Context: an optimization exercise on an open-source flow, tuned for small area and a short achievable clock period. The choices shown serve that exercise and are no tape-out recipe. At most, simulation tests tie the RTL to the original design; equivalence was not proved. Not every run is shown, and edits may drop behaviour that the tests do not exercise. Only the layout flow was run in run 2; the RTL was not checked for function there.

### flow/design.v
module adder_tree
#(
    parameter   NB_IN               = 16,
    parameter   IN_WIDTH            = 16,
    parameter   OUT_WIDTH           = IN_WIDTH+NB_IN,
    parameter   USE_PIPE            = 0
)
(
    input   wire                        clk,
    input   wire                        aresetn,
    input   wire [NB_IN*IN_WIDTH-1:0]   data_in,
    input   wire                        data_in_en,
    output  reg [OUT_WIDTH-1:0]        data_out,
    output  reg                        data_out_en
);
reg [OUT_WIDTH-1:0]        data_out_tmp;
integer i;
generate
    if (USE_PIPE==0) begin
        always @(posedge clk or negedge aresetn)
        begin
            if(!aresetn) begin
                data_out    <= { OUT_WIDTH {1'b0} };
                data_out_en <= 1'b0;
            end
            else begin
                data_out_tmp = 0;
                for(i=0;i<NB_IN;i++)begin
                    data_out_tmp = data_out_tmp+data_in[i*IN_WIDTH +: IN_WIDTH];
                end
                data_out <= data_out_tmp;
                data_out_en <= data_in_en;
            end
        end
    end
    if (USE_PIPE==1) begin
        always @(posedge clk or negedge aresetn)
        begin
            if(!aresetn) begin
            end
            else begin
            end
        end
    end
endgenerate
endmodule
### flow/run.sh
#!/bin/bash
# synth_recipe.tcl (not shown) runs the flow's synth.tcl, then flattens the netlist and writes it again
# the make line also repeats each setting of config.mk as NAME=value (left out here)
make -C /OpenROAD-flow-scripts/flow DESIGN_CONFIG=/design/flow/config.mk WORK_HOME=/design/flow/orfs CLKGATE_MAP_FILE= SYNTH_SCRIPT=/design/flow/synth_recipe.tcl finish
### flow/config.mk
export PLATFORM = sky130hd
export DESIGN_NAME = adder_tree
export DESIGN_NICKNAME = adder_tree
export VERILOG_FILES = /design/flow/design.v
export SDC_FILE = /design/flow/constraint.sdc
export NUM_CORES = 4
export LEC_CHECK = 0
export CAP_MARGIN = 20
export CORE_MARGIN = 2
export CORE_UTILIZATION = 40
export SLEW_MARGIN = 20
### flow/constraint.sdc
create_clock -name core_clock -period 7.0 [get_ports {clk}]
set_input_delay 1.4000 -clock core_clock [delete_from_list [all_inputs] [get_ports {clk}]]
set_output_delay 1.4000 -clock core_clock [all_outputs]
set_load 0.01 [all_outputs]
run_1/final_placement.png
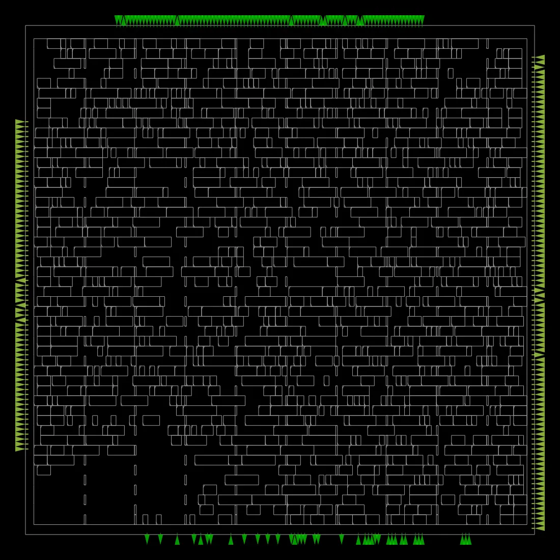
Placeable Area: 18020 um2
final core utilization: 58.41%
Non-Filler Instances: 1249
Tapcells: 229
FF+latch count: 22

run_1/zoom.png
Bar = 20 um. Region (10, 10) to (60, 60) um. Cells in gray, sequential cells in the stronger gray; small squares are vias.
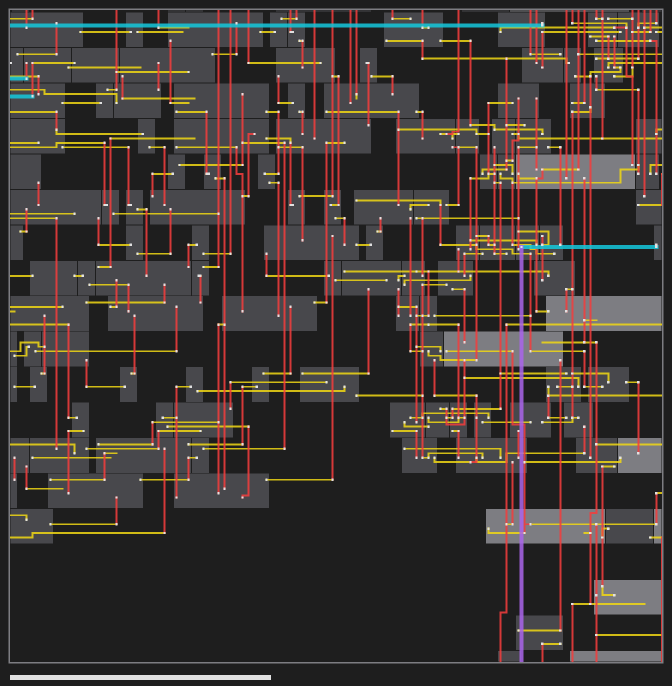
[yellow] met1
[cyan] met3
[red] met2
[purple] met4
most frequent: inv_1 (30), fa_1 (19), clkdlybuf4s50_1 (9)
sequential cells in the window: 5
cells with their middle in the window: 105
netlist names of flops here include: data_out (5)

run_1/final_congestion.png
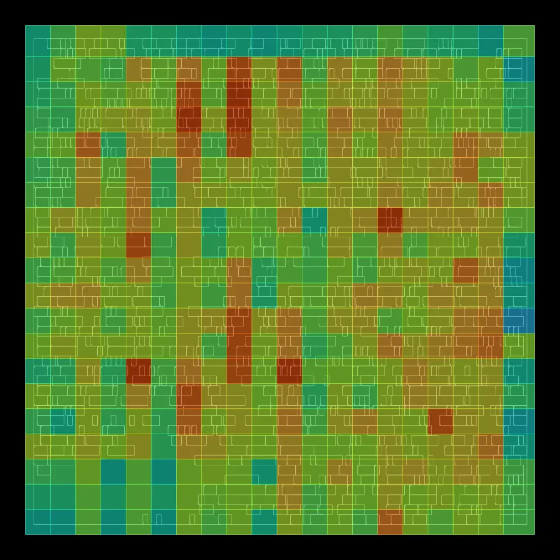
met2 usage: 32.53%
total track usage: 17.88%
GR peak layer: met2

==> summary.txt, run 1 <==
Run status
  – Outcome: no timing/DRC/antenna violations

Global route
  – Grt total ovfl: 0
  – First-pass GRT wire length: about 28000 um
  – M3 GR Usage: roughly 2.9%
  – Grt met1 use: about a quarter
  – Initial antenna violation count: 0

Final layout
  – Seq/total area: 5.229%
  – Biggest regs: data_out: 21 flops, data_out_en: 1 flops
  – Layout cells sized above 1: under 10%
  – Syn-to-layout area delta: 43.10%
  – # diodes: 0
  – Final instance area: roughly 11000 um2
  – Largest Register: data_out
  – Most frequent cells in the layout: inv_1, clkdlybuf4s50_1, fa_1
  – Reg area: ~550 um2
  – Number of flip-flops in the largest register: 21
  – Final nets: approximately 1500
  – Area of the multi-input gates: between 5000 and 6000 um2
  – Fraction of area in multi-input gates: about half
  – Inverters: between 300 and 400

Drt
  – Routed via count: between 5000 and 6000
  – Max Used Layer: met4
  – Final WL: approximately 16000 um
  – WL met2: 8660 um
  – Avg WL per Cell: roughly 13 um
  – Final ANT Viol Nets: 0
  – Drt initial violations: 89
  – Pre-Repair DR Iteration Count: 4
  – WL met3: roughly 1200 um
  – Routed vias/inst: 4.179

CTS
  – Hold-fix buffers, CTS: 0
  – Clock-pin transition on the worst setup and hold timing paths: 0.06 ns
  – Post-CTS setup buffers: 0
  – Resized cells post-CTS: 0
  – Number of H-tree levels: 1
  – Root buf cell: clkbuf_16

Yosys
  – Post-Synth Adder-Cell Area: 64.80%
  – Main synth FF type: dfrtp_1
  – Top post-synthesis cells by area: fa_1, inv_1, dfrtp_1
  – Synth top area share: ~60%
  – Syn_area_per_cell: 10.04 um2
  – Compound-gate portion of the synthesized area: under 10%
  – Most frequent cell after synthesis: inv_1
  – Xor and xnor area share after synthesis: about 1.7%
  – Cells after Synth: ~730
  – Seq/Total Area, Yosys: about 7.5%
  – EDFF count, synth: 0
  – Synth Area in Simple Gates: 1.888%
  – Netlist Area Pre-Place: 7357 um2
  – Async set-reset flop share out of synthesis: 100.0%
  – Syn. warnings: 1
  – Multiplexer share of the synthesized area: 0%
  – Largest family of logic cells by synthesized area: adder cells

Placed design
  – Port Buffers: 280
  – DPL Wire Length: between 15000 and 20000 um
  – Global placement routability congestion: roughly 0.78
  – Dpl cell area: between 10000 and 15000 um2
  – Placed Cells: approximately 1200

Floorplanning
  – Die area: ~19000 um2
  – Rows: between 40 and 50
  – Die Ht: between 100 and 150 um
  – Io pins: between 200 and 300
  – Initial Utilization: between 40 and 50%

Critical path
  – Worst Setup Start Kind: input pin
  – Element type at the critical path end: flip-flop
  – Setup Crit Path Kind: input pin to flip-flop
  – Required time of the critical path: around 7.2 ns

STA
  – RSZ-0062 raised after global routing: false
  – Final hold slack: around 1.1 ns
  – Final setup viols: 0
  – Fin. max-slew vios: 0
  – Tmin final: 6.760 ns
  – Slew margin rel.: between 60% and 70%
  – Actual slew at the worst max-slew pin: just over 0.5 ns

Hold path
  – HP Class: input pin to async pin

Run
  – MaxCap Viol Count: 0
## run 1: final timing paths
| path | from | endpoint | slack (ns) | depth (start not counted) |
|---|---|---|---|---|
| min | aresetn | data_out_en | 1.11 | 1 |
| max in group asynchronous | aresetn | data_out[4] | 5.55 | 1 |
| min in group core_clock | data_in_en | data_out_en | 1.59 | 1 |
| max | data_in[2] | data_out[14] | 0.24 | 18 |
## run 1: metrics by stage
stage	setup WS, ns	TNS, ns
finish	0.2405	0
global route	0.05920	0
CTS	0.1992	0
detailed placement	-0.001525	-0.001525
global placement	0.01107	0
floorplan	0.7185	0
## run 1: critical path, stage by stage
cell	delay [ns]
clkdlybuf4s50_1	0.51
inv_1	0.07
fa_1	0.54
inv_1	0.05
fa_1	0.47
fa_1	0.54
fa_1	0.46
fa_1	0.55
inv_1	0.06
fa_1	0.53
inv_1	0.04
ha_1	0.21
fa_1	0.41
a21o_1	0.21
a221oi_2	0.32
o211ai_1	0.14
a41oi_1	0.27
xnor2_1	0.15
## Run 2: files that changed since run 1, shown whole
==> flow/design.v <==
module adder_tree
#(
    parameter   NB_IN               = 16,
    parameter   IN_WIDTH            = 16,
    parameter   OUT_WIDTH           = IN_WIDTH+NB_IN,
    parameter   USE_PIPE            = 0
)
(
    input   wire                        clk,
    input   wire                        aresetn,
    input   wire [NB_IN*IN_WIDTH-1:0]   data_in,
    input   wire                        data_in_en,
    output  reg [OUT_WIDTH-1:0]        data_out,
    output  reg                        data_out_en
);
wire s0;
wire c0;
wire s1;
wire c1;
wire s2;
wire c2;
wire s3;
wire c3;
wire s4;
wire c4;
wire s5;
wire c5;
wire s6;
wire c6;
wire s7;
wire c7;
wire s8;
wire c8;
wire s9;
wire c9;
wire s10;
wire c10;
wire s11;
wire c11;
wire s12;
wire c12;
wire s13;
wire c13;
wire s14;
wire c14;
wire s15;
wire c15;
wire s16;
wire c16;
wire s17;
wire c17;
wire s18;
wire c18;
wire s19;
wire c19;
wire s20;
wire c20;
wire s21;
wire c21;
wire s22;
wire c22;
wire s23;
wire c23;
wire s24;
wire c24;
wire s25;
wire c25;
wire s26;
wire c26;
wire s27;
wire c27;
wire s28;
wire c28;
wire s29;
wire c29;
wire s30;
wire c30;
wire s31;
wire c31;
wire s32;
wire c32;
wire s33;
wire c33;
wire s34;
wire c34;
wire s35;
wire c35;
wire s36;
wire c36;
wire s37;
wire c37;
wire s38;
wire c38;
wire s39;
wire c39;
wire s40;
wire c40;
wire s41;
wire c41;
wire s42;
wire c42;
wire s43;
wire c43;
wire s44;
wire c44;
wire s45;
wire c45;
wire s46;
wire c46;
wire s47;
wire c47;
wire s48;
wire c48;
wire s49;
wire c49;
wire s50;
wire c50;
wire s51;
wire c51;
wire s52;
wire c52;
wire s53;
wire c53;
wire s54;
wire c54;
wire s55;
wire c55;
wire s56;
wire c56;
wire s57;
wire c57;
wire s58;
wire c58;
wire s59;
wire c59;
wire s60;
wire c60;
wire s61;
wire c61;
wire s62;
wire c62;
wire s63;
wire c63;
wire s64;
wire c64;
wire s65;
wire c65;
wire s66;
wire c66;
wire s67;
wire c67;
wire s68;
wire c68;
wire s69;
wire c69;
wire s70;
wire c70;
wire s71;
wire c71;
wire s72;
wire c72;
wire s73;
wire c73;
wire s74;
wire c74;
wire s75;
wire c75;
wire s76;
wire c76;
wire s77;
wire c77;
wire s78;
wire c78;
wire s79;
wire c79;
wire s80;
wire c80;
wire s81;
wire c81;
wire s82;
wire c82;
wire s83;
wire c83;
wire s84;
wire c84;
wire s85;
wire c85;
wire s86;
wire c86;
wire s87;
wire c87;
wire s88;
wire c88;
wire s89;
wire c89;
wire s90;
wire c90;
wire s91;
wire c91;
wire s92;
wire c92;
wire s93;
wire c93;
wire s94;
wire c94;
wire s95;
wire c95;
wire s96;
wire c96;
wire s97;
wire c97;
wire s98;
wire c98;
wire s99;
wire c99;
wire s100;
wire c100;
wire s101;
wire c101;
wire s102;
wire c102;
wire s103;
wire c103;
wire s104;
wire c104;
wire s105;
wire c105;
wire s106;
wire c106;
wire s107;
wire c107;
wire s108;
wire c108;
wire s109;
wire c109;
wire s110;
wire c110;
wire s111;
wire c111;
wire s112;
wire c112;
wire s113;
wire c113;
wire s114;
wire c114;
wire s115;
wire c115;
wire s116;
wire c116;
wire s117;
wire c117;
wire s118;
wire c118;
wire s119;
wire c119;
wire s120;
wire c120;
wire s121;
wire c121;
wire s122;
wire c122;
wire s123;
wire c123;
wire s124;
wire c124;
wire s125;
wire c125;
wire s126;
wire c126;
wire s127;
wire c127;
wire s128;
wire c128;
wire s129;
wire c129;
wire s130;
wire c130;
wire s131;
wire c131;
wire s132;
wire c132;
wire s133;
wire c133;
wire s134;
wire c134;
wire s135;
wire c135;
wire s136;
wire c136;
wire s137;
wire c137;
wire s138;
wire c138;
wire s139;
wire c139;
wire s140;
wire c140;
wire s141;
wire c141;
wire s142;
wire c142;
wire s143;
wire c143;
wire s144;
wire c144;
wire s145;
wire c145;
wire s146;
wire c146;
wire s147;
wire c147;
wire s148;
wire c148;
wire s149;
wire c149;
wire s150;
wire c150;
wire s151;
wire c151;
wire s152;
wire c152;
wire s153;
wire c153;
wire s154;
wire c154;
wire s155;
wire c155;
wire s156;
wire c156;
wire s157;
wire c157;
wire s158;
wire c158;
wire s159;
wire c159;
reg [95:0] p1;
wire s160;
wire c160;
wire s161;
wire c161;
wire s162;
wire c162;
wire s163;
wire c163;
wire s164;
wire c164;
wire s165;
wire c165;
wire s166;
wire c166;
wire s167;
wire c167;
wire s168;
wire c168;
wire s169;
wire c169;
wire s170;
wire c170;
wire s171;
wire c171;
wire s172;
wire c172;
wire s173;
wire c173;
wire s174;
wire c174;
wire s175;
wire c175;
wire s176;
wire c176;
wire s177;
wire c177;
wire s178;
wire c178;
wire s179;
wire c179;
wire s180;
wire c180;
wire s181;
wire c181;
wire s182;
wire c182;
wire s183;
wire c183;
wire s184;
wire c184;
wire s185;
wire c185;
wire s186;
wire c186;
wire s187;
wire c187;
wire s188;
wire c188;
wire s189;
wire c189;
wire s190;
wire c190;
wire s191;
wire c191;
wire s192;
wire c192;
wire s193;
wire c193;
wire s194;
wire c194;
wire s195;
wire c195;
wire s196;
wire c196;
wire s197;
wire c197;
wire s198;
wire c198;
wire s199;
wire c199;
wire s200;
wire c200;
wire s201;
wire c201;
wire s202;
wire c202;
wire s203;
wire c203;
wire s204;
wire c204;
wire s205;
wire c205;
wire s206;
wire c206;
wire s207;
wire c207;
wire s208;
wire c208;
wire s209;
wire c209;
wire s210;
wire c210;
wire s211;
wire c211;
wire s212;
wire c212;
wire s213;
wire c213;
wire s214;
wire c214;
wire s215;
wire c215;
wire s216;
wire c216;
wire s217;
wire c217;
wire s218;
wire c218;
wire s219;
wire c219;
wire s220;
wire c220;
wire [19:0] cpa_a = {1'b0, c219, c218, c215, c211, c207, c203, c199, c195, c191, c187, c183, c179, c175, c171, c167, s167, s163, s160, p1[0]};
wire [19:0] cpa_b = {1'b0, c220, s220, s218, s215, s211, s207, s203, s199, s195, s191, s187, s183, s179, s175, s171, 1'b0, 1'b0, 1'b0, p1[1]};
wire [19:0] cpa_s = cpa_a + cpa_b;
adder_tree_fa u_fa0 (.a(data_in[0]), .b(data_in[112]), .c(data_in[128]), .s(s0), .co(c0));
adder_tree_fa u_fa1 (.a(data_in[144]), .b(data_in[160]), .c(data_in[16]), .s(s1), .co(c1));
adder_tree_fa u_fa2 (.a(data_in[176]), .b(data_in[192]), .c(data_in[208]), .s(s2), .co(c2));
adder_tree_fa u_fa3 (.a(data_in[224]), .b(data_in[240]), .c(data_in[32]), .s(s3), .co(c3));
adder_tree_fa u_fa4 (.a(data_in[48]), .b(data_in[64]), .c(data_in[80]), .s(s4), .co(c4));
adder_tree_fa u_fa5 (.a(data_in[96]), .b(s0), .c(s1), .s(s5), .co(c5));
adder_tree_fa u_fa6 (.a(s2), .b(s3), .c(s4), .s(s6), .co(c6));
adder_tree_fa u_fa7 (.a(data_in[113]), .b(data_in[129]), .c(data_in[145]), .s(s7), .co(c7));
adder_tree_fa u_fa8 (.a(data_in[161]), .b(data_in[177]), .c(data_in[17]), .s(s8), .co(c8));
adder_tree_fa u_fa9 (.a(data_in[193]), .b(data_in[1]), .c(data_in[209]), .s(s9), .co(c9));
adder_tree_fa u_fa10 (.a(data_in[225]), .b(data_in[241]), .c(data_in[33]), .s(s10), .co(c10));
adder_tree_fa u_fa11 (.a(data_in[49]), .b(data_in[65]), .c(data_in[81]), .s(s11), .co(c11));
adder_tree_fa u_fa12 (.a(data_in[97]), .b(c0), .c(c1), .s(s12), .co(c12));
adder_tree_fa u_fa13 (.a(c2), .b(c3), .c(c4), .s(s13), .co(c13));
adder_tree_fa u_fa14 (.a(s10), .b(s11), .c(s7), .s(s14), .co(c14));
adder_tree_fa u_fa15 (.a(s8), .b(s9), .c(c5), .s(s15), .co(c15));
adder_tree_fa u_fa16 (.a(c6), .b(s12), .c(s13), .s(s16), .co(c16));
adder_tree_fa u_fa17 (.a(data_in[114]), .b(data_in[130]), .c(data_in[146]), .s(s17), .co(c17));
adder_tree_fa u_fa18 (.a(data_in[162]), .b(data_in[178]), .c(data_in[18]), .s(s18), .co(c18));
adder_tree_fa u_fa19 (.a(data_in[194]), .b(data_in[210]), .c(data_in[226]), .s(s19), .co(c19));
adder_tree_fa u_fa20 (.a(data_in[242]), .b(data_in[2]), .c(data_in[34]), .s(s20), .co(c20));
adder_tree_fa u_fa21 (.a(data_in[50]), .b(data_in[66]), .c(data_in[82]), .s(s21), .co(c21));
adder_tree_fa u_fa22 (.a(data_in[98]), .b(c10), .c(c11), .s(s22), .co(c22));
adder_tree_fa u_fa23 (.a(c7), .b(c8), .c(c9), .s(s23), .co(c23));
adder_tree_fa u_fa24 (.a(s17), .b(s18), .c(s19), .s(s24), .co(c24));
adder_tree_fa u_fa25 (.a(s20), .b(s21), .c(c12), .s(s25), .co(c25));
adder_tree_fa u_fa26 (.a(c13), .b(c14), .c(s22), .s(s26), .co(c26));
adder_tree_fa u_fa27 (.a(data_in[115]), .b(data_in[131]), .c(data_in[147]), .s(s27), .co(c27));
adder_tree_fa u_fa28 (.a(data_in[163]), .b(data_in[179]), .c(data_in[195]), .s(s28), .co(c28));
adder_tree_fa u_fa29 (.a(data_in[19]), .b(data_in[211]), .c(data_in[227]), .s(s29), .co(c29));
adder_tree_fa u_fa30 (.a(data_in[243]), .b(data_in[35]), .c(data_in[3]), .s(s30), .co(c30));
adder_tree_fa u_fa31 (.a(data_in[51]), .b(data_in[67]), .c(data_in[83]), .s(s31), .co(c31));
adder_tree_fa u_fa32 (.a(data_in[99]), .b(c17), .c(c18), .s(s32), .co(c32));
adder_tree_fa u_fa33 (.a(c19), .b(c20), .c(c21), .s(s33), .co(c33));
adder_tree_fa u_fa34 (.a(s27), .b(s28), .c(s29), .s(s34), .co(c34));
adder_tree_fa u_fa35 (.a(s30), .b(s31), .c(c22), .s(s35), .co(c35));
adder_tree_fa u_fa36 (.a(c23), .b(c24), .c(s32), .s(s36), .co(c36));
adder_tree_fa u_fa37 (.a(data_in[100]), .b(data_in[116]), .c(data_in[132]), .s(s37), .co(c37));
adder_tree_fa u_fa38 (.a(data_in[148]), .b(data_in[164]), .c(data_in[180]), .s(s38), .co(c38));
adder_tree_fa u_fa39 (.a(data_in[196]), .b(data_in[20]), .c(data_in[212]), .s(s39), .co(c39));
adder_tree_fa u_fa40 (.a(data_in[228]), .b(data_in[244]), .c(data_in[36]), .s(s40), .co(c40));
adder_tree_fa u_fa41 (.a(data_in[4]), .b(data_in[52]), .c(data_in[68]), .s(s41), .co(c41));
adder_tree_fa u_fa42 (.a(data_in[84]), .b(c27), .c(c28), .s(s42), .co(c42));
adder_tree_fa u_fa43 (.a(c29), .b(c30), .c(c31), .s(s43), .co(c43));
adder_tree_fa u_fa44 (.a(s37), .b(s38), .c(s39), .s(s44), .co(c44));
adder_tree_fa u_fa45 (.a(s40), .b(s41), .c(c32), .s(s45), .co(c45));
adder_tree_fa u_fa46 (.a(c33), .b(c34), .c(s42), .s(s46), .co(c46));
adder_tree_fa u_fa47 (.a(data_in[101]), .b(data_in[117]), .c(data_in[133]), .s(s47), .co(c47));
adder_tree_fa u_fa48 (.a(data_in[149]), .b(data_in[165]), .c(data_in[181]), .s(s48), .co(c48));
adder_tree_fa u_fa49 (.a(data_in[197]), .b(data_in[213]), .c(data_in[21]), .s(s49), .co(c49));
adder_tree_fa u_fa50 (.a(data_in[229]), .b(data_in[245]), .c(data_in[37]), .s(s50), .co(c50));
adder_tree_fa u_fa51 (.a(data_in[53]), .b(data_in[5]), .c(data_in[69]), .s(s51), .co(c51));
adder_tree_fa u_fa52 (.a(data_in[85]), .b(c37), .c(c38), .s(s52), .co(c52));
adder_tree_fa u_fa53 (.a(c39), .b(c40), .c(c41), .s(s53), .co(c53));
adder_tree_fa u_fa54 (.a(s47), .b(s48), .c(s49), .s(s54), .co(c54));
adder_tree_fa u_fa55 (.a(s50), .b(s51), .c(c42), .s(s55), .co(c55));
adder_tree_fa u_fa56 (.a(c43), .b(c44), .c(s52), .s(s56), .co(c56));
adder_tree_fa u_fa57 (.a(data_in[102]), .b(data_in[118]), .c(data_in[134]), .s(s57), .co(c57));
adder_tree_fa u_fa58 (.a(data_in[150]), .b(data_in[166]), .c(data_in[182]), .s(s58), .co(c58));
adder_tree_fa u_fa59 (.a(data_in[198]), .b(data_in[214]), .c(data_in[22]), .s(s59), .co(c59));
adder_tree_fa u_fa60 (.a(data_in[230]), .b(data_in[246]), .c(data_in[38]), .s(s60), .co(c60));
adder_tree_fa u_fa61 (.a(data_in[54]), .b(data_in[6]), .c(data_in[70]), .s(s61), .co(c61));
adder_tree_fa u_fa62 (.a(data_in[86]), .b(c47), .c(c48), .s(s62), .co(c62));
adder_tree_fa u_fa63 (.a(c49), .b(c50), .c(c51), .s(s63), .co(c63));
adder_tree_fa u_fa64 (.a(s57), .b(s58), .c(s59), .s(s64), .co(c64));
adder_tree_fa u_fa65 (.a(s60), .b(s61), .c(c52), .s(s65), .co(c65));
adder_tree_fa u_fa66 (.a(c53), .b(c54), .c(s62), .s(s66), .co(c66));
adder_tree_fa u_fa67 (.a(data_in[103]), .b(data_in[119]), .c(data_in[135]), .s(s67), .co(c67));
adder_tree_fa u_fa68 (.a(data_in[151]), .b(data_in[167]), .c(data_in[183]), .s(s68), .co(c68));
adder_tree_fa u_fa69 (.a(data_in[199]), .b(data_in[215]), .c(data_in[231]), .s(s69), .co(c69));
adder_tree_fa u_fa70 (.a(data_in[23]), .b(data_in[247]), .c(data_in[39]), .s(s70), .co(c70));
adder_tree_fa u_fa71 (.a(data_in[55]), .b(data_in[71]), .c(data_in[7]), .s(s71), .co(c71));
adder_tree_fa u_fa72 (.a(data_in[87]), .b(c57), .c(c58), .s(s72), .co(c72));
adder_tree_fa u_fa73 (.a(c59), .b(c60), .c(c61), .s(s73), .co(c73));
adder_tree_fa u_fa74 (.a(s67), .b(s68), .c(s69), .s(s74), .co(c74));
adder_tree_fa u_fa75 (.a(s70), .b(s71), .c(c62), .s(s75), .co(c75));
adder_tree_fa u_fa76 (.a(c63), .b(c64), .c(s72), .s(s76), .co(c76));
adder_tree_fa u_fa77 (.a(data_in[104]), .b(data_in[120]), .c(data_in[136]), .s(s77), .co(c77));
adder_tree_fa u_fa78 (.a(data_in[152]), .b(data_in[168]), .c(data_in[184]), .s(s78), .co(c78));
adder_tree_fa u_fa79 (.a(data_in[200]), .b(data_in[216]), .c(data_in[232]), .s(s79), .co(c79));
adder_tree_fa u_fa80 (.a(data_in[248]), .b(data_in[24]), .c(data_in[40]), .s(s80), .co(c80));
adder_tree_fa u_fa81 (.a(data_in[56]), .b(data_in[72]), .c(data_in[88]), .s(s81), .co(c81));
adder_tree_fa u_fa82 (.a(data_in[8]), .b(c67), .c(c68), .s(s82), .co(c82));
adder_tree_fa u_fa83 (.a(c69), .b(c70), .c(c71), .s(s83), .co(c83));
adder_tree_fa u_fa84 (.a(s77), .b(s78), .c(s79), .s(s84), .co(c84));
adder_tree_fa u_fa85 (.a(s80), .b(s81), .c(c72), .s(s85), .co(c85));
adder_tree_fa u_fa86 (.a(c73), .b(c74), .c(s82), .s(s86), .co(c86));
adder_tree_fa u_fa87 (.a(data_in[105]), .b(data_in[121]), .c(data_in[137]), .s(s87), .co(c87));
adder_tree_fa u_fa88 (.a(data_in[153]), .b(data_in[169]), .c(data_in[185]), .s(s88), .co(c88));
adder_tree_fa u_fa89 (.a(data_in[201]), .b(data_in[217]), .c(data_in[233]), .s(s89), .co(c89));
adder_tree_fa u_fa90 (.a(data_in[249]), .b(data_in[25]), .c(data_in[41]), .s(s90), .co(c90));
adder_tree_fa u_fa91 (.a(data_in[57]), .b(data_in[73]), .c(data_in[89]), .s(s91), .co(c91));
adder_tree_fa u_fa92 (.a(data_in[9]), .b(c77), .c(c78), .s(s92), .co(c92));
adder_tree_fa u_fa93 (.a(c79), .b(c80), .c(c81), .s(s93), .co(c93));
adder_tree_fa u_fa94 (.a(s87), .b(s88), .c(s89), .s(s94), .co(c94));
adder_tree_fa u_fa95 (.a(s90), .b(s91), .c(c82), .s(s95), .co(c95));
adder_tree_fa u_fa96 (.a(c83), .b(c84), .c(s92), .s(s96), .co(c96));
adder_tree_fa u_fa97 (.a(data_in[106]), .b(data_in[10]), .c(data_in[122]), .s(s97), .co(c97));
adder_tree_fa u_fa98 (.a(data_in[138]), .b(data_in[154]), .c(data_in[170]), .s(s98), .co(c98));
adder_tree_fa u_fa99 (.a(data_in[186]), .b(data_in[202]), .c(data_in[218]), .s(s99), .co(c99));
adder_tree_fa u_fa100 (.a(data_in[234]), .b(data_in[250]), .c(data_in[26]), .s(s100), .co(c100));
adder_tree_fa u_fa101 (.a(data_in[42]), .b(data_in[58]), .c(data_in[74]), .s(s101), .co(c101));
adder_tree_fa u_fa102 (.a(data_in[90]), .b(c87), .c(c88), .s(s102), .co(c102));
adder_tree_fa u_fa103 (.a(c89), .b(c90), .c(c91), .s(s103), .co(c103));
adder_tree_fa u_fa104 (.a(s100), .b(s101), .c(s97), .s(s104), .co(c104));
adder_tree_fa u_fa105 (.a(s98), .b(s99), .c(c92), .s(s105), .co(c105));
adder_tree_fa u_fa106 (.a(c93), .b(c94), .c(s102), .s(s106), .co(c106));
adder_tree_fa u_fa107 (.a(data_in[107]), .b(data_in[11]), .c(data_in[123]), .s(s107), .co(c107));
adder_tree_fa u_fa108 (.a(data_in[139]), .b(data_in[155]), .c(data_in[171]), .s(s108), .co(c108));
adder_tree_fa u_fa109 (.a(data_in[187]), .b(data_in[203]), .c(data_in[219]), .s(s109), .co(c109));
adder_tree_fa u_fa110 (.a(data_in[235]), .b(data_in[251]), .c(data_in[27]), .s(s110), .co(c110));
adder_tree_fa u_fa111 (.a(data_in[43]), .b(data_in[59]), .c(data_in[75]), .s(s111), .co(c111));
adder_tree_fa u_fa112 (.a(data_in[91]), .b(c100), .c(c101), .s(s112), .co(c112));
adder_tree_fa u_fa113 (.a(c97), .b(c98), .c(c99), .s(s113), .co(c113));
adder_tree_fa u_fa114 (.a(s107), .b(s108), .c(s109), .s(s114), .co(c114));
adder_tree_fa u_fa115 (.a(s110), .b(s111), .c(c102), .s(s115), .co(c115));
adder_tree_fa u_fa116 (.a(c103), .b(c104), .c(s112), .s(s116), .co(c116));
adder_tree_fa u_fa117 (.a(data_in[108]), .b(data_in[124]), .c(data_in[12]), .s(s117), .co(c117));
adder_tree_fa u_fa118 (.a(data_in[140]), .b(data_in[156]), .c(data_in[172]), .s(s118), .co(c118));
adder_tree_fa u_fa119 (.a(data_in[188]), .b(data_in[204]), .c(data_in[220]), .s(s119), .co(c119));
adder_tree_fa u_fa120 (.a(data_in[236]), .b(data_in[252]), .c(data_in[28]), .s(s120), .co(c120));
adder_tree_fa u_fa121 (.a(data_in[44]), .b(data_in[60]), .c(data_in[76]), .s(s121), .co(c121));
adder_tree_fa u_fa122 (.a(data_in[92]), .b(c107), .c(c108), .s(s122), .co(c122));
adder_tree_fa u_fa123 (.a(c109), .b(c110), .c(c111), .s(s123), .co(c123));
adder_tree_fa u_fa124 (.a(s117), .b(s118), .c(s119), .s(s124), .co(c124));
adder_tree_fa u_fa125 (.a(s120), .b(s121), .c(c112), .s(s125), .co(c125));
adder_tree_fa u_fa126 (.a(c113), .b(c114), .c(s122), .s(s126), .co(c126));
adder_tree_fa u_fa127 (.a(data_in[109]), .b(data_in[125]), .c(data_in[13]), .s(s127), .co(c127));
adder_tree_fa u_fa128 (.a(data_in[141]), .b(data_in[157]), .c(data_in[173]), .s(s128), .co(c128));
adder_tree_fa u_fa129 (.a(data_in[189]), .b(data_in[205]), .c(data_in[221]), .s(s129), .co(c129));
adder_tree_fa u_fa130 (.a(data_in[237]), .b(data_in[253]), .c(data_in[29]), .s(s130), .co(c130));
adder_tree_fa u_fa131 (.a(data_in[45]), .b(data_in[61]), .c(data_in[77]), .s(s131), .co(c131));
adder_tree_fa u_fa132 (.a(data_in[93]), .b(c117), .c(c118), .s(s132), .co(c132));
adder_tree_fa u_fa133 (.a(c119), .b(c120), .c(c121), .s(s133), .co(c133));
adder_tree_fa u_fa134 (.a(s127), .b(s128), .c(s129), .s(s134), .co(c134));
adder_tree_fa u_fa135 (.a(s130), .b(s131), .c(c122), .s(s135), .co(c135));
adder_tree_fa u_fa136 (.a(c123), .b(c124), .c(s132), .s(s136), .co(c136));
adder_tree_fa u_fa137 (.a(data_in[110]), .b(data_in[126]), .c(data_in[142]), .s(s137), .co(c137));
adder_tree_fa u_fa138 (.a(data_in[14]), .b(data_in[158]), .c(data_in[174]), .s(s138), .co(c138));
adder_tree_fa u_fa139 (.a(data_in[190]), .b(data_in[206]), .c(data_in[222]), .s(s139), .co(c139));
adder_tree_fa u_fa140 (.a(data_in[238]), .b(data_in[254]), .c(data_in[30]), .s(s140), .co(c140));
adder_tree_fa u_fa141 (.a(data_in[46]), .b(data_in[62]), .c(data_in[78]), .s(s141), .co(c141));
adder_tree_fa u_fa142 (.a(data_in[94]), .b(c127), .c(c128), .s(s142), .co(c142));
adder_tree_fa u_fa143 (.a(c129), .b(c130), .c(c131), .s(s143), .co(c143));
adder_tree_fa u_fa144 (.a(s137), .b(s138), .c(s139), .s(s144), .co(c144));
adder_tree_fa u_fa145 (.a(s140), .b(s141), .c(c132), .s(s145), .co(c145));
adder_tree_fa u_fa146 (.a(c133), .b(c134), .c(s142), .s(s146), .co(c146));
adder_tree_fa u_fa147 (.a(data_in[111]), .b(data_in[127]), .c(data_in[143]), .s(s147), .co(c147));
adder_tree_fa u_fa148 (.a(data_in[159]), .b(data_in[15]), .c(data_in[175]), .s(s148), .co(c148));
adder_tree_fa u_fa149 (.a(data_in[191]), .b(data_in[207]), .c(data_in[223]), .s(s149), .co(c149));
adder_tree_fa u_fa150 (.a(data_in[239]), .b(data_in[255]), .c(data_in[31]), .s(s150), .co(c150));
adder_tree_fa u_fa151 (.a(data_in[47]), .b(data_in[63]), .c(data_in[79]), .s(s151), .co(c151));
adder_tree_fa u_fa152 (.a(data_in[95]), .b(c137), .c(c138), .s(s152), .co(c152));
adder_tree_fa u_fa153 (.a(c139), .b(c140), .c(c141), .s(s153), .co(c153));
adder_tree_fa u_fa154 (.a(s147), .b(s148), .c(s149), .s(s154), .co(c154));
adder_tree_fa u_fa155 (.a(s150), .b(s151), .c(c142), .s(s155), .co(c155));
adder_tree_fa u_fa156 (.a(c143), .b(c144), .c(s152), .s(s156), .co(c156));
adder_tree_fa u_fa157 (.a(c147), .b(c148), .c(c149), .s(s157), .co(c157));
adder_tree_fa u_fa158 (.a(c150), .b(c151), .c(c152), .s(s158), .co(c158));
adder_tree_fa u_fa159 (.a(c153), .b(c154), .c(s157), .s(s159), .co(c159));
adder_tree_fa u_fa160 (.a(p1[2]), .b(p1[3]), .c(p1[4]), .s(s160), .co(c160));
adder_tree_fa u_fa161 (.a(p1[10]), .b(p1[5]), .c(p1[6]), .s(s161), .co(c161));
adder_tree_fa u_fa162 (.a(p1[7]), .b(p1[8]), .c(p1[9]), .s(s162), .co(c162));
adder_tree_fa u_fa163 (.a(c160), .b(s161), .c(s162), .s(s163), .co(c163));
adder_tree_fa u_fa164 (.a(p1[11]), .b(p1[12]), .c(p1[13]), .s(s164), .co(c164));
adder_tree_fa u_fa165 (.a(p1[14]), .b(p1[15]), .c(p1[16]), .s(s165), .co(c165));
adder_tree_fa u_fa166 (.a(c161), .b(c162), .c(s164), .s(s166), .co(c166));
adder_tree_fa u_fa167 (.a(s165), .b(c163), .c(s166), .s(s167), .co(c167));
adder_tree_fa u_fa168 (.a(p1[17]), .b(p1[18]), .c(p1[19]), .s(s168), .co(c168));
adder_tree_fa u_fa169 (.a(p1[20]), .b(p1[21]), .c(p1[22]), .s(s169), .co(c169));
adder_tree_fa u_fa170 (.a(c164), .b(c165), .c(s168), .s(s170), .co(c170));
adder_tree_fa u_fa171 (.a(s169), .b(c166), .c(s170), .s(s171), .co(c171));
adder_tree_fa u_fa172 (.a(p1[23]), .b(p1[24]), .c(p1[25]), .s(s172), .co(c172));
adder_tree_fa u_fa173 (.a(p1[26]), .b(p1[27]), .c(p1[28]), .s(s173), .co(c173));
adder_tree_fa u_fa174 (.a(c168), .b(c169), .c(s172), .s(s174), .co(c174));
adder_tree_fa u_fa175 (.a(s173), .b(c170), .c(s174), .s(s175), .co(c175));
adder_tree_fa u_fa176 (.a(p1[29]), .b(p1[30]), .c(p1[31]), .s(s176), .co(c176));
adder_tree_fa u_fa177 (.a(p1[32]), .b(p1[33]), .c(p1[34]), .s(s177), .co(c177));
adder_tree_fa u_fa178 (.a(c172), .b(c173), .c(s176), .s(s178), .co(c178));
adder_tree_fa u_fa179 (.a(s177), .b(c174), .c(s178), .s(s179), .co(c179));
adder_tree_fa u_fa180 (.a(p1[35]), .b(p1[36]), .c(p1[37]), .s(s180), .co(c180));
adder_tree_fa u_fa181 (.a(p1[38]), .b(p1[39]), .c(p1[40]), .s(s181), .co(c181));
adder_tree_fa u_fa182 (.a(c176), .b(c177), .c(s180), .s(s182), .co(c182));
adder_tree_fa u_fa183 (.a(s181), .b(c178), .c(s182), .s(s183), .co(c183));
adder_tree_fa u_fa184 (.a(p1[41]), .b(p1[42]), .c(p1[43]), .s(s184), .co(c184));
adder_tree_fa u_fa185 (.a(p1[44]), .b(p1[45]), .c(p1[46]), .s(s185), .co(c185));
adder_tree_fa u_fa186 (.a(c180), .b(c181), .c(s184), .s(s186), .co(c186));
adder_tree_fa u_fa187 (.a(s185), .b(c182), .c(s186), .s(s187), .co(c187));
adder_tree_fa u_fa188 (.a(p1[47]), .b(p1[48]), .c(p1[49]), .s(s188), .co(c188));
adder_tree_fa u_fa189 (.a(p1[50]), .b(p1[51]), .c(p1[52]), .s(s189), .co(c189));
adder_tree_fa u_fa190 (.a(c184), .b(c185), .c(s188), .s(s190), .co(c190));
adder_tree_fa u_fa191 (.a(s189), .b(c186), .c(s190), .s(s191), .co(c191));
adder_tree_fa u_fa192 (.a(p1[53]), .b(p1[54]), .c(p1[55]), .s(s192), .co(c192));
adder_tree_fa u_fa193 (.a(p1[56]), .b(p1[57]), .c(p1[58]), .s(s193), .co(c193));
adder_tree_fa u_fa194 (.a(c188), .b(c189), .c(s192), .s(s194), .co(c194));
adder_tree_fa u_fa195 (.a(s193), .b(c190), .c(s194), .s(s195), .co(c195));
adder_tree_fa u_fa196 (.a(p1[59]), .b(p1[60]), .c(p1[61]), .s(s196), .co(c196));
adder_tree_fa u_fa197 (.a(p1[62]), .b(p1[63]), .c(p1[64]), .s(s197), .co(c197));
adder_tree_fa u_fa198 (.a(c192), .b(c193), .c(s196), .s(s198), .co(c198));
adder_tree_fa u_fa199 (.a(s197), .b(c194), .c(s198), .s(s199), .co(c199));
adder_tree_fa u_fa200 (.a(p1[65]), .b(p1[66]), .c(p1[67]), .s(s200), .co(c200));
adder_tree_fa u_fa201 (.a(p1[68]), .b(p1[69]), .c(p1[70]), .s(s201), .co(c201));
adder_tree_fa u_fa202 (.a(c196), .b(c197), .c(s200), .s(s202), .co(c202));
adder_tree_fa u_fa203 (.a(s201), .b(c198), .c(s202), .s(s203), .co(c203));
adder_tree_fa u_fa204 (.a(p1[71]), .b(p1[72]), .c(p1[73]), .s(s204), .co(c204));
adder_tree_fa u_fa205 (.a(p1[74]), .b(p1[75]), .c(p1[76]), .s(s205), .co(c205));
adder_tree_fa u_fa206 (.a(c200), .b(c201), .c(s204), .s(s206), .co(c206));
adder_tree_fa u_fa207 (.a(s205), .b(c202), .c(s206), .s(s207), .co(c207));
adder_tree_fa u_fa208 (.a(p1[77]), .b(p1[78]), .c(p1[79]), .s(s208), .co(c208));
adder_tree_fa u_fa209 (.a(p1[80]), .b(p1[81]), .c(p1[82]), .s(s209), .co(c209));
adder_tree_fa u_fa210 (.a(c204), .b(c205), .c(s208), .s(s210), .co(c210));
adder_tree_fa u_fa211 (.a(s209), .b(c206), .c(s210), .s(s211), .co(c211));
adder_tree_fa u_fa212 (.a(p1[83]), .b(p1[84]), .c(p1[85]), .s(s212), .co(c212));
adder_tree_fa u_fa213 (.a(p1[86]), .b(p1[87]), .c(p1[88]), .s(s213), .co(c213));
adder_tree_fa u_fa214 (.a(c208), .b(c209), .c(s212), .s(s214), .co(c214));
adder_tree_fa u_fa215 (.a(s213), .b(c210), .c(s214), .s(s215), .co(c215));
adder_tree_fa u_fa216 (.a(p1[89]), .b(p1[90]), .c(p1[91]), .s(s216), .co(c216));
adder_tree_fa u_fa217 (.a(p1[92]), .b(c212), .c(c213), .s(s217), .co(c217));
adder_tree_fa u_fa218 (.a(s216), .b(c214), .c(s217), .s(s218), .co(c218));
adder_tree_fa u_fa219 (.a(p1[93]), .b(p1[94]), .c(p1[95]), .s(s219), .co(c219));
adder_tree_fa u_fa220 (.a(c216), .b(s219), .c(c217), .s(s220), .co(c220));
always @(posedge clk) begin
    p1 <= {c159, c158, c157, s159, s158, c156, c155, s156, s155, c146, c145, s154, s153, s146, s145, c136, c135, s144, s143, s136, s135, c126, c125, s134, s133, s126, s125, c116, c115, s124, s123, s116, s115, c106, c105, s114, s113, s106, s105, c96, c95, s104, s103, s96, s95, c86, c85, s94, s93, s86, s85, c76, c75, s84, s83, s76, s75, c66, c65, s74, s73, s66, s65, c56, c55, s64, s63, s56, s55, c46, c45, s54, s53, s46, s45, c36, c35, s44, s43, s36, s35, c26, c25, s34, s33, s26, s25, c16, c15, s24, s23, s16, s15, s14, s6, s5};
    data_out <= {12'd0, cpa_s};
end
reg [0:0] en_pipe;
always @(posedge clk or negedge aresetn) begin
    if (!aresetn) begin
        en_pipe <= 0;
        data_out_en <= 1'b0;
    end else begin
        en_pipe <= data_in_en;
        data_out_en <= en_pipe[0];
    end
end
endmodule
module adder_tree_fa (input wire a, input wire b, input wire c, output wire s, output wire co);
assign s  = a ^ b ^ c;
assign co = (a & b) | (a & c) | (b & c);
endmodule
==> flow/config.mk <==
export PLATFORM = sky130hd
export DESIGN_NAME = adder_tree
export DESIGN_NICKNAME = adder_tree
export VERILOG_FILES = /design/flow/design.v
export SDC_FILE = /design/flow/constraint.sdc
export NUM_CORES = 4
export LEC_CHECK = 0
export CAP_MARGIN = 20
export CORE_MARGIN = 2
export CORE_UTILIZATION = 40
export SLEW_MARGIN = 20
export SYNTH_HIERARCHICAL = 1
export SYNTH_MINIMUM_KEEP_SIZE = 0
run_2/met3.png
Bar = 50 um.
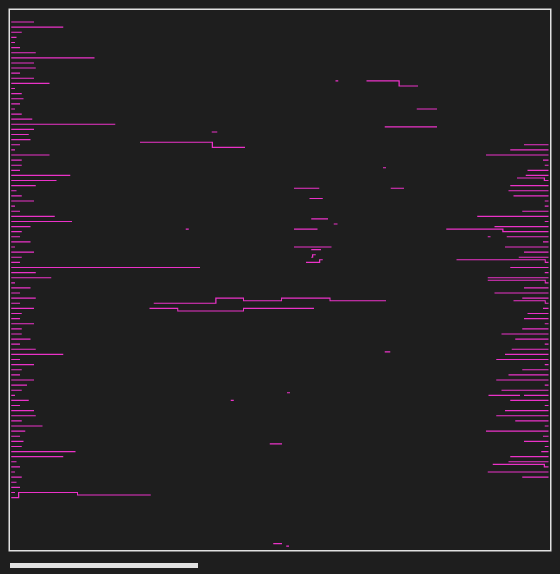
wire length on this layer: 1310 um
longest straight run: 49.9 um
main direction: horizontal
M3 GR Usage: 4.732%
final WL: 17460 um
routed via count: 4659

run_2/final_congestion.png
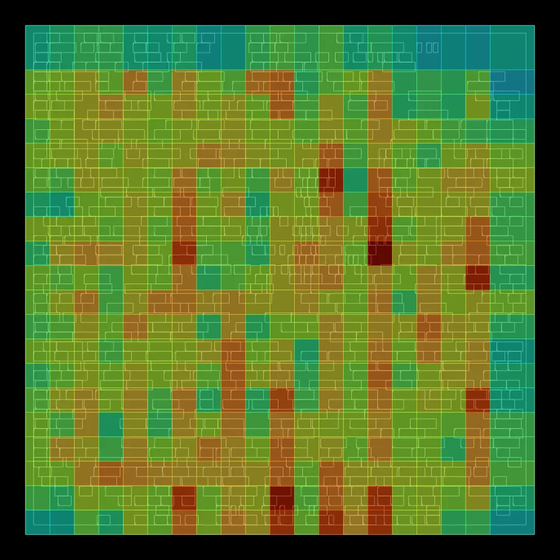
grt met1 use: 21.22%
final core utilization: 59.75%
met2 usage: 33.56%
total track usage: 18.48%
Avg WL per Cell: 16.71 um

==> run 2 against run 1 <==
Effect of this change: cell area up 9.4%; flip-flop and latch count up 96; count of clock-buffer cells in the layout up 18; sequential share of layout area up 15 points; routed wire length up 6.3%; critical path type is now flip-flop to flip-flop; largest cell class unchanged.
==> summary.txt, run 2 <==
Drt
  – Routed vias/inst: 4.458 (was 4.179)
  – Drt initial violations: 116 (was 89)
  – Final ANT Viol Nets: 0 (unchanged)
  – Max Used Layer: met4 (unchanged)
  – M1 WL: 6400 um (was 6581 um)
  – Pre-Repair DR Iteration Count: 4 (unchanged)
  – WL met2: 9417 um (was 8660 um)
  – WL met3: 1314 um (was 1150 um)

Final layout
  – Layout cells sized above 1: 5.641% (was 1.569%)
  – Most frequent cells in the layout: clkdlybuf4s50_1, fa_1, dfxtp_1 (was inv_1, clkdlybuf4s50_1, fa_1)
  – Non-Filler Instances: 1045 (was 1249)
  – Final instance area: 11510 um2 (was 10530 um2)
  – Syn-to-layout area delta: 47.67% (was 43.10%)
  – Number of flip-flops in the largest register: 96 (was 21)
  – # diodes: 0 (unchanged)
  – Largest Register: p1 (was data_out)
  – Final nets: 1264 (was 1529)
  – Biggest regs: p1: 96 flops, data_out: 20 flops (was data_out: 21 flops, data_out_en: 1 flops)

CTS
  – Hold-fix buffers, CTS: 0 (unchanged)
  – Root buf cell: clkbuf_16 (unchanged)
  – Clock buffers created by TritonCTS: 17 (was 3)
  – Post-CTS setup buffers: 0 (unchanged)
  – CTS tree: built (unchanged)
  – Clock-pin transition on the worst setup and hold timing paths: 0.05 ns (was 0.06 ns)
  – Number of H-tree levels: 4 (was 1)
  – CTS max path bufs: 2 (unchanged)
  – Clock sinks: 118 (was 22)
  – Resized cells post-CTS: 0 (unchanged)

Yosys
  – Netlist Area Pre-Place: 7797 um2 (was 7357 um2)
  – Cells after Synth: 474 (was 733)
  – Synth Area in Simple Gates: 2.632% (was 1.888%)
  – Xor and xnor area share after synthesis: 1.685% (was 1.667%)
  – Largest family of logic cells by synthesized area: adder cells (unchanged)
  – Syn_area_per_cell: 16.45 um2 (was 10.04 um2)
  – Post-synth top area cell: fa_1 (unchanged)
  – Async set-reset flop share out of synthesis: 1.695% (was 100.0%)
  – Multiplexer share of the synthesized area: 0.1284% (was 0%)
  – Post-Synth Adder-Cell Area: 59.47% (was 64.80%)
  – EDFF count, synth: 0 (unchanged)
  – Seq/Total Area, Yosys: 30.42% (was 7.483%)
  – Compound-gate portion of the synthesized area: 3.996% (was 4.218%)
  – FF+latch count, synth: 118 (was 22)
  – Top post-synthesis cells by area: fa_1, dfxtp_1, ha_1 (was fa_1, inv_1, dfrtp_1)
  – Synth cell count leaders: fa_1, dfxtp_1, ha_1 (was inv_1, fa_1, ha_1)
  – Main synth FF type: dfxtp_1 (was dfrtp_1)
  – Most frequent cell after synthesis: fa_1 (was inv_1)
  – Synth top area share: 56.74% (was 59.86%)
  – Syn. warnings: 7 (was 1)

Floorplanning
  – Placeable Area: 19270 um2 (was 18020 um2)
  – Io pins: 292 (unchanged)
  – Initial Utilization: 40.46% (was 40.82%)
  – Rows: 51 (was 49)
  – Die Ht: 143.6 um (was 139.6 um)
  – Die area: 20630 um2 (was 19490 um2)

Critical path
  – Setup Crit Path Kind: flip-flop to flip-flop (was input pin to flip-flop)
  – Required time of the critical path: 7.30 ns (was 7.18 ns)
  – CP arrival: 3.75 ns (was 6.94 ns)
  – Element type at the critical path end: flip-flop (unchanged)
  – CP Buf/Inv Count: 0 (was 5)
  – Reg2Reg Depth: 9
  – R2r setup slk: about 3.5 ns
  – Slowest Stage Delay on Critical Path: 0.57 ns (was 0.55 ns)
  – Reg2Reg Launch Point: p1[47]
  – Most frequent CP cell: fa_1 (unchanged)
  – Crit Path Max Fanout: 5 (was 3)
  – Crit path max-delay family: adder cells (unchanged)
  – CP Cell Sequence: fa_1, fa_1, fa_1, ha_1, a21oi_1, nor2_1, a211oi_1, o211ai_1, o221a_2 (was clkdlybuf4s50_1, inv_1, fa_1, inv_1, fa_1, fa_1, fa_1, fa_1, inv_1, fa_1, inv_1, ha_1, fa_1, a21o_1, a221oi_2, o211ai_1, a41oi_1, xnor2_1)
  – Worst Setup Start Kind: flip-flop (was input pin)
  – Critical-path top delay cell: fa_1 (unchanged)

Global route
  – First-pass GRT wire length: 28290 um (was 28090 um)
  – GR peak layer: met2 (unchanged)
  – Largest net degree at the start of global routing: 17 (was 23)
  – Vias in the first global route: 5706 (was 5941)
  – Grt total ovfl: 0 (unchanged)
  – Initial antenna violation count: 0 (unchanged)

Placed design
  – DPL Wire Length: 16090 um (was 16080 um)
  – Pre-CTS setup slack: 3.511 ns (was -0.001525 ns)
  – Port Buffers: 279 (was 280)
  – Placed Cells: 1013 (was 1245)
  – Global placement routability congestion: 0.7715 (was 0.7813)
  – Dpl cell area: 10850 um2 (was 10430 um2)

Hold path
  – Hold Path Sink: data_out_en
  – Hold depth: 0
  – Min-delay src: en_pipe
  – HP Class: flip-flop to flip-flop (was input pin to async pin)

STA
  – Setup TNS Final: 0 ns (unchanged)
  – Final hold slack: 0.3564 ns (was 1.112 ns)
  – Worst Clk Skew: around 0.0054 ns
  – Final setup viols: 0 (unchanged)
  – RSZ-0062 raised after global routing: false (unchanged)
  – Fin. max-slew vios: 0 (unchanged)
  – Worst Slack Setup Final: 3.545 ns (was 0.2405 ns)
  – Tmin final: 3.455 ns (was 6.760 ns)
  – Slew margin rel.: 61.95% (was 66.19%)
  – Actual slew at the worst max-slew pin: 0.5674 ns (was 0.5072 ns)

Run
  – MaxCap Viol Count: 0 (unchanged)

Run status
  – Outcome: no timing/DRC/antenna violations (unchanged)
run 2: cell count changes after synthesis, moves of 3 or more:
| cell | delta |
|---|---|
| inv_1 | -362 |
| dfxtp_1 | +116 |
| dfrtp_1 | -20 |
| ha_1 | -12 |
| a21o_1 | -7 |
| nor2_1 | +7 |
| a21oi_1 | -5 |
| nand3_1 | +3 |
| xnor2_1 | +3 |
run 2: worst max path at each step:
stage | cells past startpoint | from | to | slack [ns]
final | 9 | p1[47] | data_out[19] | 3.54
after global routing | 9 | p1[47] | data_out[19] | 3.43
after floorplan | 10 | p1[65] | data_out[18] | 3.96
after global placement | 4 | data_in[105] | p1[58] | 3.57
after CTS | 9 | p1[47] | data_out[19] | 3.57
after detailed placement | 4 | data_in[0] | p1[4] | 3.51
run 2: cell type report:
cell class | instances | area (um2)
Clock inverter | 11 | 196.4
Tap cell | 265 | 331.6
Fill cell | 1541 | 7756
Inverter | 3 | 11.26
Clock buffer | 21 | 470.5
Multi-Input combinational cell | 348 | 5340
Timing Repair Buffer | 279 | 2793
Sequential cell | 118 | 2372
run_2/final_placement.png
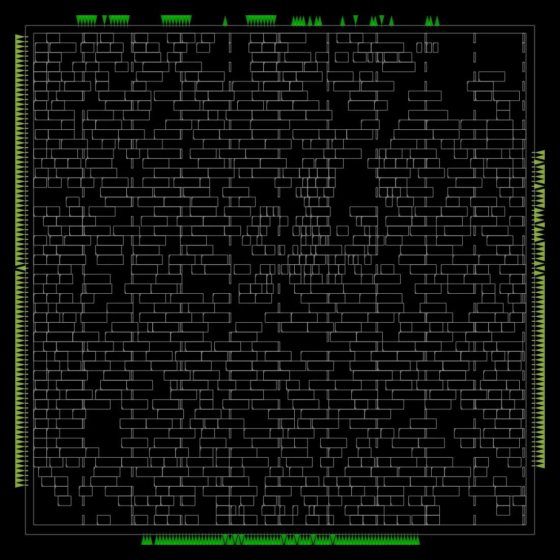

--- run 3 (changed files replaced; the others as in run 2) ---
==> flow/design.v <==
module adder_tree
#(
    parameter   NB_IN               = 16,
    parameter   IN_WIDTH            = 16,
    parameter   OUT_WIDTH           = IN_WIDTH+NB_IN,
    parameter   USE_PIPE            = 0
)
(
    input   wire                        clk,
    input   wire                        aresetn,
    input   wire [NB_IN*IN_WIDTH-1:0]   data_in,
    input   wire                        data_in_en,
    output  reg [OUT_WIDTH-1:0]        data_out,
    output  reg                        data_out_en
);
wire s0;
wire c0;
wire s1;
wire c1;
wire s2;
wire c2;
wire s3;
wire c3;
wire s4;
wire c4;
wire s5;
wire c5;
wire s6;
wire c6;
wire s7;
wire c7;
wire s8;
wire c8;
wire s9;
wire c9;
wire s10;
wire c10;
wire s11;
wire c11;
wire s12;
wire c12;
wire s13;
wire c13;
wire s14;
wire c14;
wire s15;
wire c15;
wire s16;
wire c16;
wire s17;
wire c17;
wire s18;
wire c18;
wire s19;
wire c19;
wire s20;
wire c20;
wire s21;
wire c21;
wire s22;
wire c22;
wire s23;
wire c23;
wire s24;
wire c24;
wire s25;
wire c25;
wire s26;
wire c26;
wire s27;
wire c27;
wire s28;
wire c28;
wire s29;
wire c29;
wire s30;
wire c30;
wire s31;
wire c31;
wire s32;
wire c32;
wire s33;
wire c33;
wire s34;
wire c34;
wire s35;
wire c35;
wire s36;
wire c36;
wire s37;
wire c37;
wire s38;
wire c38;
wire s39;
wire c39;
wire s40;
wire c40;
wire s41;
wire c41;
wire s42;
wire c42;
wire s43;
wire c43;
wire s44;
wire c44;
wire s45;
wire c45;
wire s46;
wire c46;
wire s47;
wire c47;
wire s48;
wire c48;
wire s49;
wire c49;
wire s50;
wire c50;
wire s51;
wire c51;
wire s52;
wire c52;
wire s53;
wire c53;
wire s54;
wire c54;
wire s55;
wire c55;
wire s56;
wire c56;
wire s57;
wire c57;
wire s58;
wire c58;
wire s59;
wire c59;
wire s60;
wire c60;
wire s61;
wire c61;
wire s62;
wire c62;
wire s63;
wire c63;
wire s64;
wire c64;
wire s65;
wire c65;
wire s66;
wire c66;
wire s67;
wire c67;
wire s68;
wire c68;
wire s69;
wire c69;
wire s70;
wire c70;
wire s71;
wire c71;
wire s72;
wire c72;
wire s73;
wire c73;
wire s74;
wire c74;
wire s75;
wire c75;
wire s76;
wire c76;
wire s77;
wire c77;
wire s78;
wire c78;
wire s79;
wire c79;
wire s80;
wire c80;
wire s81;
wire c81;
wire s82;
wire c82;
wire s83;
wire c83;
wire s84;
wire c84;
wire s85;
wire c85;
wire s86;
wire c86;
wire s87;
wire c87;
wire s88;
wire c88;
wire s89;
wire c89;
wire s90;
wire c90;
wire s91;
wire c91;
wire s92;
wire c92;
wire s93;
wire c93;
wire s94;
wire c94;
wire s95;
wire c95;
wire s96;
wire c96;
wire s97;
wire c97;
wire s98;
wire c98;
wire s99;
wire c99;
wire s100;
wire c100;
wire s101;
wire c101;
wire s102;
wire c102;
wire s103;
wire c103;
wire s104;
wire c104;
wire s105;
wire c105;
wire s106;
wire c106;
wire s107;
wire c107;
wire s108;
wire c108;
wire s109;
wire c109;
wire s110;
wire c110;
wire s111;
wire c111;
wire s112;
wire c112;
wire s113;
wire c113;
wire s114;
wire c114;
wire s115;
wire c115;
wire s116;
wire c116;
wire s117;
wire c117;
wire s118;
wire c118;
wire s119;
wire c119;
wire s120;
wire c120;
wire s121;
wire c121;
wire s122;
wire c122;
wire s123;
wire c123;
wire s124;
wire c124;
wire s125;
wire c125;
wire s126;
wire c126;
wire s127;
wire c127;
reg [127:0] p1;
wire s128;
wire c128;
wire s129;
wire c129;
wire s130;
wire c130;
wire s131;
wire c131;
wire s132;
wire c132;
wire s133;
wire c133;
wire s134;
wire c134;
wire s135;
wire c135;
wire s136;
wire c136;
wire s137;
wire c137;
wire s138;
wire c138;
wire s139;
wire c139;
wire s140;
wire c140;
wire s141;
wire c141;
wire s142;
wire c142;
wire s143;
wire c143;
wire s144;
wire c144;
wire s145;
wire c145;
wire s146;
wire c146;
wire s147;
wire c147;
wire s148;
wire c148;
wire s149;
wire c149;
wire s150;
wire c150;
wire s151;
wire c151;
wire s152;
wire c152;
wire s153;
wire c153;
wire s154;
wire c154;
wire s155;
wire c155;
wire s156;
wire c156;
wire s157;
wire c157;
wire s158;
wire c158;
wire s159;
wire c159;
wire s160;
wire c160;
wire s161;
wire c161;
wire s162;
wire c162;
wire s163;
wire c163;
wire s164;
wire c164;
wire s165;
wire c165;
wire s166;
wire c166;
wire s167;
wire c167;
wire s168;
wire c168;
wire s169;
wire c169;
wire s170;
wire c170;
wire s171;
wire c171;
wire s172;
wire c172;
wire s173;
wire c173;
wire s174;
wire c174;
wire s175;
wire c175;
wire s176;
wire c176;
wire s177;
wire c177;
wire s178;
wire c178;
wire s179;
wire c179;
wire s180;
wire c180;
wire s181;
wire c181;
wire s182;
wire c182;
wire s183;
wire c183;
wire s184;
wire c184;
wire s185;
wire c185;
wire s186;
wire c186;
wire s187;
wire c187;
wire s188;
wire c188;
wire s189;
wire c189;
wire s190;
wire c190;
wire s191;
wire c191;
wire s192;
wire c192;
wire s193;
wire c193;
wire s194;
wire c194;
wire s195;
wire c195;
wire s196;
wire c196;
wire s197;
wire c197;
wire s198;
wire c198;
wire s199;
wire c199;
wire s200;
wire c200;
wire s201;
wire c201;
wire s202;
wire c202;
wire s203;
wire c203;
wire s204;
wire c204;
wire s205;
wire c205;
wire s206;
wire c206;
wire s207;
wire c207;
wire s208;
wire c208;
wire s209;
wire c209;
wire s210;
wire c210;
wire s211;
wire c211;
wire s212;
wire c212;
wire s213;
wire c213;
wire s214;
wire c214;
wire s215;
wire c215;
wire s216;
wire c216;
wire s217;
wire c217;
wire s218;
wire c218;
wire s219;
wire c219;
wire s220;
wire c220;
reg [34:0] p2;
wire [19:0] cpa_a = {1'b0, p2[33], p2[31], p2[29], p2[27], p2[25], p2[23], p2[21], p2[19], p2[17], p2[15], p2[13], p2[11], p2[10], p2[7], p2[5], p2[4], p2[3], p2[2], p2[0]};
wire [19:0] cpa_b = {1'b0, p2[34], p2[32], p2[30], p2[28], p2[26], p2[24], p2[22], p2[20], p2[18], p2[16], p2[14], p2[12], p2[9], p2[8], p2[6], 1'b0, 1'b0, 1'b0, p2[1]};
wire [19:0] cpa_s = cpa_a + cpa_b;
adder_tree_fa u_fa0 (.a(data_in[0]), .b(data_in[112]), .c(data_in[128]), .s(s0), .co(c0));
adder_tree_fa u_fa1 (.a(data_in[144]), .b(data_in[160]), .c(data_in[16]), .s(s1), .co(c1));
adder_tree_fa u_fa2 (.a(data_in[176]), .b(data_in[192]), .c(data_in[208]), .s(s2), .co(c2));
adder_tree_fa u_fa3 (.a(data_in[224]), .b(data_in[240]), .c(data_in[32]), .s(s3), .co(c3));
adder_tree_fa u_fa4 (.a(data_in[48]), .b(data_in[64]), .c(data_in[80]), .s(s4), .co(c4));
adder_tree_fa u_fa5 (.a(data_in[96]), .b(s0), .c(s1), .s(s5), .co(c5));
adder_tree_fa u_fa6 (.a(s2), .b(s3), .c(s4), .s(s6), .co(c6));
adder_tree_fa u_fa7 (.a(data_in[113]), .b(data_in[129]), .c(data_in[145]), .s(s7), .co(c7));
adder_tree_fa u_fa8 (.a(data_in[161]), .b(data_in[177]), .c(data_in[17]), .s(s8), .co(c8));
adder_tree_fa u_fa9 (.a(data_in[193]), .b(data_in[1]), .c(data_in[209]), .s(s9), .co(c9));
adder_tree_fa u_fa10 (.a(data_in[225]), .b(data_in[241]), .c(data_in[33]), .s(s10), .co(c10));
adder_tree_fa u_fa11 (.a(data_in[49]), .b(data_in[65]), .c(data_in[81]), .s(s11), .co(c11));
adder_tree_fa u_fa12 (.a(data_in[97]), .b(c0), .c(c1), .s(s12), .co(c12));
adder_tree_fa u_fa13 (.a(c2), .b(c3), .c(c4), .s(s13), .co(c13));
adder_tree_fa u_fa14 (.a(s10), .b(s11), .c(s7), .s(s14), .co(c14));
adder_tree_fa u_fa15 (.a(data_in[114]), .b(data_in[130]), .c(data_in[146]), .s(s15), .co(c15));
adder_tree_fa u_fa16 (.a(data_in[162]), .b(data_in[178]), .c(data_in[18]), .s(s16), .co(c16));
adder_tree_fa u_fa17 (.a(data_in[194]), .b(data_in[210]), .c(data_in[226]), .s(s17), .co(c17));
adder_tree_fa u_fa18 (.a(data_in[242]), .b(data_in[2]), .c(data_in[34]), .s(s18), .co(c18));
adder_tree_fa u_fa19 (.a(data_in[50]), .b(data_in[66]), .c(data_in[82]), .s(s19), .co(c19));
adder_tree_fa u_fa20 (.a(data_in[98]), .b(c10), .c(c11), .s(s20), .co(c20));
adder_tree_fa u_fa21 (.a(c7), .b(c8), .c(c9), .s(s21), .co(c21));
adder_tree_fa u_fa22 (.a(s15), .b(s16), .c(s17), .s(s22), .co(c22));
adder_tree_fa u_fa23 (.a(data_in[115]), .b(data_in[131]), .c(data_in[147]), .s(s23), .co(c23));
adder_tree_fa u_fa24 (.a(data_in[163]), .b(data_in[179]), .c(data_in[195]), .s(s24), .co(c24));
adder_tree_fa u_fa25 (.a(data_in[19]), .b(data_in[211]), .c(data_in[227]), .s(s25), .co(c25));
adder_tree_fa u_fa26 (.a(data_in[243]), .b(data_in[35]), .c(data_in[3]), .s(s26), .co(c26));
adder_tree_fa u_fa27 (.a(data_in[51]), .b(data_in[67]), .c(data_in[83]), .s(s27), .co(c27));
adder_tree_fa u_fa28 (.a(data_in[99]), .b(c15), .c(c16), .s(s28), .co(c28));
adder_tree_fa u_fa29 (.a(c17), .b(c18), .c(c19), .s(s29), .co(c29));
adder_tree_fa u_fa30 (.a(s23), .b(s24), .c(s25), .s(s30), .co(c30));
adder_tree_fa u_fa31 (.a(data_in[100]), .b(data_in[116]), .c(data_in[132]), .s(s31), .co(c31));
adder_tree_fa u_fa32 (.a(data_in[148]), .b(data_in[164]), .c(data_in[180]), .s(s32), .co(c32));
adder_tree_fa u_fa33 (.a(data_in[196]), .b(data_in[20]), .c(data_in[212]), .s(s33), .co(c33));
adder_tree_fa u_fa34 (.a(data_in[228]), .b(data_in[244]), .c(data_in[36]), .s(s34), .co(c34));
adder_tree_fa u_fa35 (.a(data_in[4]), .b(data_in[52]), .c(data_in[68]), .s(s35), .co(c35));
adder_tree_fa u_fa36 (.a(data_in[84]), .b(c23), .c(c24), .s(s36), .co(c36));
adder_tree_fa u_fa37 (.a(c25), .b(c26), .c(c27), .s(s37), .co(c37));
adder_tree_fa u_fa38 (.a(s31), .b(s32), .c(s33), .s(s38), .co(c38));
adder_tree_fa u_fa39 (.a(data_in[101]), .b(data_in[117]), .c(data_in[133]), .s(s39), .co(c39));
adder_tree_fa u_fa40 (.a(data_in[149]), .b(data_in[165]), .c(data_in[181]), .s(s40), .co(c40));
adder_tree_fa u_fa41 (.a(data_in[197]), .b(data_in[213]), .c(data_in[21]), .s(s41), .co(c41));
adder_tree_fa u_fa42 (.a(data_in[229]), .b(data_in[245]), .c(data_in[37]), .s(s42), .co(c42));
adder_tree_fa u_fa43 (.a(data_in[53]), .b(data_in[5]), .c(data_in[69]), .s(s43), .co(c43));
adder_tree_fa u_fa44 (.a(data_in[85]), .b(c31), .c(c32), .s(s44), .co(c44));
adder_tree_fa u_fa45 (.a(c33), .b(c34), .c(c35), .s(s45), .co(c45));
adder_tree_fa u_fa46 (.a(s39), .b(s40), .c(s41), .s(s46), .co(c46));
adder_tree_fa u_fa47 (.a(data_in[102]), .b(data_in[118]), .c(data_in[134]), .s(s47), .co(c47));
adder_tree_fa u_fa48 (.a(data_in[150]), .b(data_in[166]), .c(data_in[182]), .s(s48), .co(c48));
adder_tree_fa u_fa49 (.a(data_in[198]), .b(data_in[214]), .c(data_in[22]), .s(s49), .co(c49));
adder_tree_fa u_fa50 (.a(data_in[230]), .b(data_in[246]), .c(data_in[38]), .s(s50), .co(c50));
adder_tree_fa u_fa51 (.a(data_in[54]), .b(data_in[6]), .c(data_in[70]), .s(s51), .co(c51));
adder_tree_fa u_fa52 (.a(data_in[86]), .b(c39), .c(c40), .s(s52), .co(c52));
adder_tree_fa u_fa53 (.a(c41), .b(c42), .c(c43), .s(s53), .co(c53));
adder_tree_fa u_fa54 (.a(s47), .b(s48), .c(s49), .s(s54), .co(c54));
adder_tree_fa u_fa55 (.a(data_in[103]), .b(data_in[119]), .c(data_in[135]), .s(s55), .co(c55));
adder_tree_fa u_fa56 (.a(data_in[151]), .b(data_in[167]), .c(data_in[183]), .s(s56), .co(c56));
adder_tree_fa u_fa57 (.a(data_in[199]), .b(data_in[215]), .c(data_in[231]), .s(s57), .co(c57));
adder_tree_fa u_fa58 (.a(data_in[23]), .b(data_in[247]), .c(data_in[39]), .s(s58), .co(c58));
adder_tree_fa u_fa59 (.a(data_in[55]), .b(data_in[71]), .c(data_in[7]), .s(s59), .co(c59));
adder_tree_fa u_fa60 (.a(data_in[87]), .b(c47), .c(c48), .s(s60), .co(c60));
adder_tree_fa u_fa61 (.a(c49), .b(c50), .c(c51), .s(s61), .co(c61));
adder_tree_fa u_fa62 (.a(s55), .b(s56), .c(s57), .s(s62), .co(c62));
adder_tree_fa u_fa63 (.a(data_in[104]), .b(data_in[120]), .c(data_in[136]), .s(s63), .co(c63));
adder_tree_fa u_fa64 (.a(data_in[152]), .b(data_in[168]), .c(data_in[184]), .s(s64), .co(c64));
adder_tree_fa u_fa65 (.a(data_in[200]), .b(data_in[216]), .c(data_in[232]), .s(s65), .co(c65));
adder_tree_fa u_fa66 (.a(data_in[248]), .b(data_in[24]), .c(data_in[40]), .s(s66), .co(c66));
adder_tree_fa u_fa67 (.a(data_in[56]), .b(data_in[72]), .c(data_in[88]), .s(s67), .co(c67));
adder_tree_fa u_fa68 (.a(data_in[8]), .b(c55), .c(c56), .s(s68), .co(c68));
adder_tree_fa u_fa69 (.a(c57), .b(c58), .c(c59), .s(s69), .co(c69));
adder_tree_fa u_fa70 (.a(s63), .b(s64), .c(s65), .s(s70), .co(c70));
adder_tree_fa u_fa71 (.a(data_in[105]), .b(data_in[121]), .c(data_in[137]), .s(s71), .co(c71));
adder_tree_fa u_fa72 (.a(data_in[153]), .b(data_in[169]), .c(data_in[185]), .s(s72), .co(c72));
adder_tree_fa u_fa73 (.a(data_in[201]), .b(data_in[217]), .c(data_in[233]), .s(s73), .co(c73));
adder_tree_fa u_fa74 (.a(data_in[249]), .b(data_in[25]), .c(data_in[41]), .s(s74), .co(c74));
adder_tree_fa u_fa75 (.a(data_in[57]), .b(data_in[73]), .c(data_in[89]), .s(s75), .co(c75));
adder_tree_fa u_fa76 (.a(data_in[9]), .b(c63), .c(c64), .s(s76), .co(c76));
adder_tree_fa u_fa77 (.a(c65), .b(c66), .c(c67), .s(s77), .co(c77));
adder_tree_fa u_fa78 (.a(s71), .b(s72), .c(s73), .s(s78), .co(c78));
adder_tree_fa u_fa79 (.a(data_in[106]), .b(data_in[10]), .c(data_in[122]), .s(s79), .co(c79));
adder_tree_fa u_fa80 (.a(data_in[138]), .b(data_in[154]), .c(data_in[170]), .s(s80), .co(c80));
adder_tree_fa u_fa81 (.a(data_in[186]), .b(data_in[202]), .c(data_in[218]), .s(s81), .co(c81));
adder_tree_fa u_fa82 (.a(data_in[234]), .b(data_in[250]), .c(data_in[26]), .s(s82), .co(c82));
adder_tree_fa u_fa83 (.a(data_in[42]), .b(data_in[58]), .c(data_in[74]), .s(s83), .co(c83));
adder_tree_fa u_fa84 (.a(data_in[90]), .b(c71), .c(c72), .s(s84), .co(c84));
adder_tree_fa u_fa85 (.a(c73), .b(c74), .c(c75), .s(s85), .co(c85));
adder_tree_fa u_fa86 (.a(s79), .b(s80), .c(s81), .s(s86), .co(c86));
adder_tree_fa u_fa87 (.a(data_in[107]), .b(data_in[11]), .c(data_in[123]), .s(s87), .co(c87));
adder_tree_fa u_fa88 (.a(data_in[139]), .b(data_in[155]), .c(data_in[171]), .s(s88), .co(c88));
adder_tree_fa u_fa89 (.a(data_in[187]), .b(data_in[203]), .c(data_in[219]), .s(s89), .co(c89));
adder_tree_fa u_fa90 (.a(data_in[235]), .b(data_in[251]), .c(data_in[27]), .s(s90), .co(c90));
adder_tree_fa u_fa91 (.a(data_in[43]), .b(data_in[59]), .c(data_in[75]), .s(s91), .co(c91));
adder_tree_fa u_fa92 (.a(data_in[91]), .b(c79), .c(c80), .s(s92), .co(c92));
adder_tree_fa u_fa93 (.a(c81), .b(c82), .c(c83), .s(s93), .co(c93));
adder_tree_fa u_fa94 (.a(s87), .b(s88), .c(s89), .s(s94), .co(c94));
adder_tree_fa u_fa95 (.a(data_in[108]), .b(data_in[124]), .c(data_in[12]), .s(s95), .co(c95));
adder_tree_fa u_fa96 (.a(data_in[140]), .b(data_in[156]), .c(data_in[172]), .s(s96), .co(c96));
adder_tree_fa u_fa97 (.a(data_in[188]), .b(data_in[204]), .c(data_in[220]), .s(s97), .co(c97));
adder_tree_fa u_fa98 (.a(data_in[236]), .b(data_in[252]), .c(data_in[28]), .s(s98), .co(c98));
adder_tree_fa u_fa99 (.a(data_in[44]), .b(data_in[60]), .c(data_in[76]), .s(s99), .co(c99));
adder_tree_fa u_fa100 (.a(data_in[92]), .b(c87), .c(c88), .s(s100), .co(c100));
adder_tree_fa u_fa101 (.a(c89), .b(c90), .c(c91), .s(s101), .co(c101));
adder_tree_fa u_fa102 (.a(s95), .b(s96), .c(s97), .s(s102), .co(c102));
adder_tree_fa u_fa103 (.a(data_in[109]), .b(data_in[125]), .c(data_in[13]), .s(s103), .co(c103));
adder_tree_fa u_fa104 (.a(data_in[141]), .b(data_in[157]), .c(data_in[173]), .s(s104), .co(c104));
adder_tree_fa u_fa105 (.a(data_in[189]), .b(data_in[205]), .c(data_in[221]), .s(s105), .co(c105));
adder_tree_fa u_fa106 (.a(data_in[237]), .b(data_in[253]), .c(data_in[29]), .s(s106), .co(c106));
adder_tree_fa u_fa107 (.a(data_in[45]), .b(data_in[61]), .c(data_in[77]), .s(s107), .co(c107));
adder_tree_fa u_fa108 (.a(data_in[93]), .b(c95), .c(c96), .s(s108), .co(c108));
adder_tree_fa u_fa109 (.a(c97), .b(c98), .c(c99), .s(s109), .co(c109));
adder_tree_fa u_fa110 (.a(s103), .b(s104), .c(s105), .s(s110), .co(c110));
adder_tree_fa u_fa111 (.a(data_in[110]), .b(data_in[126]), .c(data_in[142]), .s(s111), .co(c111));
adder_tree_fa u_fa112 (.a(data_in[14]), .b(data_in[158]), .c(data_in[174]), .s(s112), .co(c112));
adder_tree_fa u_fa113 (.a(data_in[190]), .b(data_in[206]), .c(data_in[222]), .s(s113), .co(c113));
adder_tree_fa u_fa114 (.a(data_in[238]), .b(data_in[254]), .c(data_in[30]), .s(s114), .co(c114));
adder_tree_fa u_fa115 (.a(data_in[46]), .b(data_in[62]), .c(data_in[78]), .s(s115), .co(c115));
adder_tree_fa u_fa116 (.a(data_in[94]), .b(c103), .c(c104), .s(s116), .co(c116));
adder_tree_fa u_fa117 (.a(c105), .b(c106), .c(c107), .s(s117), .co(c117));
adder_tree_fa u_fa118 (.a(s111), .b(s112), .c(s113), .s(s118), .co(c118));
adder_tree_fa u_fa119 (.a(data_in[111]), .b(data_in[127]), .c(data_in[143]), .s(s119), .co(c119));
adder_tree_fa u_fa120 (.a(data_in[159]), .b(data_in[15]), .c(data_in[175]), .s(s120), .co(c120));
adder_tree_fa u_fa121 (.a(data_in[191]), .b(data_in[207]), .c(data_in[223]), .s(s121), .co(c121));
adder_tree_fa u_fa122 (.a(data_in[239]), .b(data_in[255]), .c(data_in[31]), .s(s122), .co(c122));
adder_tree_fa u_fa123 (.a(data_in[47]), .b(data_in[63]), .c(data_in[79]), .s(s123), .co(c123));
adder_tree_fa u_fa124 (.a(data_in[95]), .b(c111), .c(c112), .s(s124), .co(c124));
adder_tree_fa u_fa125 (.a(c113), .b(c114), .c(c115), .s(s125), .co(c125));
adder_tree_fa u_fa126 (.a(s119), .b(s120), .c(s121), .s(s126), .co(c126));
adder_tree_fa u_fa127 (.a(c119), .b(c120), .c(c121), .s(s127), .co(c127));
adder_tree_fa u_fa128 (.a(p1[2]), .b(p1[3]), .c(p1[4]), .s(s128), .co(c128));
adder_tree_fa u_fa129 (.a(p1[5]), .b(p1[6]), .c(p1[7]), .s(s129), .co(c129));
adder_tree_fa u_fa130 (.a(p1[8]), .b(s128), .c(s129), .s(s130), .co(c130));
adder_tree_fa u_fa131 (.a(p1[10]), .b(p1[11]), .c(p1[12]), .s(s131), .co(c131));
adder_tree_fa u_fa132 (.a(p1[13]), .b(p1[14]), .c(p1[15]), .s(s132), .co(c132));
adder_tree_fa u_fa133 (.a(p1[16]), .b(p1[9]), .c(c128), .s(s133), .co(c133));
adder_tree_fa u_fa134 (.a(c129), .b(s131), .c(s132), .s(s134), .co(c134));
adder_tree_fa u_fa135 (.a(c130), .b(s133), .c(s134), .s(s135), .co(c135));
adder_tree_fa u_fa136 (.a(p1[17]), .b(p1[18]), .c(p1[19]), .s(s136), .co(c136));
adder_tree_fa u_fa137 (.a(p1[20]), .b(p1[21]), .c(p1[22]), .s(s137), .co(c137));
adder_tree_fa u_fa138 (.a(p1[23]), .b(p1[24]), .c(c131), .s(s138), .co(c138));
adder_tree_fa u_fa139 (.a(c132), .b(s136), .c(s137), .s(s139), .co(c139));
adder_tree_fa u_fa140 (.a(c133), .b(c134), .c(s138), .s(s140), .co(c140));
adder_tree_fa u_fa141 (.a(s139), .b(c135), .c(s140), .s(s141), .co(c141));
adder_tree_fa u_fa142 (.a(p1[25]), .b(p1[26]), .c(p1[27]), .s(s142), .co(c142));
adder_tree_fa u_fa143 (.a(p1[28]), .b(p1[29]), .c(p1[30]), .s(s143), .co(c143));
adder_tree_fa u_fa144 (.a(p1[31]), .b(p1[32]), .c(c136), .s(s144), .co(c144));
adder_tree_fa u_fa145 (.a(c137), .b(s142), .c(s143), .s(s145), .co(c145));
adder_tree_fa u_fa146 (.a(c138), .b(c139), .c(s144), .s(s146), .co(c146));
adder_tree_fa u_fa147 (.a(s145), .b(c140), .c(s146), .s(s147), .co(c147));
adder_tree_fa u_fa148 (.a(p1[33]), .b(p1[34]), .c(p1[35]), .s(s148), .co(c148));
adder_tree_fa u_fa149 (.a(p1[36]), .b(p1[37]), .c(p1[38]), .s(s149), .co(c149));
adder_tree_fa u_fa150 (.a(p1[39]), .b(p1[40]), .c(c142), .s(s150), .co(c150));
adder_tree_fa u_fa151 (.a(c143), .b(s148), .c(s149), .s(s151), .co(c151));
adder_tree_fa u_fa152 (.a(c144), .b(c145), .c(s150), .s(s152), .co(c152));
adder_tree_fa u_fa153 (.a(s151), .b(c146), .c(s152), .s(s153), .co(c153));
adder_tree_fa u_fa154 (.a(p1[41]), .b(p1[42]), .c(p1[43]), .s(s154), .co(c154));
adder_tree_fa u_fa155 (.a(p1[44]), .b(p1[45]), .c(p1[46]), .s(s155), .co(c155));
adder_tree_fa u_fa156 (.a(p1[47]), .b(p1[48]), .c(c148), .s(s156), .co(c156));
adder_tree_fa u_fa157 (.a(c149), .b(s154), .c(s155), .s(s157), .co(c157));
adder_tree_fa u_fa158 (.a(c150), .b(c151), .c(s156), .s(s158), .co(c158));
adder_tree_fa u_fa159 (.a(s157), .b(c152), .c(s158), .s(s159), .co(c159));
adder_tree_fa u_fa160 (.a(p1[49]), .b(p1[50]), .c(p1[51]), .s(s160), .co(c160));
adder_tree_fa u_fa161 (.a(p1[52]), .b(p1[53]), .c(p1[54]), .s(s161), .co(c161));
adder_tree_fa u_fa162 (.a(p1[55]), .b(p1[56]), .c(c154), .s(s162), .co(c162));
adder_tree_fa u_fa163 (.a(c155), .b(s160), .c(s161), .s(s163), .co(c163));
adder_tree_fa u_fa164 (.a(c156), .b(c157), .c(s162), .s(s164), .co(c164));
adder_tree_fa u_fa165 (.a(s163), .b(c158), .c(s164), .s(s165), .co(c165));
adder_tree_fa u_fa166 (.a(p1[57]), .b(p1[58]), .c(p1[59]), .s(s166), .co(c166));
adder_tree_fa u_fa167 (.a(p1[60]), .b(p1[61]), .c(p1[62]), .s(s167), .co(c167));
adder_tree_fa u_fa168 (.a(p1[63]), .b(p1[64]), .c(c160), .s(s168), .co(c168));
adder_tree_fa u_fa169 (.a(c161), .b(s166), .c(s167), .s(s169), .co(c169));
adder_tree_fa u_fa170 (.a(c162), .b(c163), .c(s168), .s(s170), .co(c170));
adder_tree_fa u_fa171 (.a(s169), .b(c164), .c(s170), .s(s171), .co(c171));
adder_tree_fa u_fa172 (.a(p1[65]), .b(p1[66]), .c(p1[67]), .s(s172), .co(c172));
adder_tree_fa u_fa173 (.a(p1[68]), .b(p1[69]), .c(p1[70]), .s(s173), .co(c173));
adder_tree_fa u_fa174 (.a(p1[71]), .b(p1[72]), .c(c166), .s(s174), .co(c174));
adder_tree_fa u_fa175 (.a(c167), .b(s172), .c(s173), .s(s175), .co(c175));
adder_tree_fa u_fa176 (.a(c168), .b(c169), .c(s174), .s(s176), .co(c176));
adder_tree_fa u_fa177 (.a(s175), .b(c170), .c(s176), .s(s177), .co(c177));
adder_tree_fa u_fa178 (.a(p1[73]), .b(p1[74]), .c(p1[75]), .s(s178), .co(c178));
adder_tree_fa u_fa179 (.a(p1[76]), .b(p1[77]), .c(p1[78]), .s(s179), .co(c179));
adder_tree_fa u_fa180 (.a(p1[79]), .b(p1[80]), .c(c172), .s(s180), .co(c180));
adder_tree_fa u_fa181 (.a(c173), .b(s178), .c(s179), .s(s181), .co(c181));
adder_tree_fa u_fa182 (.a(c174), .b(c175), .c(s180), .s(s182), .co(c182));
adder_tree_fa u_fa183 (.a(s181), .b(c176), .c(s182), .s(s183), .co(c183));
adder_tree_fa u_fa184 (.a(p1[81]), .b(p1[82]), .c(p1[83]), .s(s184), .co(c184));
adder_tree_fa u_fa185 (.a(p1[84]), .b(p1[85]), .c(p1[86]), .s(s185), .co(c185));
adder_tree_fa u_fa186 (.a(p1[87]), .b(p1[88]), .c(c178), .s(s186), .co(c186));
adder_tree_fa u_fa187 (.a(c179), .b(s184), .c(s185), .s(s187), .co(c187));
adder_tree_fa u_fa188 (.a(c180), .b(c181), .c(s186), .s(s188), .co(c188));
adder_tree_fa u_fa189 (.a(s187), .b(c182), .c(s188), .s(s189), .co(c189));
adder_tree_fa u_fa190 (.a(p1[89]), .b(p1[90]), .c(p1[91]), .s(s190), .co(c190));
adder_tree_fa u_fa191 (.a(p1[92]), .b(p1[93]), .c(p1[94]), .s(s191), .co(c191));
adder_tree_fa u_fa192 (.a(p1[95]), .b(p1[96]), .c(c184), .s(s192), .co(c192));
adder_tree_fa u_fa193 (.a(c185), .b(s190), .c(s191), .s(s193), .co(c193));
adder_tree_fa u_fa194 (.a(c186), .b(c187), .c(s192), .s(s194), .co(c194));
adder_tree_fa u_fa195 (.a(s193), .b(c188), .c(s194), .s(s195), .co(c195));
adder_tree_fa u_fa196 (.a(p1[100]), .b(p1[101]), .c(p1[102]), .s(s196), .co(c196));
adder_tree_fa u_fa197 (.a(p1[103]), .b(p1[104]), .c(p1[97]), .s(s197), .co(c197));
adder_tree_fa u_fa198 (.a(p1[98]), .b(p1[99]), .c(c190), .s(s198), .co(c198));
adder_tree_fa u_fa199 (.a(c191), .b(s196), .c(s197), .s(s199), .co(c199));
adder_tree_fa u_fa200 (.a(c192), .b(c193), .c(s198), .s(s200), .co(c200));
adder_tree_fa u_fa201 (.a(s199), .b(c194), .c(s200), .s(s201), .co(c201));
adder_tree_fa u_fa202 (.a(p1[105]), .b(p1[106]), .c(p1[107]), .s(s202), .co(c202));
adder_tree_fa u_fa203 (.a(p1[108]), .b(p1[109]), .c(p1[110]), .s(s203), .co(c203));
adder_tree_fa u_fa204 (.a(p1[111]), .b(p1[112]), .c(c196), .s(s204), .co(c204));
adder_tree_fa u_fa205 (.a(c197), .b(s202), .c(s203), .s(s205), .co(c205));
adder_tree_fa u_fa206 (.a(c198), .b(c199), .c(s204), .s(s206), .co(c206));
adder_tree_fa u_fa207 (.a(s205), .b(c200), .c(s206), .s(s207), .co(c207));
adder_tree_fa u_fa208 (.a(p1[113]), .b(p1[114]), .c(p1[115]), .s(s208), .co(c208));
adder_tree_fa u_fa209 (.a(p1[116]), .b(p1[117]), .c(p1[118]), .s(s209), .co(c209));
adder_tree_fa u_fa210 (.a(p1[119]), .b(p1[120]), .c(c202), .s(s210), .co(c210));
adder_tree_fa u_fa211 (.a(c203), .b(s208), .c(s209), .s(s211), .co(c211));
adder_tree_fa u_fa212 (.a(c204), .b(c205), .c(s210), .s(s212), .co(c212));
adder_tree_fa u_fa213 (.a(s211), .b(c206), .c(s212), .s(s213), .co(c213));
adder_tree_fa u_fa214 (.a(p1[121]), .b(p1[122]), .c(p1[123]), .s(s214), .co(c214));
adder_tree_fa u_fa215 (.a(p1[124]), .b(p1[125]), .c(p1[126]), .s(s215), .co(c215));
adder_tree_fa u_fa216 (.a(c208), .b(c209), .c(s214), .s(s216), .co(c216));
adder_tree_fa u_fa217 (.a(s215), .b(c210), .c(c211), .s(s217), .co(c217));
adder_tree_fa u_fa218 (.a(s216), .b(c212), .c(s217), .s(s218), .co(c218));
adder_tree_fa u_fa219 (.a(p1[127]), .b(c214), .c(c215), .s(s219), .co(c219));
adder_tree_fa u_fa220 (.a(c216), .b(s219), .c(c217), .s(s220), .co(c220));
always @(posedge clk) begin
    p1 <= {c127, s127, c126, c125, c124, c123, c122, s126, s125, s124, c118, c117, c116, s123, s122, s118, s117, s116, c110, c109, c108, s115, s114, s110, s109, s108, c102, c101, c100, s107, s106, s102, s101, s100, c94, c93, c92, s99, s98, s94, s93, s92, c86, c85, c84, s91, s90, s86, s85, s84, c78, c77, c76, s83, s82, s78, s77, s76, c70, c69, c68, s75, s74, s70, s69, s68, c62, c61, c60, s67, s66, s62, s61, s60, c54, c53, c52, s59, s58, s54, s53, s52, c46, c45, c44, s51, s50, s46, s45, s44, c38, c37, c36, s43, s42, s38, s37, s36, c30, c29, c28, s35, s34, s30, s29, s28, c22, c21, c20, s27, s26, s22, s21, s20, c14, c13, c12, s19, s18, s14, s13, s12, c6, c5, s9, s8, s6, s5};
    p2 <= {c220, c219, s220, c218, s218, c213, s213, c207, s207, c201, s201, c195, s195, c189, s189, c183, s183, c177, s177, c171, s171, c165, s165, c159, s159, c153, s153, c147, s147, c141, s141, s135, s130, p1[1], p1[0]};
    data_out <= {12'd0, cpa_s};
end
reg [1:0] en_pipe;
always @(posedge clk or negedge aresetn) begin
    if (!aresetn) begin
        en_pipe <= 0;
        data_out_en <= 1'b0;
    end else begin
        en_pipe <= {en_pipe[0:0], data_in_en};
        data_out_en <= en_pipe[1];
    end
end
endmodule
module adder_tree_fa (input wire a, input wire b, input wire c, output wire s, output wire co);
assign s  = a ^ b ^ c;
assign co = (a & b) | (a & c) | (b & c);
endmodule
run_3/final_placement.png
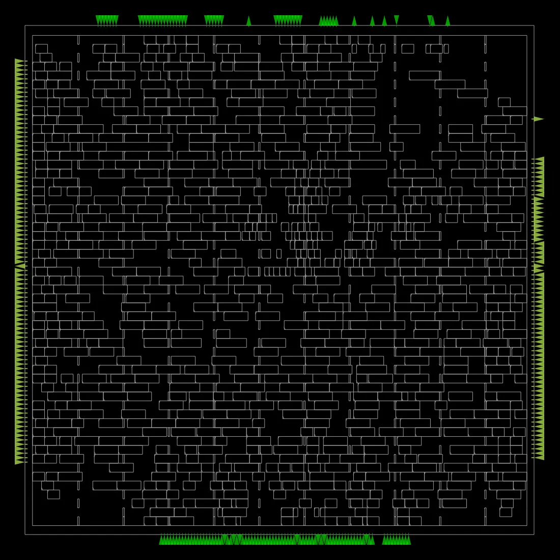
Placeable Area: 22570 um2
Rows: 55
final core utilization: 56.83%
FF+latch count: 186

==> run 3 against run 2 <==
Effect of this change: still clean; non-clock buffer count is the same; routed wire length grew 6.5%; synthesized cell count grew 14%; die area grew 17%; cell area grew 11%; worst hold slack lost 0.023 ns; clock skew grew 0.0047 ns; utilization shrank 2.9 points; critical endpoint is now data_out[15].
==> summary.txt, run 3 <==
Run status
  – Outcome: no timing/DRC/antenna violations (unchanged)

Run
  – MaxCap Viol Count: 0 (unchanged)

Critical path
  – Worst Setup SP: data_out[15] (was p1[47])
  – Element type at the critical path end: primary output (was flip-flop)
  – Slowest Stage Delay on Critical Path: 0.55 ns (was 0.57 ns)
  – Crit Path Max Fanout: 1 (was 5)
  – Setup Crit Path Kind: flip-flop to primary output (was flip-flop to flip-flop)
  – Crit path max-delay family: buffers and inverters (was adder cells)
  – Critical-path top delay cell: clkdlybuf4s50_1 (was fa_1)
  – Reg2Reg Launch Point: p1[17] (was p1[47])
  – CP arrival: 1.32 ns (was 3.75 ns)
  – CP Buf/Inv Count: 1 (was 0)
  – Worst Setup Start Kind: flip-flop (unchanged)
  – Required time of the critical path: 5.60 ns (was 7.30 ns)
  – CP Cell Sequence: clkdlybuf4s50_1 (was fa_1, fa_1, fa_1, ha_1, a21oi_1, nor2_1, a211oi_1, o211ai_1, o221a_2)

STA
  – Final hold slack: 0.3334 ns (was 0.3564 ns)
  – Final setup viols: 0 (unchanged)
  – Fin. max-slew vios: 0 (unchanged)
  – Tmin final: 2.724 ns (was 3.455 ns)
  – Worst Slack Setup Final: 4.276 ns (was 3.545 ns)
  – Setup TNS Final: 0 ns (unchanged)
  – RSZ-0062 raised after global routing: false (unchanged)
  – Worst Clk Skew: 0.01012 ns (was 0.005410 ns)

CTS
  – Root buf cell: clkbuf_16 (unchanged)
  – Clock-pin transition on the worst setup and hold timing paths: 0.07 ns (was 0.05 ns)
  – Resized cells post-CTS: 0 (unchanged)
  – CTS tree: built (unchanged)
  – Clock sinks: 186 (was 118)
  – Post-CTS setup buffers: 0 (unchanged)
  – CTS max path bufs: 2 (unchanged)
  – Number of H-tree levels: 4 (unchanged)
  – Hold-fix buffers, CTS: 0 (unchanged)
  – Clock buffers created by TritonCTS: 17 (unchanged)

Global route
  – Vias in the first global route: 6159 (was 5706)
  – Largest net degree at the start of global routing: 19 (was 17)
  – First-pass GRT wire length: 30410 um (was 28290 um)
  – Met2 usage: 29.73% (was 33.56%)
  – Initial antenna violation count: 0 (unchanged)
  – Grt total ovfl: 0 (unchanged)
  – GR peak layer: met2 (unchanged)

Drt
  – Avg WL per Cell: 16.41 um (was 16.71 um)
  – WL met3: 1113 um (was 1314 um)
  – Max Used Layer: met4 (unchanged)
  – M1 WL: 7222 um (was 6400 um)
  – Drt initial violations: 154 (was 116)
  – WL met2: 9908 um (was 9417 um)
  – Routed via count: 5001 (was 4659)
  – Routed vias/inst: 4.414 (was 4.458)
  – Pre-Repair DR Iteration Count: 4 (unchanged)
  – Final WL: 18590 um (was 17460 um)
  – Final ANT Viol Nets: 0 (unchanged)

Yosys
  – Async set-reset flop share out of synthesis: 1.613% (was 1.695%)
  – Synth top area share: 48.28% (was 56.74%)
  – Synth Area in Simple Gates: 2.239% (was 2.632%)
  – Netlist Area Pre-Place: 9164 um2 (was 7797 um2)
  – Post-Synth Adder-Cell Area: 50.60% (was 59.47%)
  – Cells after Synth: 542 (was 474)
  – Post-synth top area cell: fa_1 (unchanged)
  – Syn. warnings: 7 (unchanged)
  – FF+latch count, synth: 186 (was 118)
  – Most frequent cell after synthesis: fa_1 (unchanged)
  – Count of cell types in the netlist: 46 (unchanged)
  – Top post-synthesis cells by area: fa_1, dfxtp_1, ha_1 (unchanged)
  – Seq/Total Area, Yosys: 40.80% (was 30.42%)
  – Multiplexer share of the synthesized area: 0.1092% (was 0.1284%)
  – Compound-gate portion of the synthesized area: 3.400% (was 3.996%)
  – EDFF count, synth: 0 (unchanged)
  – Largest family of logic cells by synthesized area: adder cells (unchanged)
  – Xor and xnor area share after synthesis: 1.434% (was 1.685%)
  – Syn_area_per_cell: 16.91 um2 (was 16.45 um2)
  – Main synth FF type: dfxtp_1 (unchanged)

Placed design
  – Pre-CTS setup slack: 3.986 ns (was 3.511 ns)
  – Port Buffers: 279 (unchanged)
  – DPL Wire Length: 16570 um (was 16090 um)
  – Placed Cells: 1101 (was 1013)
  – Dpl cell area: 12240 um2 (was 10850 um2)
  – Global placement routability congestion: 0.7941 (was 0.7715)

Final layout
  – Final instance area: 12830 um2 (was 11510 um2)
  – Final nets: 1332 (was 1264)
  – Syn-to-layout area delta: 39.99% (was 47.67%)
  – Biggest regs: p1: 128 flops, p2: 35 flops, data_out: 20 flops (was p1: 96 flops, data_out: 20 flops)
  – # fillers: 1777 (was 1541)
  – # diodes: 0 (unchanged)
  – Largest Register: p1 (unchanged)
  – Most frequent cells in the layout: clkdlybuf4s50_1, fa_1, dfxtp_1 (unchanged)
  – Layout cells sized above 1: 5.307% (was 5.641%)
  – Non-Filler Instances: 1133 (was 1045)
  – Number of flip-flops in the largest register: 128 (was 96)
  – Commonest non-fill, non-tap cell in the layout: clkdlybuf4s50_1 (unchanged)

Hold path
  – Min-delay src: p1[1] (was en_pipe)
  – HP Class: flip-flop to flip-flop (unchanged)

Floorplanning
  – Die area: 24140 um2 (was 20630 um2)
  – Initial Utilization: 40.60% (was 40.46%)
  – Io pins: 292 (unchanged)
  – Die Ht: 155.4 um (was 143.6 um)
run_3/final_congestion.png
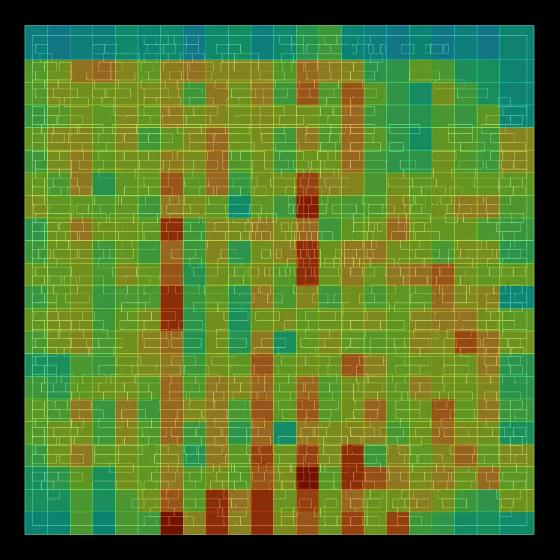
M3 GR Usage: 3.872%
grt met1 use: 19.67%
total track usage: 16.60%

-- run 3: cell types whose count changed in the layout (fill, tap and decap cells not counted) --
cell	change
inv_8	+5
clkbuf_1	-1
bufinv_16	-4
dfxtp_1	+67
dfrtp_1	+1
inv_6	+4
clkinv_4	-2
clkbuf_8	-2
-- run 3: area by class of cell --
class                      count  area, um2  area share [%]
inverter                       3      11.26         0.08778
timing repair buffer         279       2793           21.77
tap                          285      356.6           2.780
clock buffer                  18      439.2           3.423
clock inverter                14      150.1           1.170
sequential                   186       3739           29.14
multi-input combinational    348       5340           41.63
-- run 3: final timing paths --
check	cells past startpoint	slack, ns	to
min	0	0.33	p2[1]
min in group asynchronous	1	1.16	en_pipe[0]
min reg2reg	0	0.33	p2[1]
max reg2reg	4	4.63	p2[6]
max in group asynchronous	1	5.70	data_out_en
max	1	4.28	data_out[15]
run_3/metal_stack.png
Bar = 50 um. Only two layers are drawn.
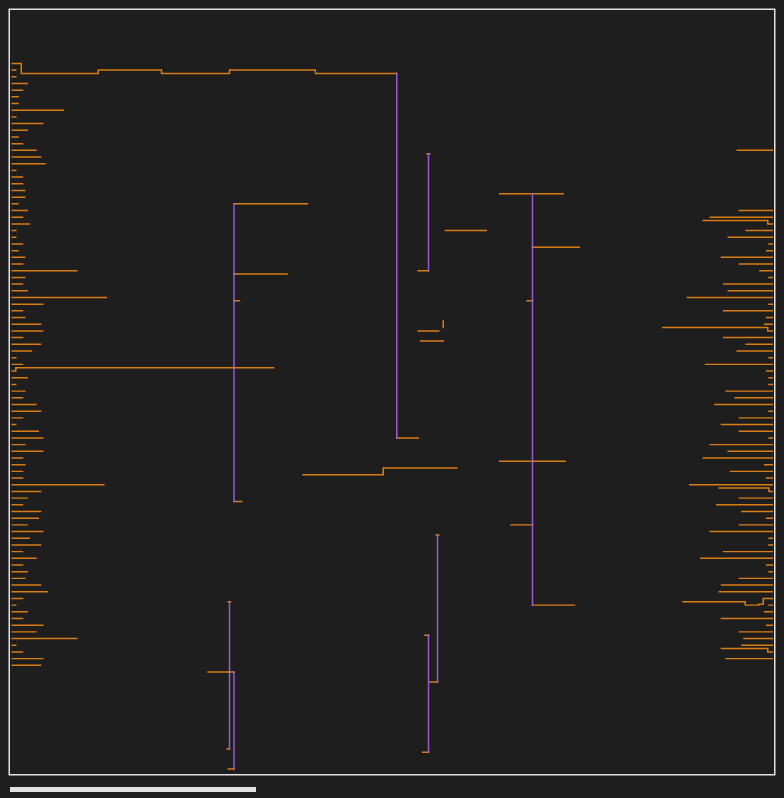

==> inputs of run 4 (changes only) <==
==> flow/flow/run.sh (new file) <==
#!/bin/bash
# Own layout flow: the standard ORFS flow (standard.sh, unchanged synthesis),
# with the port buffers chosen explicitly (small buf_1 on inputs, buf_2 on outputs)
# instead of the default clkdlybuf4s50_1 delay buffers.
set -euo pipefail
here=$(pwd)
export PRE_GLOBAL_PLACE_TCL=$here/flow/pre_gp.tcl
export CTS_ARGS="-sink_clustering_enable -repair_clock_nets -dont_use_dummy_load"
bash standard.sh > $here/orfs_flow.log 2>&1
==> flow/flow/pre_gp.tcl (new file) <==
# Sourced by ORFS global_place.tcl before it buffers the ports: make its
# buffer_ports call put buf_1 on every input and buf_2 on every output.
rename buffer_ports orfs_buffer_ports
proc buffer_ports { args } {
  orfs_buffer_ports -inputs -buffer_cell sky130_fd_sc_hd__buf_1
  orfs_buffer_ports -outputs -buffer_cell sky130_fd_sc_hd__buf_2
}
==> flow/standard.sh (new file) <==
#!/bin/bash
# synth_recipe.tcl (not shown) runs the flow's synth.tcl, then flattens the netlist and writes it again
# the make line also repeats each setting of config.mk as NAME=value (left out here)
make -C /OpenROAD-flow-scripts/flow DESIGN_CONFIG=/design/flow/config.mk WORK_HOME=/design/flow/orfs CLKGATE_MAP_FILE= SYNTH_SCRIPT=/design/flow/synth_recipe.tcl "${@:-finish}"
removed: flow/run.sh
run_4/metal_stack.png
Bar = 50 um. Only two layers are drawn.
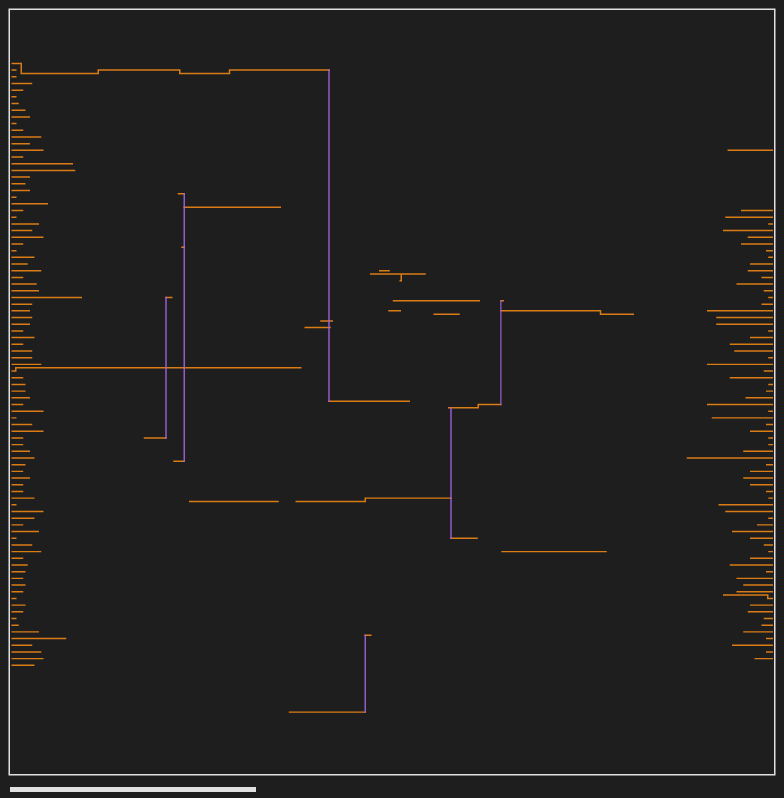
[purple] met4 | wire length: 214 um
[orange] met3 | wire length: 1020 um

run_4/registers.png
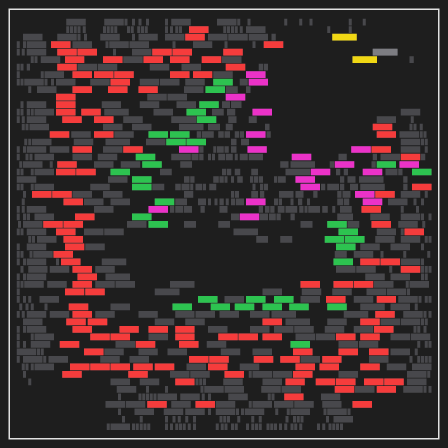
[yellow] en_pipe | flops: 2
[magenta] data_out | flops: 20
[green] p2 | flops: 35
[red] p1 | flops: 128 | where: widely spread
not colored: 1

==> run 4 against run 3 <==
Effect of this change: still clean on timing, DRC and antenna; maximum frequency increased by 15%; die area unchanged; worst setup slack improved by 0.36 ns; utilization decreased by 8.3 points; synthesized area did not move; first-iteration DRC count shrank 10%; global-route usage down 1.8 points; final cell count down 1.3%; count of clock-buffer cells in the layout fell by 1; non-clock buffer count unchanged; register-to-register slack is essentially flat; sequential share of layout area grew 5.0 points; critical path type is now flip-flop to flip-flop.
==> summary.txt, run 4 <==
Critical path
  – Slowest Stage Delay on Critical Path: 0.60 ns (was 0.55 ns)
  – Reg2Reg Depth: 4 (unchanged)
  – Crit path max-delay family: adder cells (was buffers and inverters)
  – Most frequent CP cell: fa_1
  – Worst path depth: 4 (was 1)
  – Critical-path top delay cell: fa_1 (was clkdlybuf4s50_1)
  – Critical R2R Capture: p2[4] (was p2[6])
  – R2r setup slk: 4.63 ns (about the same)
  – CP arrival: 2.64 ns (was 1.32 ns)
  – Reg2Reg Launch Point: p1[13] (was p1[17])
  – CP Buf/Inv Count: 0 (was 1)
  – Required time of the critical path: 7.27 ns (was 5.60 ns)
  – Element type at the critical path end: flip-flop (was primary output)
  – CP Cell Sequence: fa_1, fa_1, fa_1, fa_1 (was clkdlybuf4s50_1)
  – Crit Path Max Fanout: 1 (unchanged)
  – Worst Setup Start Kind: flip-flop (unchanged)
  – Setup Crit Path Kind: flip-flop to flip-flop (was flip-flop to primary output)

Yosys
  – Compound-gate portion of the synthesized area: 3.400% (unchanged)
  – Post-Synth Adder-Cell Area: 50.60% (unchanged)
  – Xor and xnor area share after synthesis: 1.434% (unchanged)
  – Syn. warnings: 7 (unchanged)
  – Top post-synthesis cells by area: fa_1, dfxtp_1, ha_1 (unchanged)
  – Most frequent cell after synthesis: fa_1 (unchanged)
  – Count of cell types in the netlist: 46 (unchanged)
  – Netlist Area Pre-Place: 9164 um2 (unchanged)
  – Synth cell count leaders: fa_1, dfxtp_1, ha_1 (unchanged)
  – Main synth FF type: dfxtp_1 (unchanged)
  – EDFF count, synth: 0 (unchanged)
  – Syn_area_per_cell: 16.91 um2 (unchanged)
  – FF+latch count, synth: 186 (unchanged)
  – Largest family of logic cells by synthesized area: adder cells (unchanged)
  – Post-synth top area cell: fa_1 (unchanged)
  – Cells after Synth: 542 (unchanged)
  – Multiplexer share of the synthesized area: 0.1092% (unchanged)
  – Seq/Total Area, Yosys: 40.80% (unchanged)
  – Synth top area share: 48.28% (unchanged)
  – Async set-reset flop share out of synthesis: 1.613% (unchanged)
  – Synth Area in Simple Gates: 2.239% (unchanged)

Global route
  – Grt total ovfl: 0 (unchanged)
  – First-pass GRT wire length: 27290 um (was 30410 um)
  – Initial antenna violation count: 0 (unchanged)
  – Largest net degree at the start of global routing: 20 (was 19)
  – Vias in the first global route: 5734 (was 6159)
  – Total track usage: 14.80% (was 16.60%)

CTS
  – Post-CTS setup buffers: 0 (unchanged)
  – CTS tree: built (unchanged)
  – CTS max path bufs: 2 (unchanged)
  – Number of H-tree levels: 4 (unchanged)
  – Resized cells post-CTS: 0 (unchanged)
  – Hold-fix buffers, CTS: 0 (unchanged)
  – Clock sinks: 186 (unchanged)
  – Clock-pin transition on the worst setup and hold timing paths: 0.07 ns (about the same)
  – Root buf cell: clkbuf_16 (unchanged)
  – Clock buffers created by TritonCTS: 17 (unchanged)

STA
  – Fin. max-slew vios: 0 (unchanged)
  – Setup TNS Final: 0 ns (unchanged)
  – Final setup viols: 0 (unchanged)
  – Final hold slack: 0.3333 ns (was 0.3334 ns)
  – RSZ-0062 raised after global routing: false (unchanged)
  – Tmin final: 2.366 ns (was 2.724 ns)
  – Worst Clk Skew: 0.02220 ns (was 0.01012 ns)
  – Worst Slack Setup Final: 4.634 ns (was 4.276 ns)

Final layout
  – Commonest non-fill, non-tap cell in the layout: buf_1 (was clkdlybuf4s50_1)
  – Number of flip-flops in the largest register: 128 (unchanged)
  – # diodes: 0 (unchanged)
  – Final core utilization: 48.49% (was 56.83%)
  – Largest Register: p1 (unchanged)
  – Most frequent cells in the layout: buf_1, fa_1, dfxtp_1 (was clkdlybuf4s50_1, fa_1, dfxtp_1)
  – Non-Filler Instances: 1118 (was 1133)
  – Syn-to-layout area delta: 19.44% (was 39.99%)
  – Final nets: 1332 (unchanged)
  – Final instance area: 10950 um2 (was 12830 um2)
  – Layout cells sized above 1: 6.122% (was 5.307%)
  – # fillers: 2005 (was 1777)
  – Biggest regs: p1: 128 flops, p2: 35 flops, data_out: 20 flops (unchanged)

Drt
  – Routed vias/inst: 4.406 (was 4.414)
  – Routed via count: 4926 (was 5001)
  – Final WL: 16300 um (was 18590 um)
  – Pre-Repair DR Iteration Count: 5 (was 4)
  – Final ANT Viol Nets: 0 (unchanged)
  – Avg WL per Cell: 14.58 um (was 16.41 um)
  – Drt initial violations: 138 (was 154)

Placed design
  – Port Buffers: 279 (unchanged)
  – Dpl cell area: 10520 um2 (was 12240 um2)
  – DPL Wire Length: 14490 um (was 16570 um)
  – Placed Cells: 1101 (unchanged)
  – Pre-CTS setup slack: 4.305 ns (was 3.986 ns)
  – Global placement routability congestion: 0.7789 (was 0.7941)

Hold path
  – Min-delay src: p1[0] (was p1[1])
  – Hold Path Sink: p2[0] (was p2[1])
  – Hold depth: 0 (unchanged)
  – HP Class: flip-flop to flip-flop (unchanged)

Floorplanning
  – Die Ht: 155.4 um (unchanged)
  – Io pins: 292 (unchanged)
  – Initial Utilization: 40.60% (unchanged)
  – Die area: 24140 um2 (unchanged)
  – Rows: 55 (unchanged)
  – Placeable Area: 22570 um2 (unchanged)

Run
  – MaxCap Viol Count: 0 (unchanged)

Run status
  – Outcome: no timing/DRC/antenna violations (unchanged)
[run 4: cell counts after synthesis]
No cell type changed its count.
[run 4: worst max path at each step]
stage                 start      end
2_1_floorplan  data_in[109]  p1[104]
3_3_place_gp    data_in[19]   p1[24]
3_5_place_dp    data_in[19]   p1[24]
4_1_cts              p1[17]    p2[6]
5_1_grt              p1[17]    p2[6]
6_report             p1[13]    p2[4]
[run 4: metal layers]
| layer | GRT usage (%) | share of wire, % |
|---|---|---|
| met5 | 0 | 0 |
| met4 | 4.019 | 1.3 |
| met3 | 3.760 | 6.2 |
| met2 | 25.54 | 52 |
| met1 | 18.63 | 41 |
[run 4: modules after synthesis, one instance, submodules excluded]
module         cell area [um2]  cells  flops+latches  copies in the design
adder_tree_fa            20.02      1              0                   221
adder_tree                4740    321            186                     1
[run 4: layout make-up]
cell class                 instances  area (um2)  area share [%]
clock buffer                      17       425.4           3.887
inverter                           3       11.26          0.1029
multi-input combinational        348        5340           48.79
sequential                       186        3739           34.16
tap                              285       356.6           3.258
timing repair buffer             279        1074           9.808
==> inputs of run 5 (changes only) <==
--- a/flow/flow/run.sh
+++ b/flow/flow/run.sh
@@ -6,4 +6,3 @@
 here=$(pwd)
 export PRE_GLOBAL_PLACE_TCL=$here/flow/pre_gp.tcl
-export CTS_ARGS="-sink_clustering_enable -repair_clock_nets -dont_use_dummy_load"
 bash standard.sh > $here/orfs_flow.log 2>&1
run_5/met3.png
Bar = 50 um.
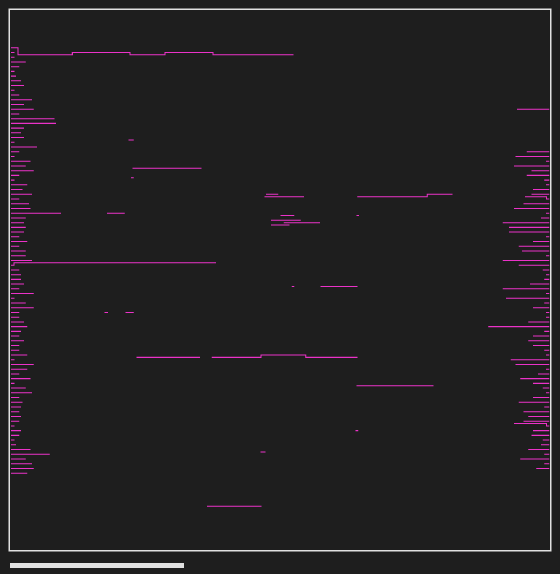
wire length on this layer: 1030 um
nets with wire on the layer: 169

run_5/zoom.png
Bar = 20 um. Region (14, 14) to (64, 64) um. Cells in gray, sequential cells in the stronger gray; small squares are vias.
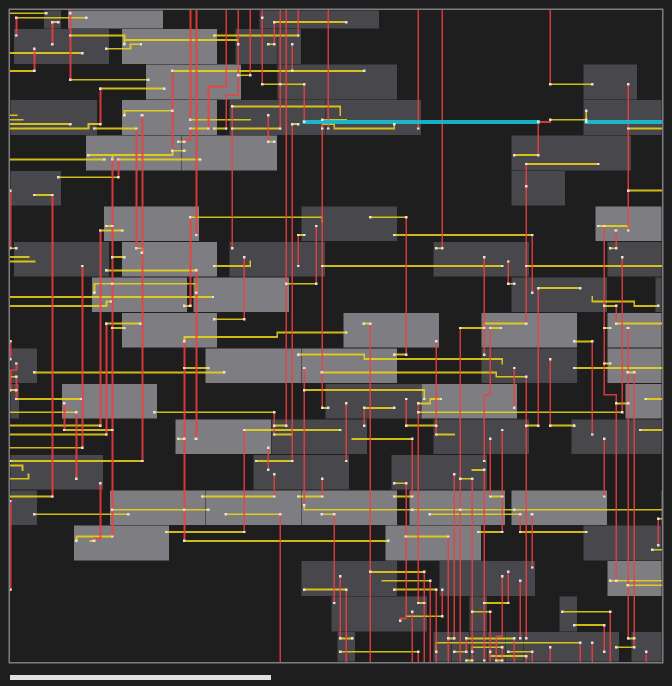
[red] met2
[yellow] met1
[cyan] met3
netlist names of flops here include: p1 (28), p2 (1)
cells with their middle in the window: 70
most frequent: dfxtp_1 (29), fa_1 (24), buf_1 (9)
sequential cells in the window: 29

==> run 5 against run 4 <==
Effect of this change: routed wire length grew 0.46%; synthesized area unchanged; count of clock-buffer cells in the layout is the same; utilization up 0.77 points; cell area grew 1.6%; worst hold slack gained 0.0056 ns; maximum frequency is 0.35% higher; die area is the same.
==> summary.txt, run 5 <==
Run status
  – Outcome: no timing/DRC/antenna violations (unchanged)

Global route
  – Met2 usage: 25.56% (was 25.54%)
  – Total track usage: 15.00% (was 14.80%)
  – M3 GR Usage: 3.760% (unchanged)
  – Largest net degree at the start of global routing: 20 (unchanged)
  – Initial antenna violation count: 0 (unchanged)

Final layout
  – Syn-to-layout area delta: 21.34% (was 19.44%)
  – Largest Register: p1 (unchanged)
  – Biggest regs: p1: 128 flops, p2: 35 flops, data_out: 20 flops (unchanged)
  – Final core utilization: 49.26% (was 48.49%)
  – Final nets: 1332 (unchanged)
  – # diodes: 0 (unchanged)

Yosys
  – Synth Area in Simple Gates: 2.239% (unchanged)
  – Cells after Synth: 542 (unchanged)
  – Post-Synth Adder-Cell Area: 50.60% (unchanged)
  – Compound-gate portion of the synthesized area: 3.400% (unchanged)
  – EDFF count, synth: 0 (unchanged)
  – FF+latch count, synth: 186 (unchanged)
  – Top post-synthesis cells by area: fa_1, dfxtp_1, ha_1 (unchanged)
  – Netlist Area Pre-Place: 9164 um2 (unchanged)
  – Xor and xnor area share after synthesis: 1.434% (unchanged)
  – Post-synth top area cell: fa_1 (unchanged)
  – Syn. warnings: 7 (unchanged)
  – Main synth FF type: dfxtp_1 (unchanged)
  – Multiplexer share of the synthesized area: 0.1092% (unchanged)
  – Most frequent cell after synthesis: fa_1 (unchanged)
  – Synth top area share: 48.28% (unchanged)
  – Syn_area_per_cell: 16.91 um2 (unchanged)

Hold path
  – HP Class: flip-flop to flip-flop (unchanged)

Critical path
  – Setup Crit Path Kind: flip-flop to flip-flop (unchanged)
  – CP Cell Sequence: fa_1, fa_1, fa_1, fa_1 (unchanged)
  – Required time of the critical path: 7.30 ns (was 7.27 ns)
  – Worst Setup Start Kind: flip-flop (unchanged)
  – CP arrival: 2.66 ns (was 2.64 ns)
  – CP Buf/Inv Count: 0 (unchanged)
  – Slowest Stage Delay on Critical Path: 0.60 ns (about the same)

Drt
  – Avg WL per Cell: 14.46 um (was 14.58 um)
  – Drt initial violations: 161 (was 138)
  – M1 WL: 6635 um (was 6623 um)
  – Pre-Repair DR Iteration Count: 4 (was 5)
  – Routed vias/inst: 4.371 (was 4.406)
  – WL met3: 1033 um (was 1018 um)
  – Routed via count: 4952 (was 4926)

STA
  – Tmin final: 2.358 ns (was 2.366 ns)
  – Final setup viols: 0 (unchanged)
  – Setup TNS Final: 0 ns (unchanged)
  – RSZ-0062 raised after global routing: false (unchanged)

Placed design
  – DPL Wire Length: 14490 um (unchanged)
  – Global placement routability congestion: 0.7789 (unchanged)

Floorplanning
  – Initial Utilization: 40.60% (unchanged)
  – Rows: 55 (unchanged)
  – Die Ht: 155.4 um (unchanged)
  – Placeable Area: 22570 um2 (unchanged)

CTS
  – Hold-fix buffers, CTS: 0 (unchanged)
  – Root buf cell: clkbuf_16 (unchanged)
  – CTS max path bufs: 2 (unchanged)
  – Clock sinks: 186 (unchanged)
  – Clock-pin transition on the worst setup and hold timing paths: 0.07 ns (about the same)
run 5: area by class of cell:
type	instances	area, um2
Fill cell	1990	11450
Tap cell	285	356.6
Inverter	3	11.26
Sequential cell	186	3739
Timing Repair Buffer	279	1074
Clock buffer	17	425.4
Multi-Input combinational cell	348	5340
Clock inverter	15	173.9
run 5: path summary, 6_finish.rpt:
path	slack [ns]	from	depth (start not counted)	to
worst max-delay path	4.64	p1[13]	4	p2[4]
worst min-delay path	0.34	p1[0]	0	p2[0]
worst max register to register	4.64	p1[13]	4	p2[4]
worst min register to register	0.34	p1[0]	0	p2[0]
max in group asynchronous	6.07	aresetn	1	data_out_en
min in group asynchronous	0.77	aresetn	1	en_pipe[0]
run 5: metrics by stage:
step	instance area [um2]	hold WS (ns)	cells	setup WS (ns)
2_1_floorplan	9205	0.3096	553	4.515
3_3_place_gp	10520	0.3318	1101	4.298
3_5_place_dp	10520	0.3179	1101	4.305
4_1_cts	11120	0.3401	1133	4.616
5_1_grt	11120	0.3389	1133	4.547
6_report	11120	0.3390	1133	4.642
==> inputs of run 6 (changes only) <==
--- a/flow/flow/run.sh
+++ b/flow/flow/run.sh
@@ -6,3 +6,4 @@
 here=$(pwd)
 export PRE_GLOBAL_PLACE_TCL=$here/flow/pre_gp.tcl
+export CTS_ARGS="-sink_clustering_enable -repair_clock_nets -dont_use_dummy_load -buf_list sky130_fd_sc_hd__clkbuf_8"
 bash standard.sh > $here/orfs_flow.log 2>&1
run_6/final_placement.png
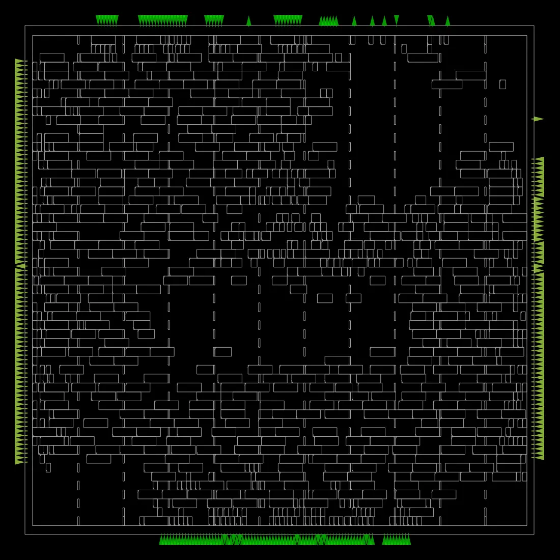
Non-Filler Instances: 1118
Tapcells: 285
# fillers: 2024
Seq/total area: 34.76%

==> run 6 against run 5 <==
Effect of this change: still clean; final cell count decreased by 1.3%; sequential share of layout area increased by 1.1 points; global-route usage shrank 0.10 points; critical path depth is the same; maximum frequency shrank 0.79%; flip-flop and latch count did not move; synthesized area did not move; via count fell by 0.81%; count of clock-buffer cells in the layout stayed put; die area is the same; worst hold slack got worse by 0.0088 ns.
==> summary.txt, run 6 <==
STA
  – RSZ-0062 raised after global routing: false (unchanged)
  – Worst Clk Skew: 0.03448 ns (was 0.01333 ns)
  – Final cycle utilization of the critical path: 33.95% (was 33.68%)
  – Final hold slack: 0.3302 ns (was 0.3390 ns)
  – Fin. max-slew vios: 0 (unchanged)
  – Fmax: 0.4208 GHz (was 0.4241 GHz)
  – Worst Slack Setup Final: 4.623 ns (was 4.642 ns)
  – Hold Vio Cnt, Final: 0 (unchanged)
  – Tmin final: 2.377 ns (was 2.358 ns)
  – Setup TNS Final: 0 ns (unchanged)
  – Final setup viols: 0 (unchanged)

Global route
  – M3 GR Usage: 3.928% (was 3.760%)
  – GR peak layer: met2 (unchanged)
  – Initial antenna violation count: 0 (unchanged)
  – Grt met1 use: 18.52% (was 18.93%)
  – Vias in the first global route: 5771 (was 5775)
  – Met2 usage: 25.54% (was 25.56%)
  – Grt total ovfl: 0 (unchanged)
  – Total track usage: 14.90% (was 15.00%)
  – Largest net degree at the start of global routing: 20 (unchanged)
  – First-pass GRT wire length: 27320 um (was 27570 um)

CTS
  – Worst skew pair latency: 0.46 ns (was 0.42 ns)
  – Clock-pin transition on the worst setup and hold timing paths: 0.09 ns (was 0.07 ns)
  – Clock buffers created by TritonCTS: 17 (unchanged)
  – Resized cells post-CTS: 0 (unchanged)
  – CTS tree: built (unchanged)
  – Post-CTS setup buffers: 0 (unchanged)
  – Clock sinks: 186 (unchanged)
  – CTS max path bufs: 2 (unchanged)
  – Root buf cell: clkbuf_8 (was clkbuf_16)
  – Number of H-tree levels: 4 (unchanged)
  – Hold-fix buffers, CTS: 0 (unchanged)

Yosys
  – Most frequent cell after synthesis: fa_1 (unchanged)
  – Cells after Synth: 542 (unchanged)
  – Netlist Area Pre-Place: 9164 um2 (unchanged)
  – Async set-reset flop share out of synthesis: 1.613% (unchanged)
  – Main synth FF type: dfxtp_1 (unchanged)
  – Synth top area share: 48.28% (unchanged)
  – Count of cell types in the netlist: 46 (unchanged)
  – Top post-synthesis cells by area: fa_1, dfxtp_1, ha_1 (unchanged)
  – Synth cell count leaders: fa_1, dfxtp_1, ha_1 (unchanged)
  – Syn_area_per_cell: 16.91 um2 (unchanged)
  – Syn. warnings: 7 (unchanged)
  – FF+latch count, synth: 186 (unchanged)
  – Seq/Total Area, Yosys: 40.80% (unchanged)
  – Post-synth top area cell: fa_1 (unchanged)
  – EDFF count, synth: 0 (unchanged)

Placed design
  – Port Buffers: 279 (unchanged)
  – Pre-CTS setup slack: 4.305 ns (unchanged)
  – Placed Cells: 1101 (unchanged)
  – Dpl cell area: 10520 um2 (unchanged)
  – Global placement routability congestion: 0.7789 (unchanged)
  – DPL Wire Length: 14490 um (unchanged)

Critical path
  – Crit path max-delay family: adder cells (unchanged)
  – CP arrival: 2.69 ns (was 2.66 ns)
  – Setup Crit Path Kind: flip-flop to flip-flop (unchanged)
  – Slowest Stage Delay on Critical Path: 0.60 ns (about the same)
  – CP Cell Sequence: fa_1, fa_1, fa_1, fa_1 (unchanged)
  – Reg2Reg Depth: 4 (unchanged)
  – Most frequent CP cell: fa_1 (unchanged)
  – Crit Path Max Fanout: 1 (unchanged)
  – Critical R2R Capture: p2[4] (unchanged)
  – Reg2Reg Launch Point: p1[13] (unchanged)
  – R2r setup slk: 4.62 ns (was 4.64 ns)
  – Element type at the critical path end: flip-flop (unchanged)
  – Worst Setup Start Kind: flip-flop (unchanged)
  – Worst Setup SP: p1[13] (unchanged)
  – CP Buf/Inv Count: 0 (unchanged)
  – Required time of the critical path: 7.31 ns (was 7.30 ns)
  – Critical-path top delay cell: fa_1 (unchanged)

Floorplanning
  – Io pins: 292 (unchanged)
  – DIE WIDTH: 155.4 um (unchanged)
  – Rows: 55 (unchanged)
  – Placeable Area: 22570 um2 (unchanged)
  – Initial Utilization: 40.60% (unchanged)
  – Die Ht: 155.4 um (unchanged)
  – Die area: 24140 um2 (unchanged)

Drt
  – WL met3: 1036 um (was 1033 um)
  – WL met2: 8422 um (was 8508 um)
  – Drt initial violations: 149 (was 161)
  – Pre-Repair DR Iteration Count: 4 (unchanged)
  – Final ANT Viol Nets: 0 (unchanged)
  – # DRC: 0 (unchanged)
  – M1 WL: 6632 um (was 6635 um)
  – Max Used Layer: met4 (unchanged)
  – Routed vias/inst: 4.394 (was 4.371)
  – Routed via count: 4912 (was 4952)

Final layout
  – Area of the multi-input gates: 5340 um2 (unchanged)
  – Largest Register: p1 (unchanged)
  – Final nets: 1332 (unchanged)
  – # diodes: 0 (unchanged)
  – Commonest non-fill, non-tap cell in the layout: buf_1 (unchanged)
  – Layout cells sized above 1: 6.122% (was 7.783%)
  – Most frequent cells in the layout: buf_1, fa_1, dfxtp_1 (unchanged)
  – Final core utilization: 47.64% (was 49.26%)
  – Number of flip-flops in the largest register: 128 (unchanged)
  – Biggest regs: p1: 128 flops, p2: 35 flops, data_out: 20 flops (unchanged)
  – Reg area: 3739 um2 (unchanged)
  – Final instance area: 10750 um2 (was 11120 um2)
  – Syn-to-layout area delta: 17.35% (was 21.34%)

Hold path
  – Min-delay src: p1[0] (unchanged)
  – Hold Path Sink: p2[0] (unchanged)
  – HP Class: flip-flop to flip-flop (unchanged)
  – Hold depth: 0 (unchanged)

Run status
  – Outcome: no timing/DRC/antenna violations (unchanged)

Run
  – MaxCap Viol Count: 0 (unchanged)
run_6/metal_stack.png
Bar = 50 um. Only two layers are drawn.
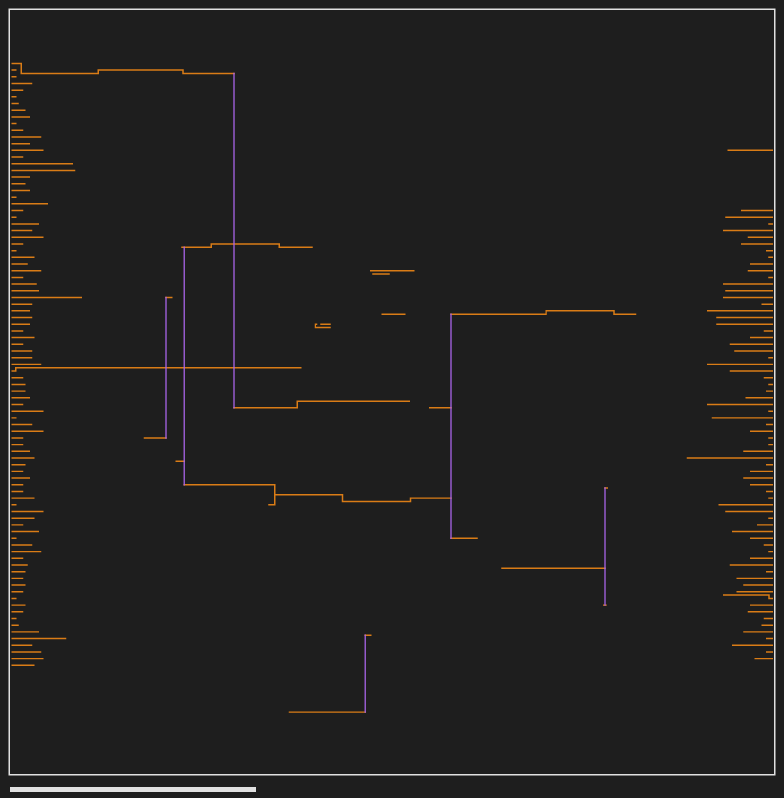
[purple] met4 | wire length: 230 um
[orange] met3 | wire length: 1040 um
Avg WL per Cell: 14.60 um
final WL: 16320 um

-- run 6: cell count changes in the layout (fill, tap and decap cells not counted), sizes merged --
cell	previous run	this run
bufinv	1	0
clkinv	4	0
clkinvlp	1	0
inv	12	3
-- run 6: how the worst max path moves through the flow --
| stage | cells after the start | end |
|---|---|---|
| floorplan | 2 | p1[104] |
| global placement | 3 | p1[24] |
| detailed placement | 3 | p1[24] |
| CTS | 4 | p2[6] |
| global route | 4 | p2[8] |
| finish | 4 | p2[4] |
-- run 6: final cells by class --
type                       instances  share of cell area [%]
sequential                       186                   34.76
clock buffer                      17                   2.176
timing repair buffer             279                   9.983
multi-input combinational        348                   49.66
tap                              285                   3.316
inverter                           3                  0.1047
-- run 6: cell families (layout without fill, tap and decap cells) --
group	Yosys count	after routing	synth area share, %
mux	1	1	0.1092
flops	186	186	40.80
simple gates	41	41	2.239
buf+inv	19	299	1.379
xor+xnor	15	15	1.434
other cells	1	12	0.04092
compound gates	41	41	3.400
fa+ha+maj	238	238	50.60
==> inputs of run 7 (changes only) <==
--- a/flow/config.mk
+++ b/flow/config.mk
@@ -8,5 +8,5 @@
 export CAP_MARGIN = 20
 export CORE_MARGIN = 2
-export CORE_UTILIZATION = 40
+export CORE_UTILIZATION = 60
 export SLEW_MARGIN = 20
 export SYNTH_HIERARCHICAL = 1
==> run 7 against run 6 <==
Effect of this change: clock skew fell by 0.013 ns; die area decreased by 33%; critical path type unchanged; largest cell class unchanged.
==> summary.txt, run 7 <==
Run status
  – Outcome: no timing/DRC/antenna violations (unchanged)

Critical path
  – CP arrival: 2.65 ns (was 2.69 ns)
  – Reg2Reg Launch Point: p1[41] (was p1[13])
  – R2r setup slk: 4.64 ns (was 4.62 ns)
  – CP Cell Sequence: fa_1, fa_1, fa_1, fa_1 (unchanged)
  – Worst Setup SP: p1[41] (was p1[13])
  – Setup Crit Path Kind: flip-flop to flip-flop (unchanged)
  – Crit path max-delay family: adder cells (unchanged)
  – Element type at the critical path end: flip-flop (unchanged)
  – Worst Setup Start Kind: flip-flop (unchanged)

Yosys
  – Cells after Synth: 542 (unchanged)
  – Post-synth top area cell: fa_1 (unchanged)
  – Netlist Area Pre-Place: 9164 um2 (unchanged)
  – Synth top area share: 48.28% (unchanged)
  – Syn. warnings: 7 (unchanged)
  – Most frequent cell after synthesis: fa_1 (unchanged)
  – Synth cell count leaders: fa_1, dfxtp_1, ha_1 (unchanged)
  – EDFF count, synth: 0 (unchanged)
  – FF+latch count, synth: 186 (unchanged)

STA
  – Hold Vio Cnt, Final: 0 (unchanged)
  – Final setup viols: 0 (unchanged)
  – Tmin final: 2.356 ns (was 2.377 ns)
  – Worst Slack Setup Final: 4.644 ns (was 4.623 ns)
  – Setup TNS Final: 0 ns (unchanged)
  – Final hold slack: 0.3348 ns (was 0.3302 ns)
  – Worst Clk Skew: 0.02179 ns (was 0.03448 ns)
  – RSZ-0062 raised after global routing: false (unchanged)
  – Final cycle utilization of the critical path: 33.66% (was 33.95%)

Floorplanning
  – Initial Utilization: 60.73% (was 40.60%)
  – DIE WIDTH: 127.6 um (was 155.4 um)
  – Die Ht: 127.6 um (was 155.4 um)
  – Io pins: 292 (unchanged)

CTS
  – Number of H-tree levels: 4 (unchanged)
  – CTS max path bufs: 2 (unchanged)
  – Clock buffers created by TritonCTS: 17 (unchanged)
  – Worst skew pair latency: 0.43 ns (was 0.46 ns)
  – Resized cells post-CTS: 0 (unchanged)
  – Root buf cell: clkbuf_8 (unchanged)

Placed design
  – Global placement routability congestion: 0.7906 (was 0.7789)
  – Pre-CTS setup slack: 4.355 ns (was 4.305 ns)
  – Port Buffers: 279 (unchanged)
  – Dpl cell area: 10400 um2 (was 10520 um2)

Global route
  – Met2 usage: 39.23% (was 25.54%)
  – Grt met1 use: 25.22% (was 18.52%)
  – Largest net degree at the start of global routing: 17 (was 20)
  – GR peak layer: met2 (unchanged)
  – First-pass GRT wire length: 26400 um (was 27320 um)
  – Vias in the first global route: 5856 (was 5771)

Drt
  – Final WL: 15350 um (was 16320 um)
  – # DRC: 0 (unchanged)
  – Routed vias/inst: 4.863 (was 4.394)

Final layout
  – # diodes: 0 (unchanged)
  – Biggest regs: p1: 128 flops, p2: 35 flops, data_out: 20 flops (unchanged)
  – Most frequent cells in the layout: buf_1, fa_1, dfxtp_1 (unchanged)
  – Number of flip-flops in the largest register: 128 (unchanged)
  – Final instance area: 10630 um2 (was 10750 um2)
  – Layout cells sized above 1: 6.122% (unchanged)
  – Syn-to-layout area delta: 16.03% (was 17.35%)

Hold path
  – Min-delay src: p1[1] (was p1[0])
==> run 7: cell counts after synthesis <==
No cell type changed its count.
==> run 7: cell type report <==
| type | instances | area, um2 |
|---|---|---|
| fill | 1084 | 4457 |
| inverter | 3 | 11.26 |
| clock buffer | 17 | 234.0 |
| sequential | 186 | 3739 |
| timing repair buffer | 279 | 1074 |
| multi-input combinational | 348 | 5340 |
| tap | 188 | 235.2 |
==> run 7: logic make-up (layout without fill, tap and decap cells) <==
logic type               Yosys count  count (layout)  share of synthesized area, %
multiplexers                       1               1                        0.1092
other                              1              12                       0.04092
adder cells (fa/ha/maj)          238             238                         50.60
flip-flops                       186             186                         40.80
XOR/XNOR                          15              15                         1.434
AND/OR/NAND/NOR                   41              41                         2.239
AO/OA/AOI/OAI                     41              41                         3.400
buffers and inverters             19             299                         1.379
==> run 7: path summary, 6_finish.rpt <==
| kind | to | cells past startpoint |
|---|---|---|
| worst max-delay path | p2[12] | 4 |
| worst min register to register | p2[1] | 0 |
| worst max register to register | p2[12] | 4 |
| max in group asynchronous | en_pipe[1] | 1 |
| worst min-delay path | p2[1] | 0 |
| min in group asynchronous | en_pipe[0] | 1 |
run_7/registers.png
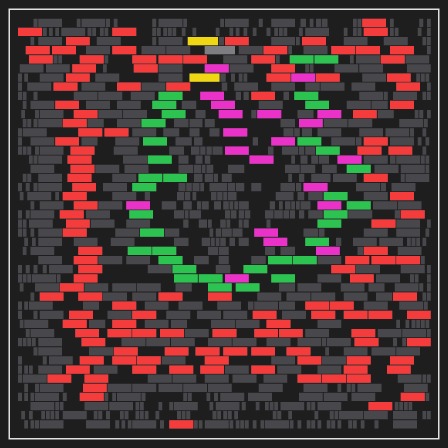
[green] p2 | flops: 35
[magenta] data_out | flops: 20
[yellow] en_pipe | flops: 2
[red] p1 | flops: 128 | where: widely spread
not colored: 1

run_7/final_placement.png
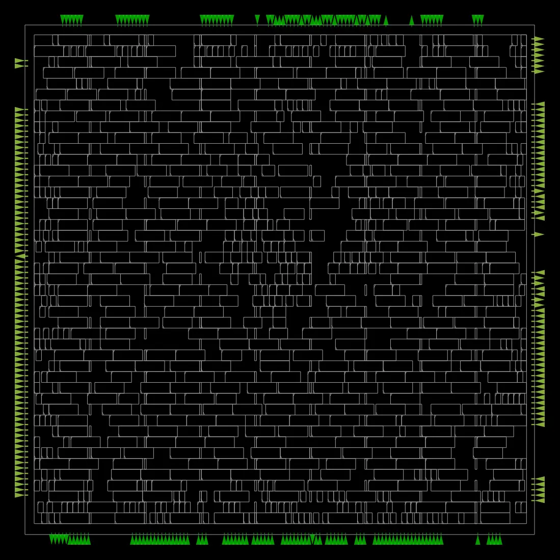
final core utilization: 70.46%
# fillers: 1084
Non-Filler Instances: 1021
Tapcells: 188

[static timing again, ports no longer ideal]
How much do the figures lean on ideal ports? The routed layouts below were timed once more, with nothing changed but the port constraints.
Step 1, drivers: a clkbuf_16 drives clk and a buf_2 each remaining input, both assumed.
Step 2, shift: input delay + t, output delay - t, t = (earliest + latest rising clock arrival at the registers) / 2. This alone moves slack from input paths to output paths.
Slacks: ideal ports / drivers / drivers and shift; pairs: ideal ports / drivers.
run	t, ns	slack for setup (ns)	worst setup path at the end
run 1	0.282	0.240 / 0.244 / -0.038	input to register
run 2	0.450	3.545 / 3.545 / 3.509	input to register
run 3	0.468	4.276 / 4.227 / 3.986	input to register
run 4	0.456	4.634 / 4.634 / 4.315	input to register
run 5	0.468	4.642 / 4.635 / 4.323	input to register
run 6	0.485	4.623 / 4.617 / 4.319	input to register
run 7	0.455	4.644 / 4.636 / 4.330	input to register
Met with ideal ports but missed after step 2: setup timing in run 1.
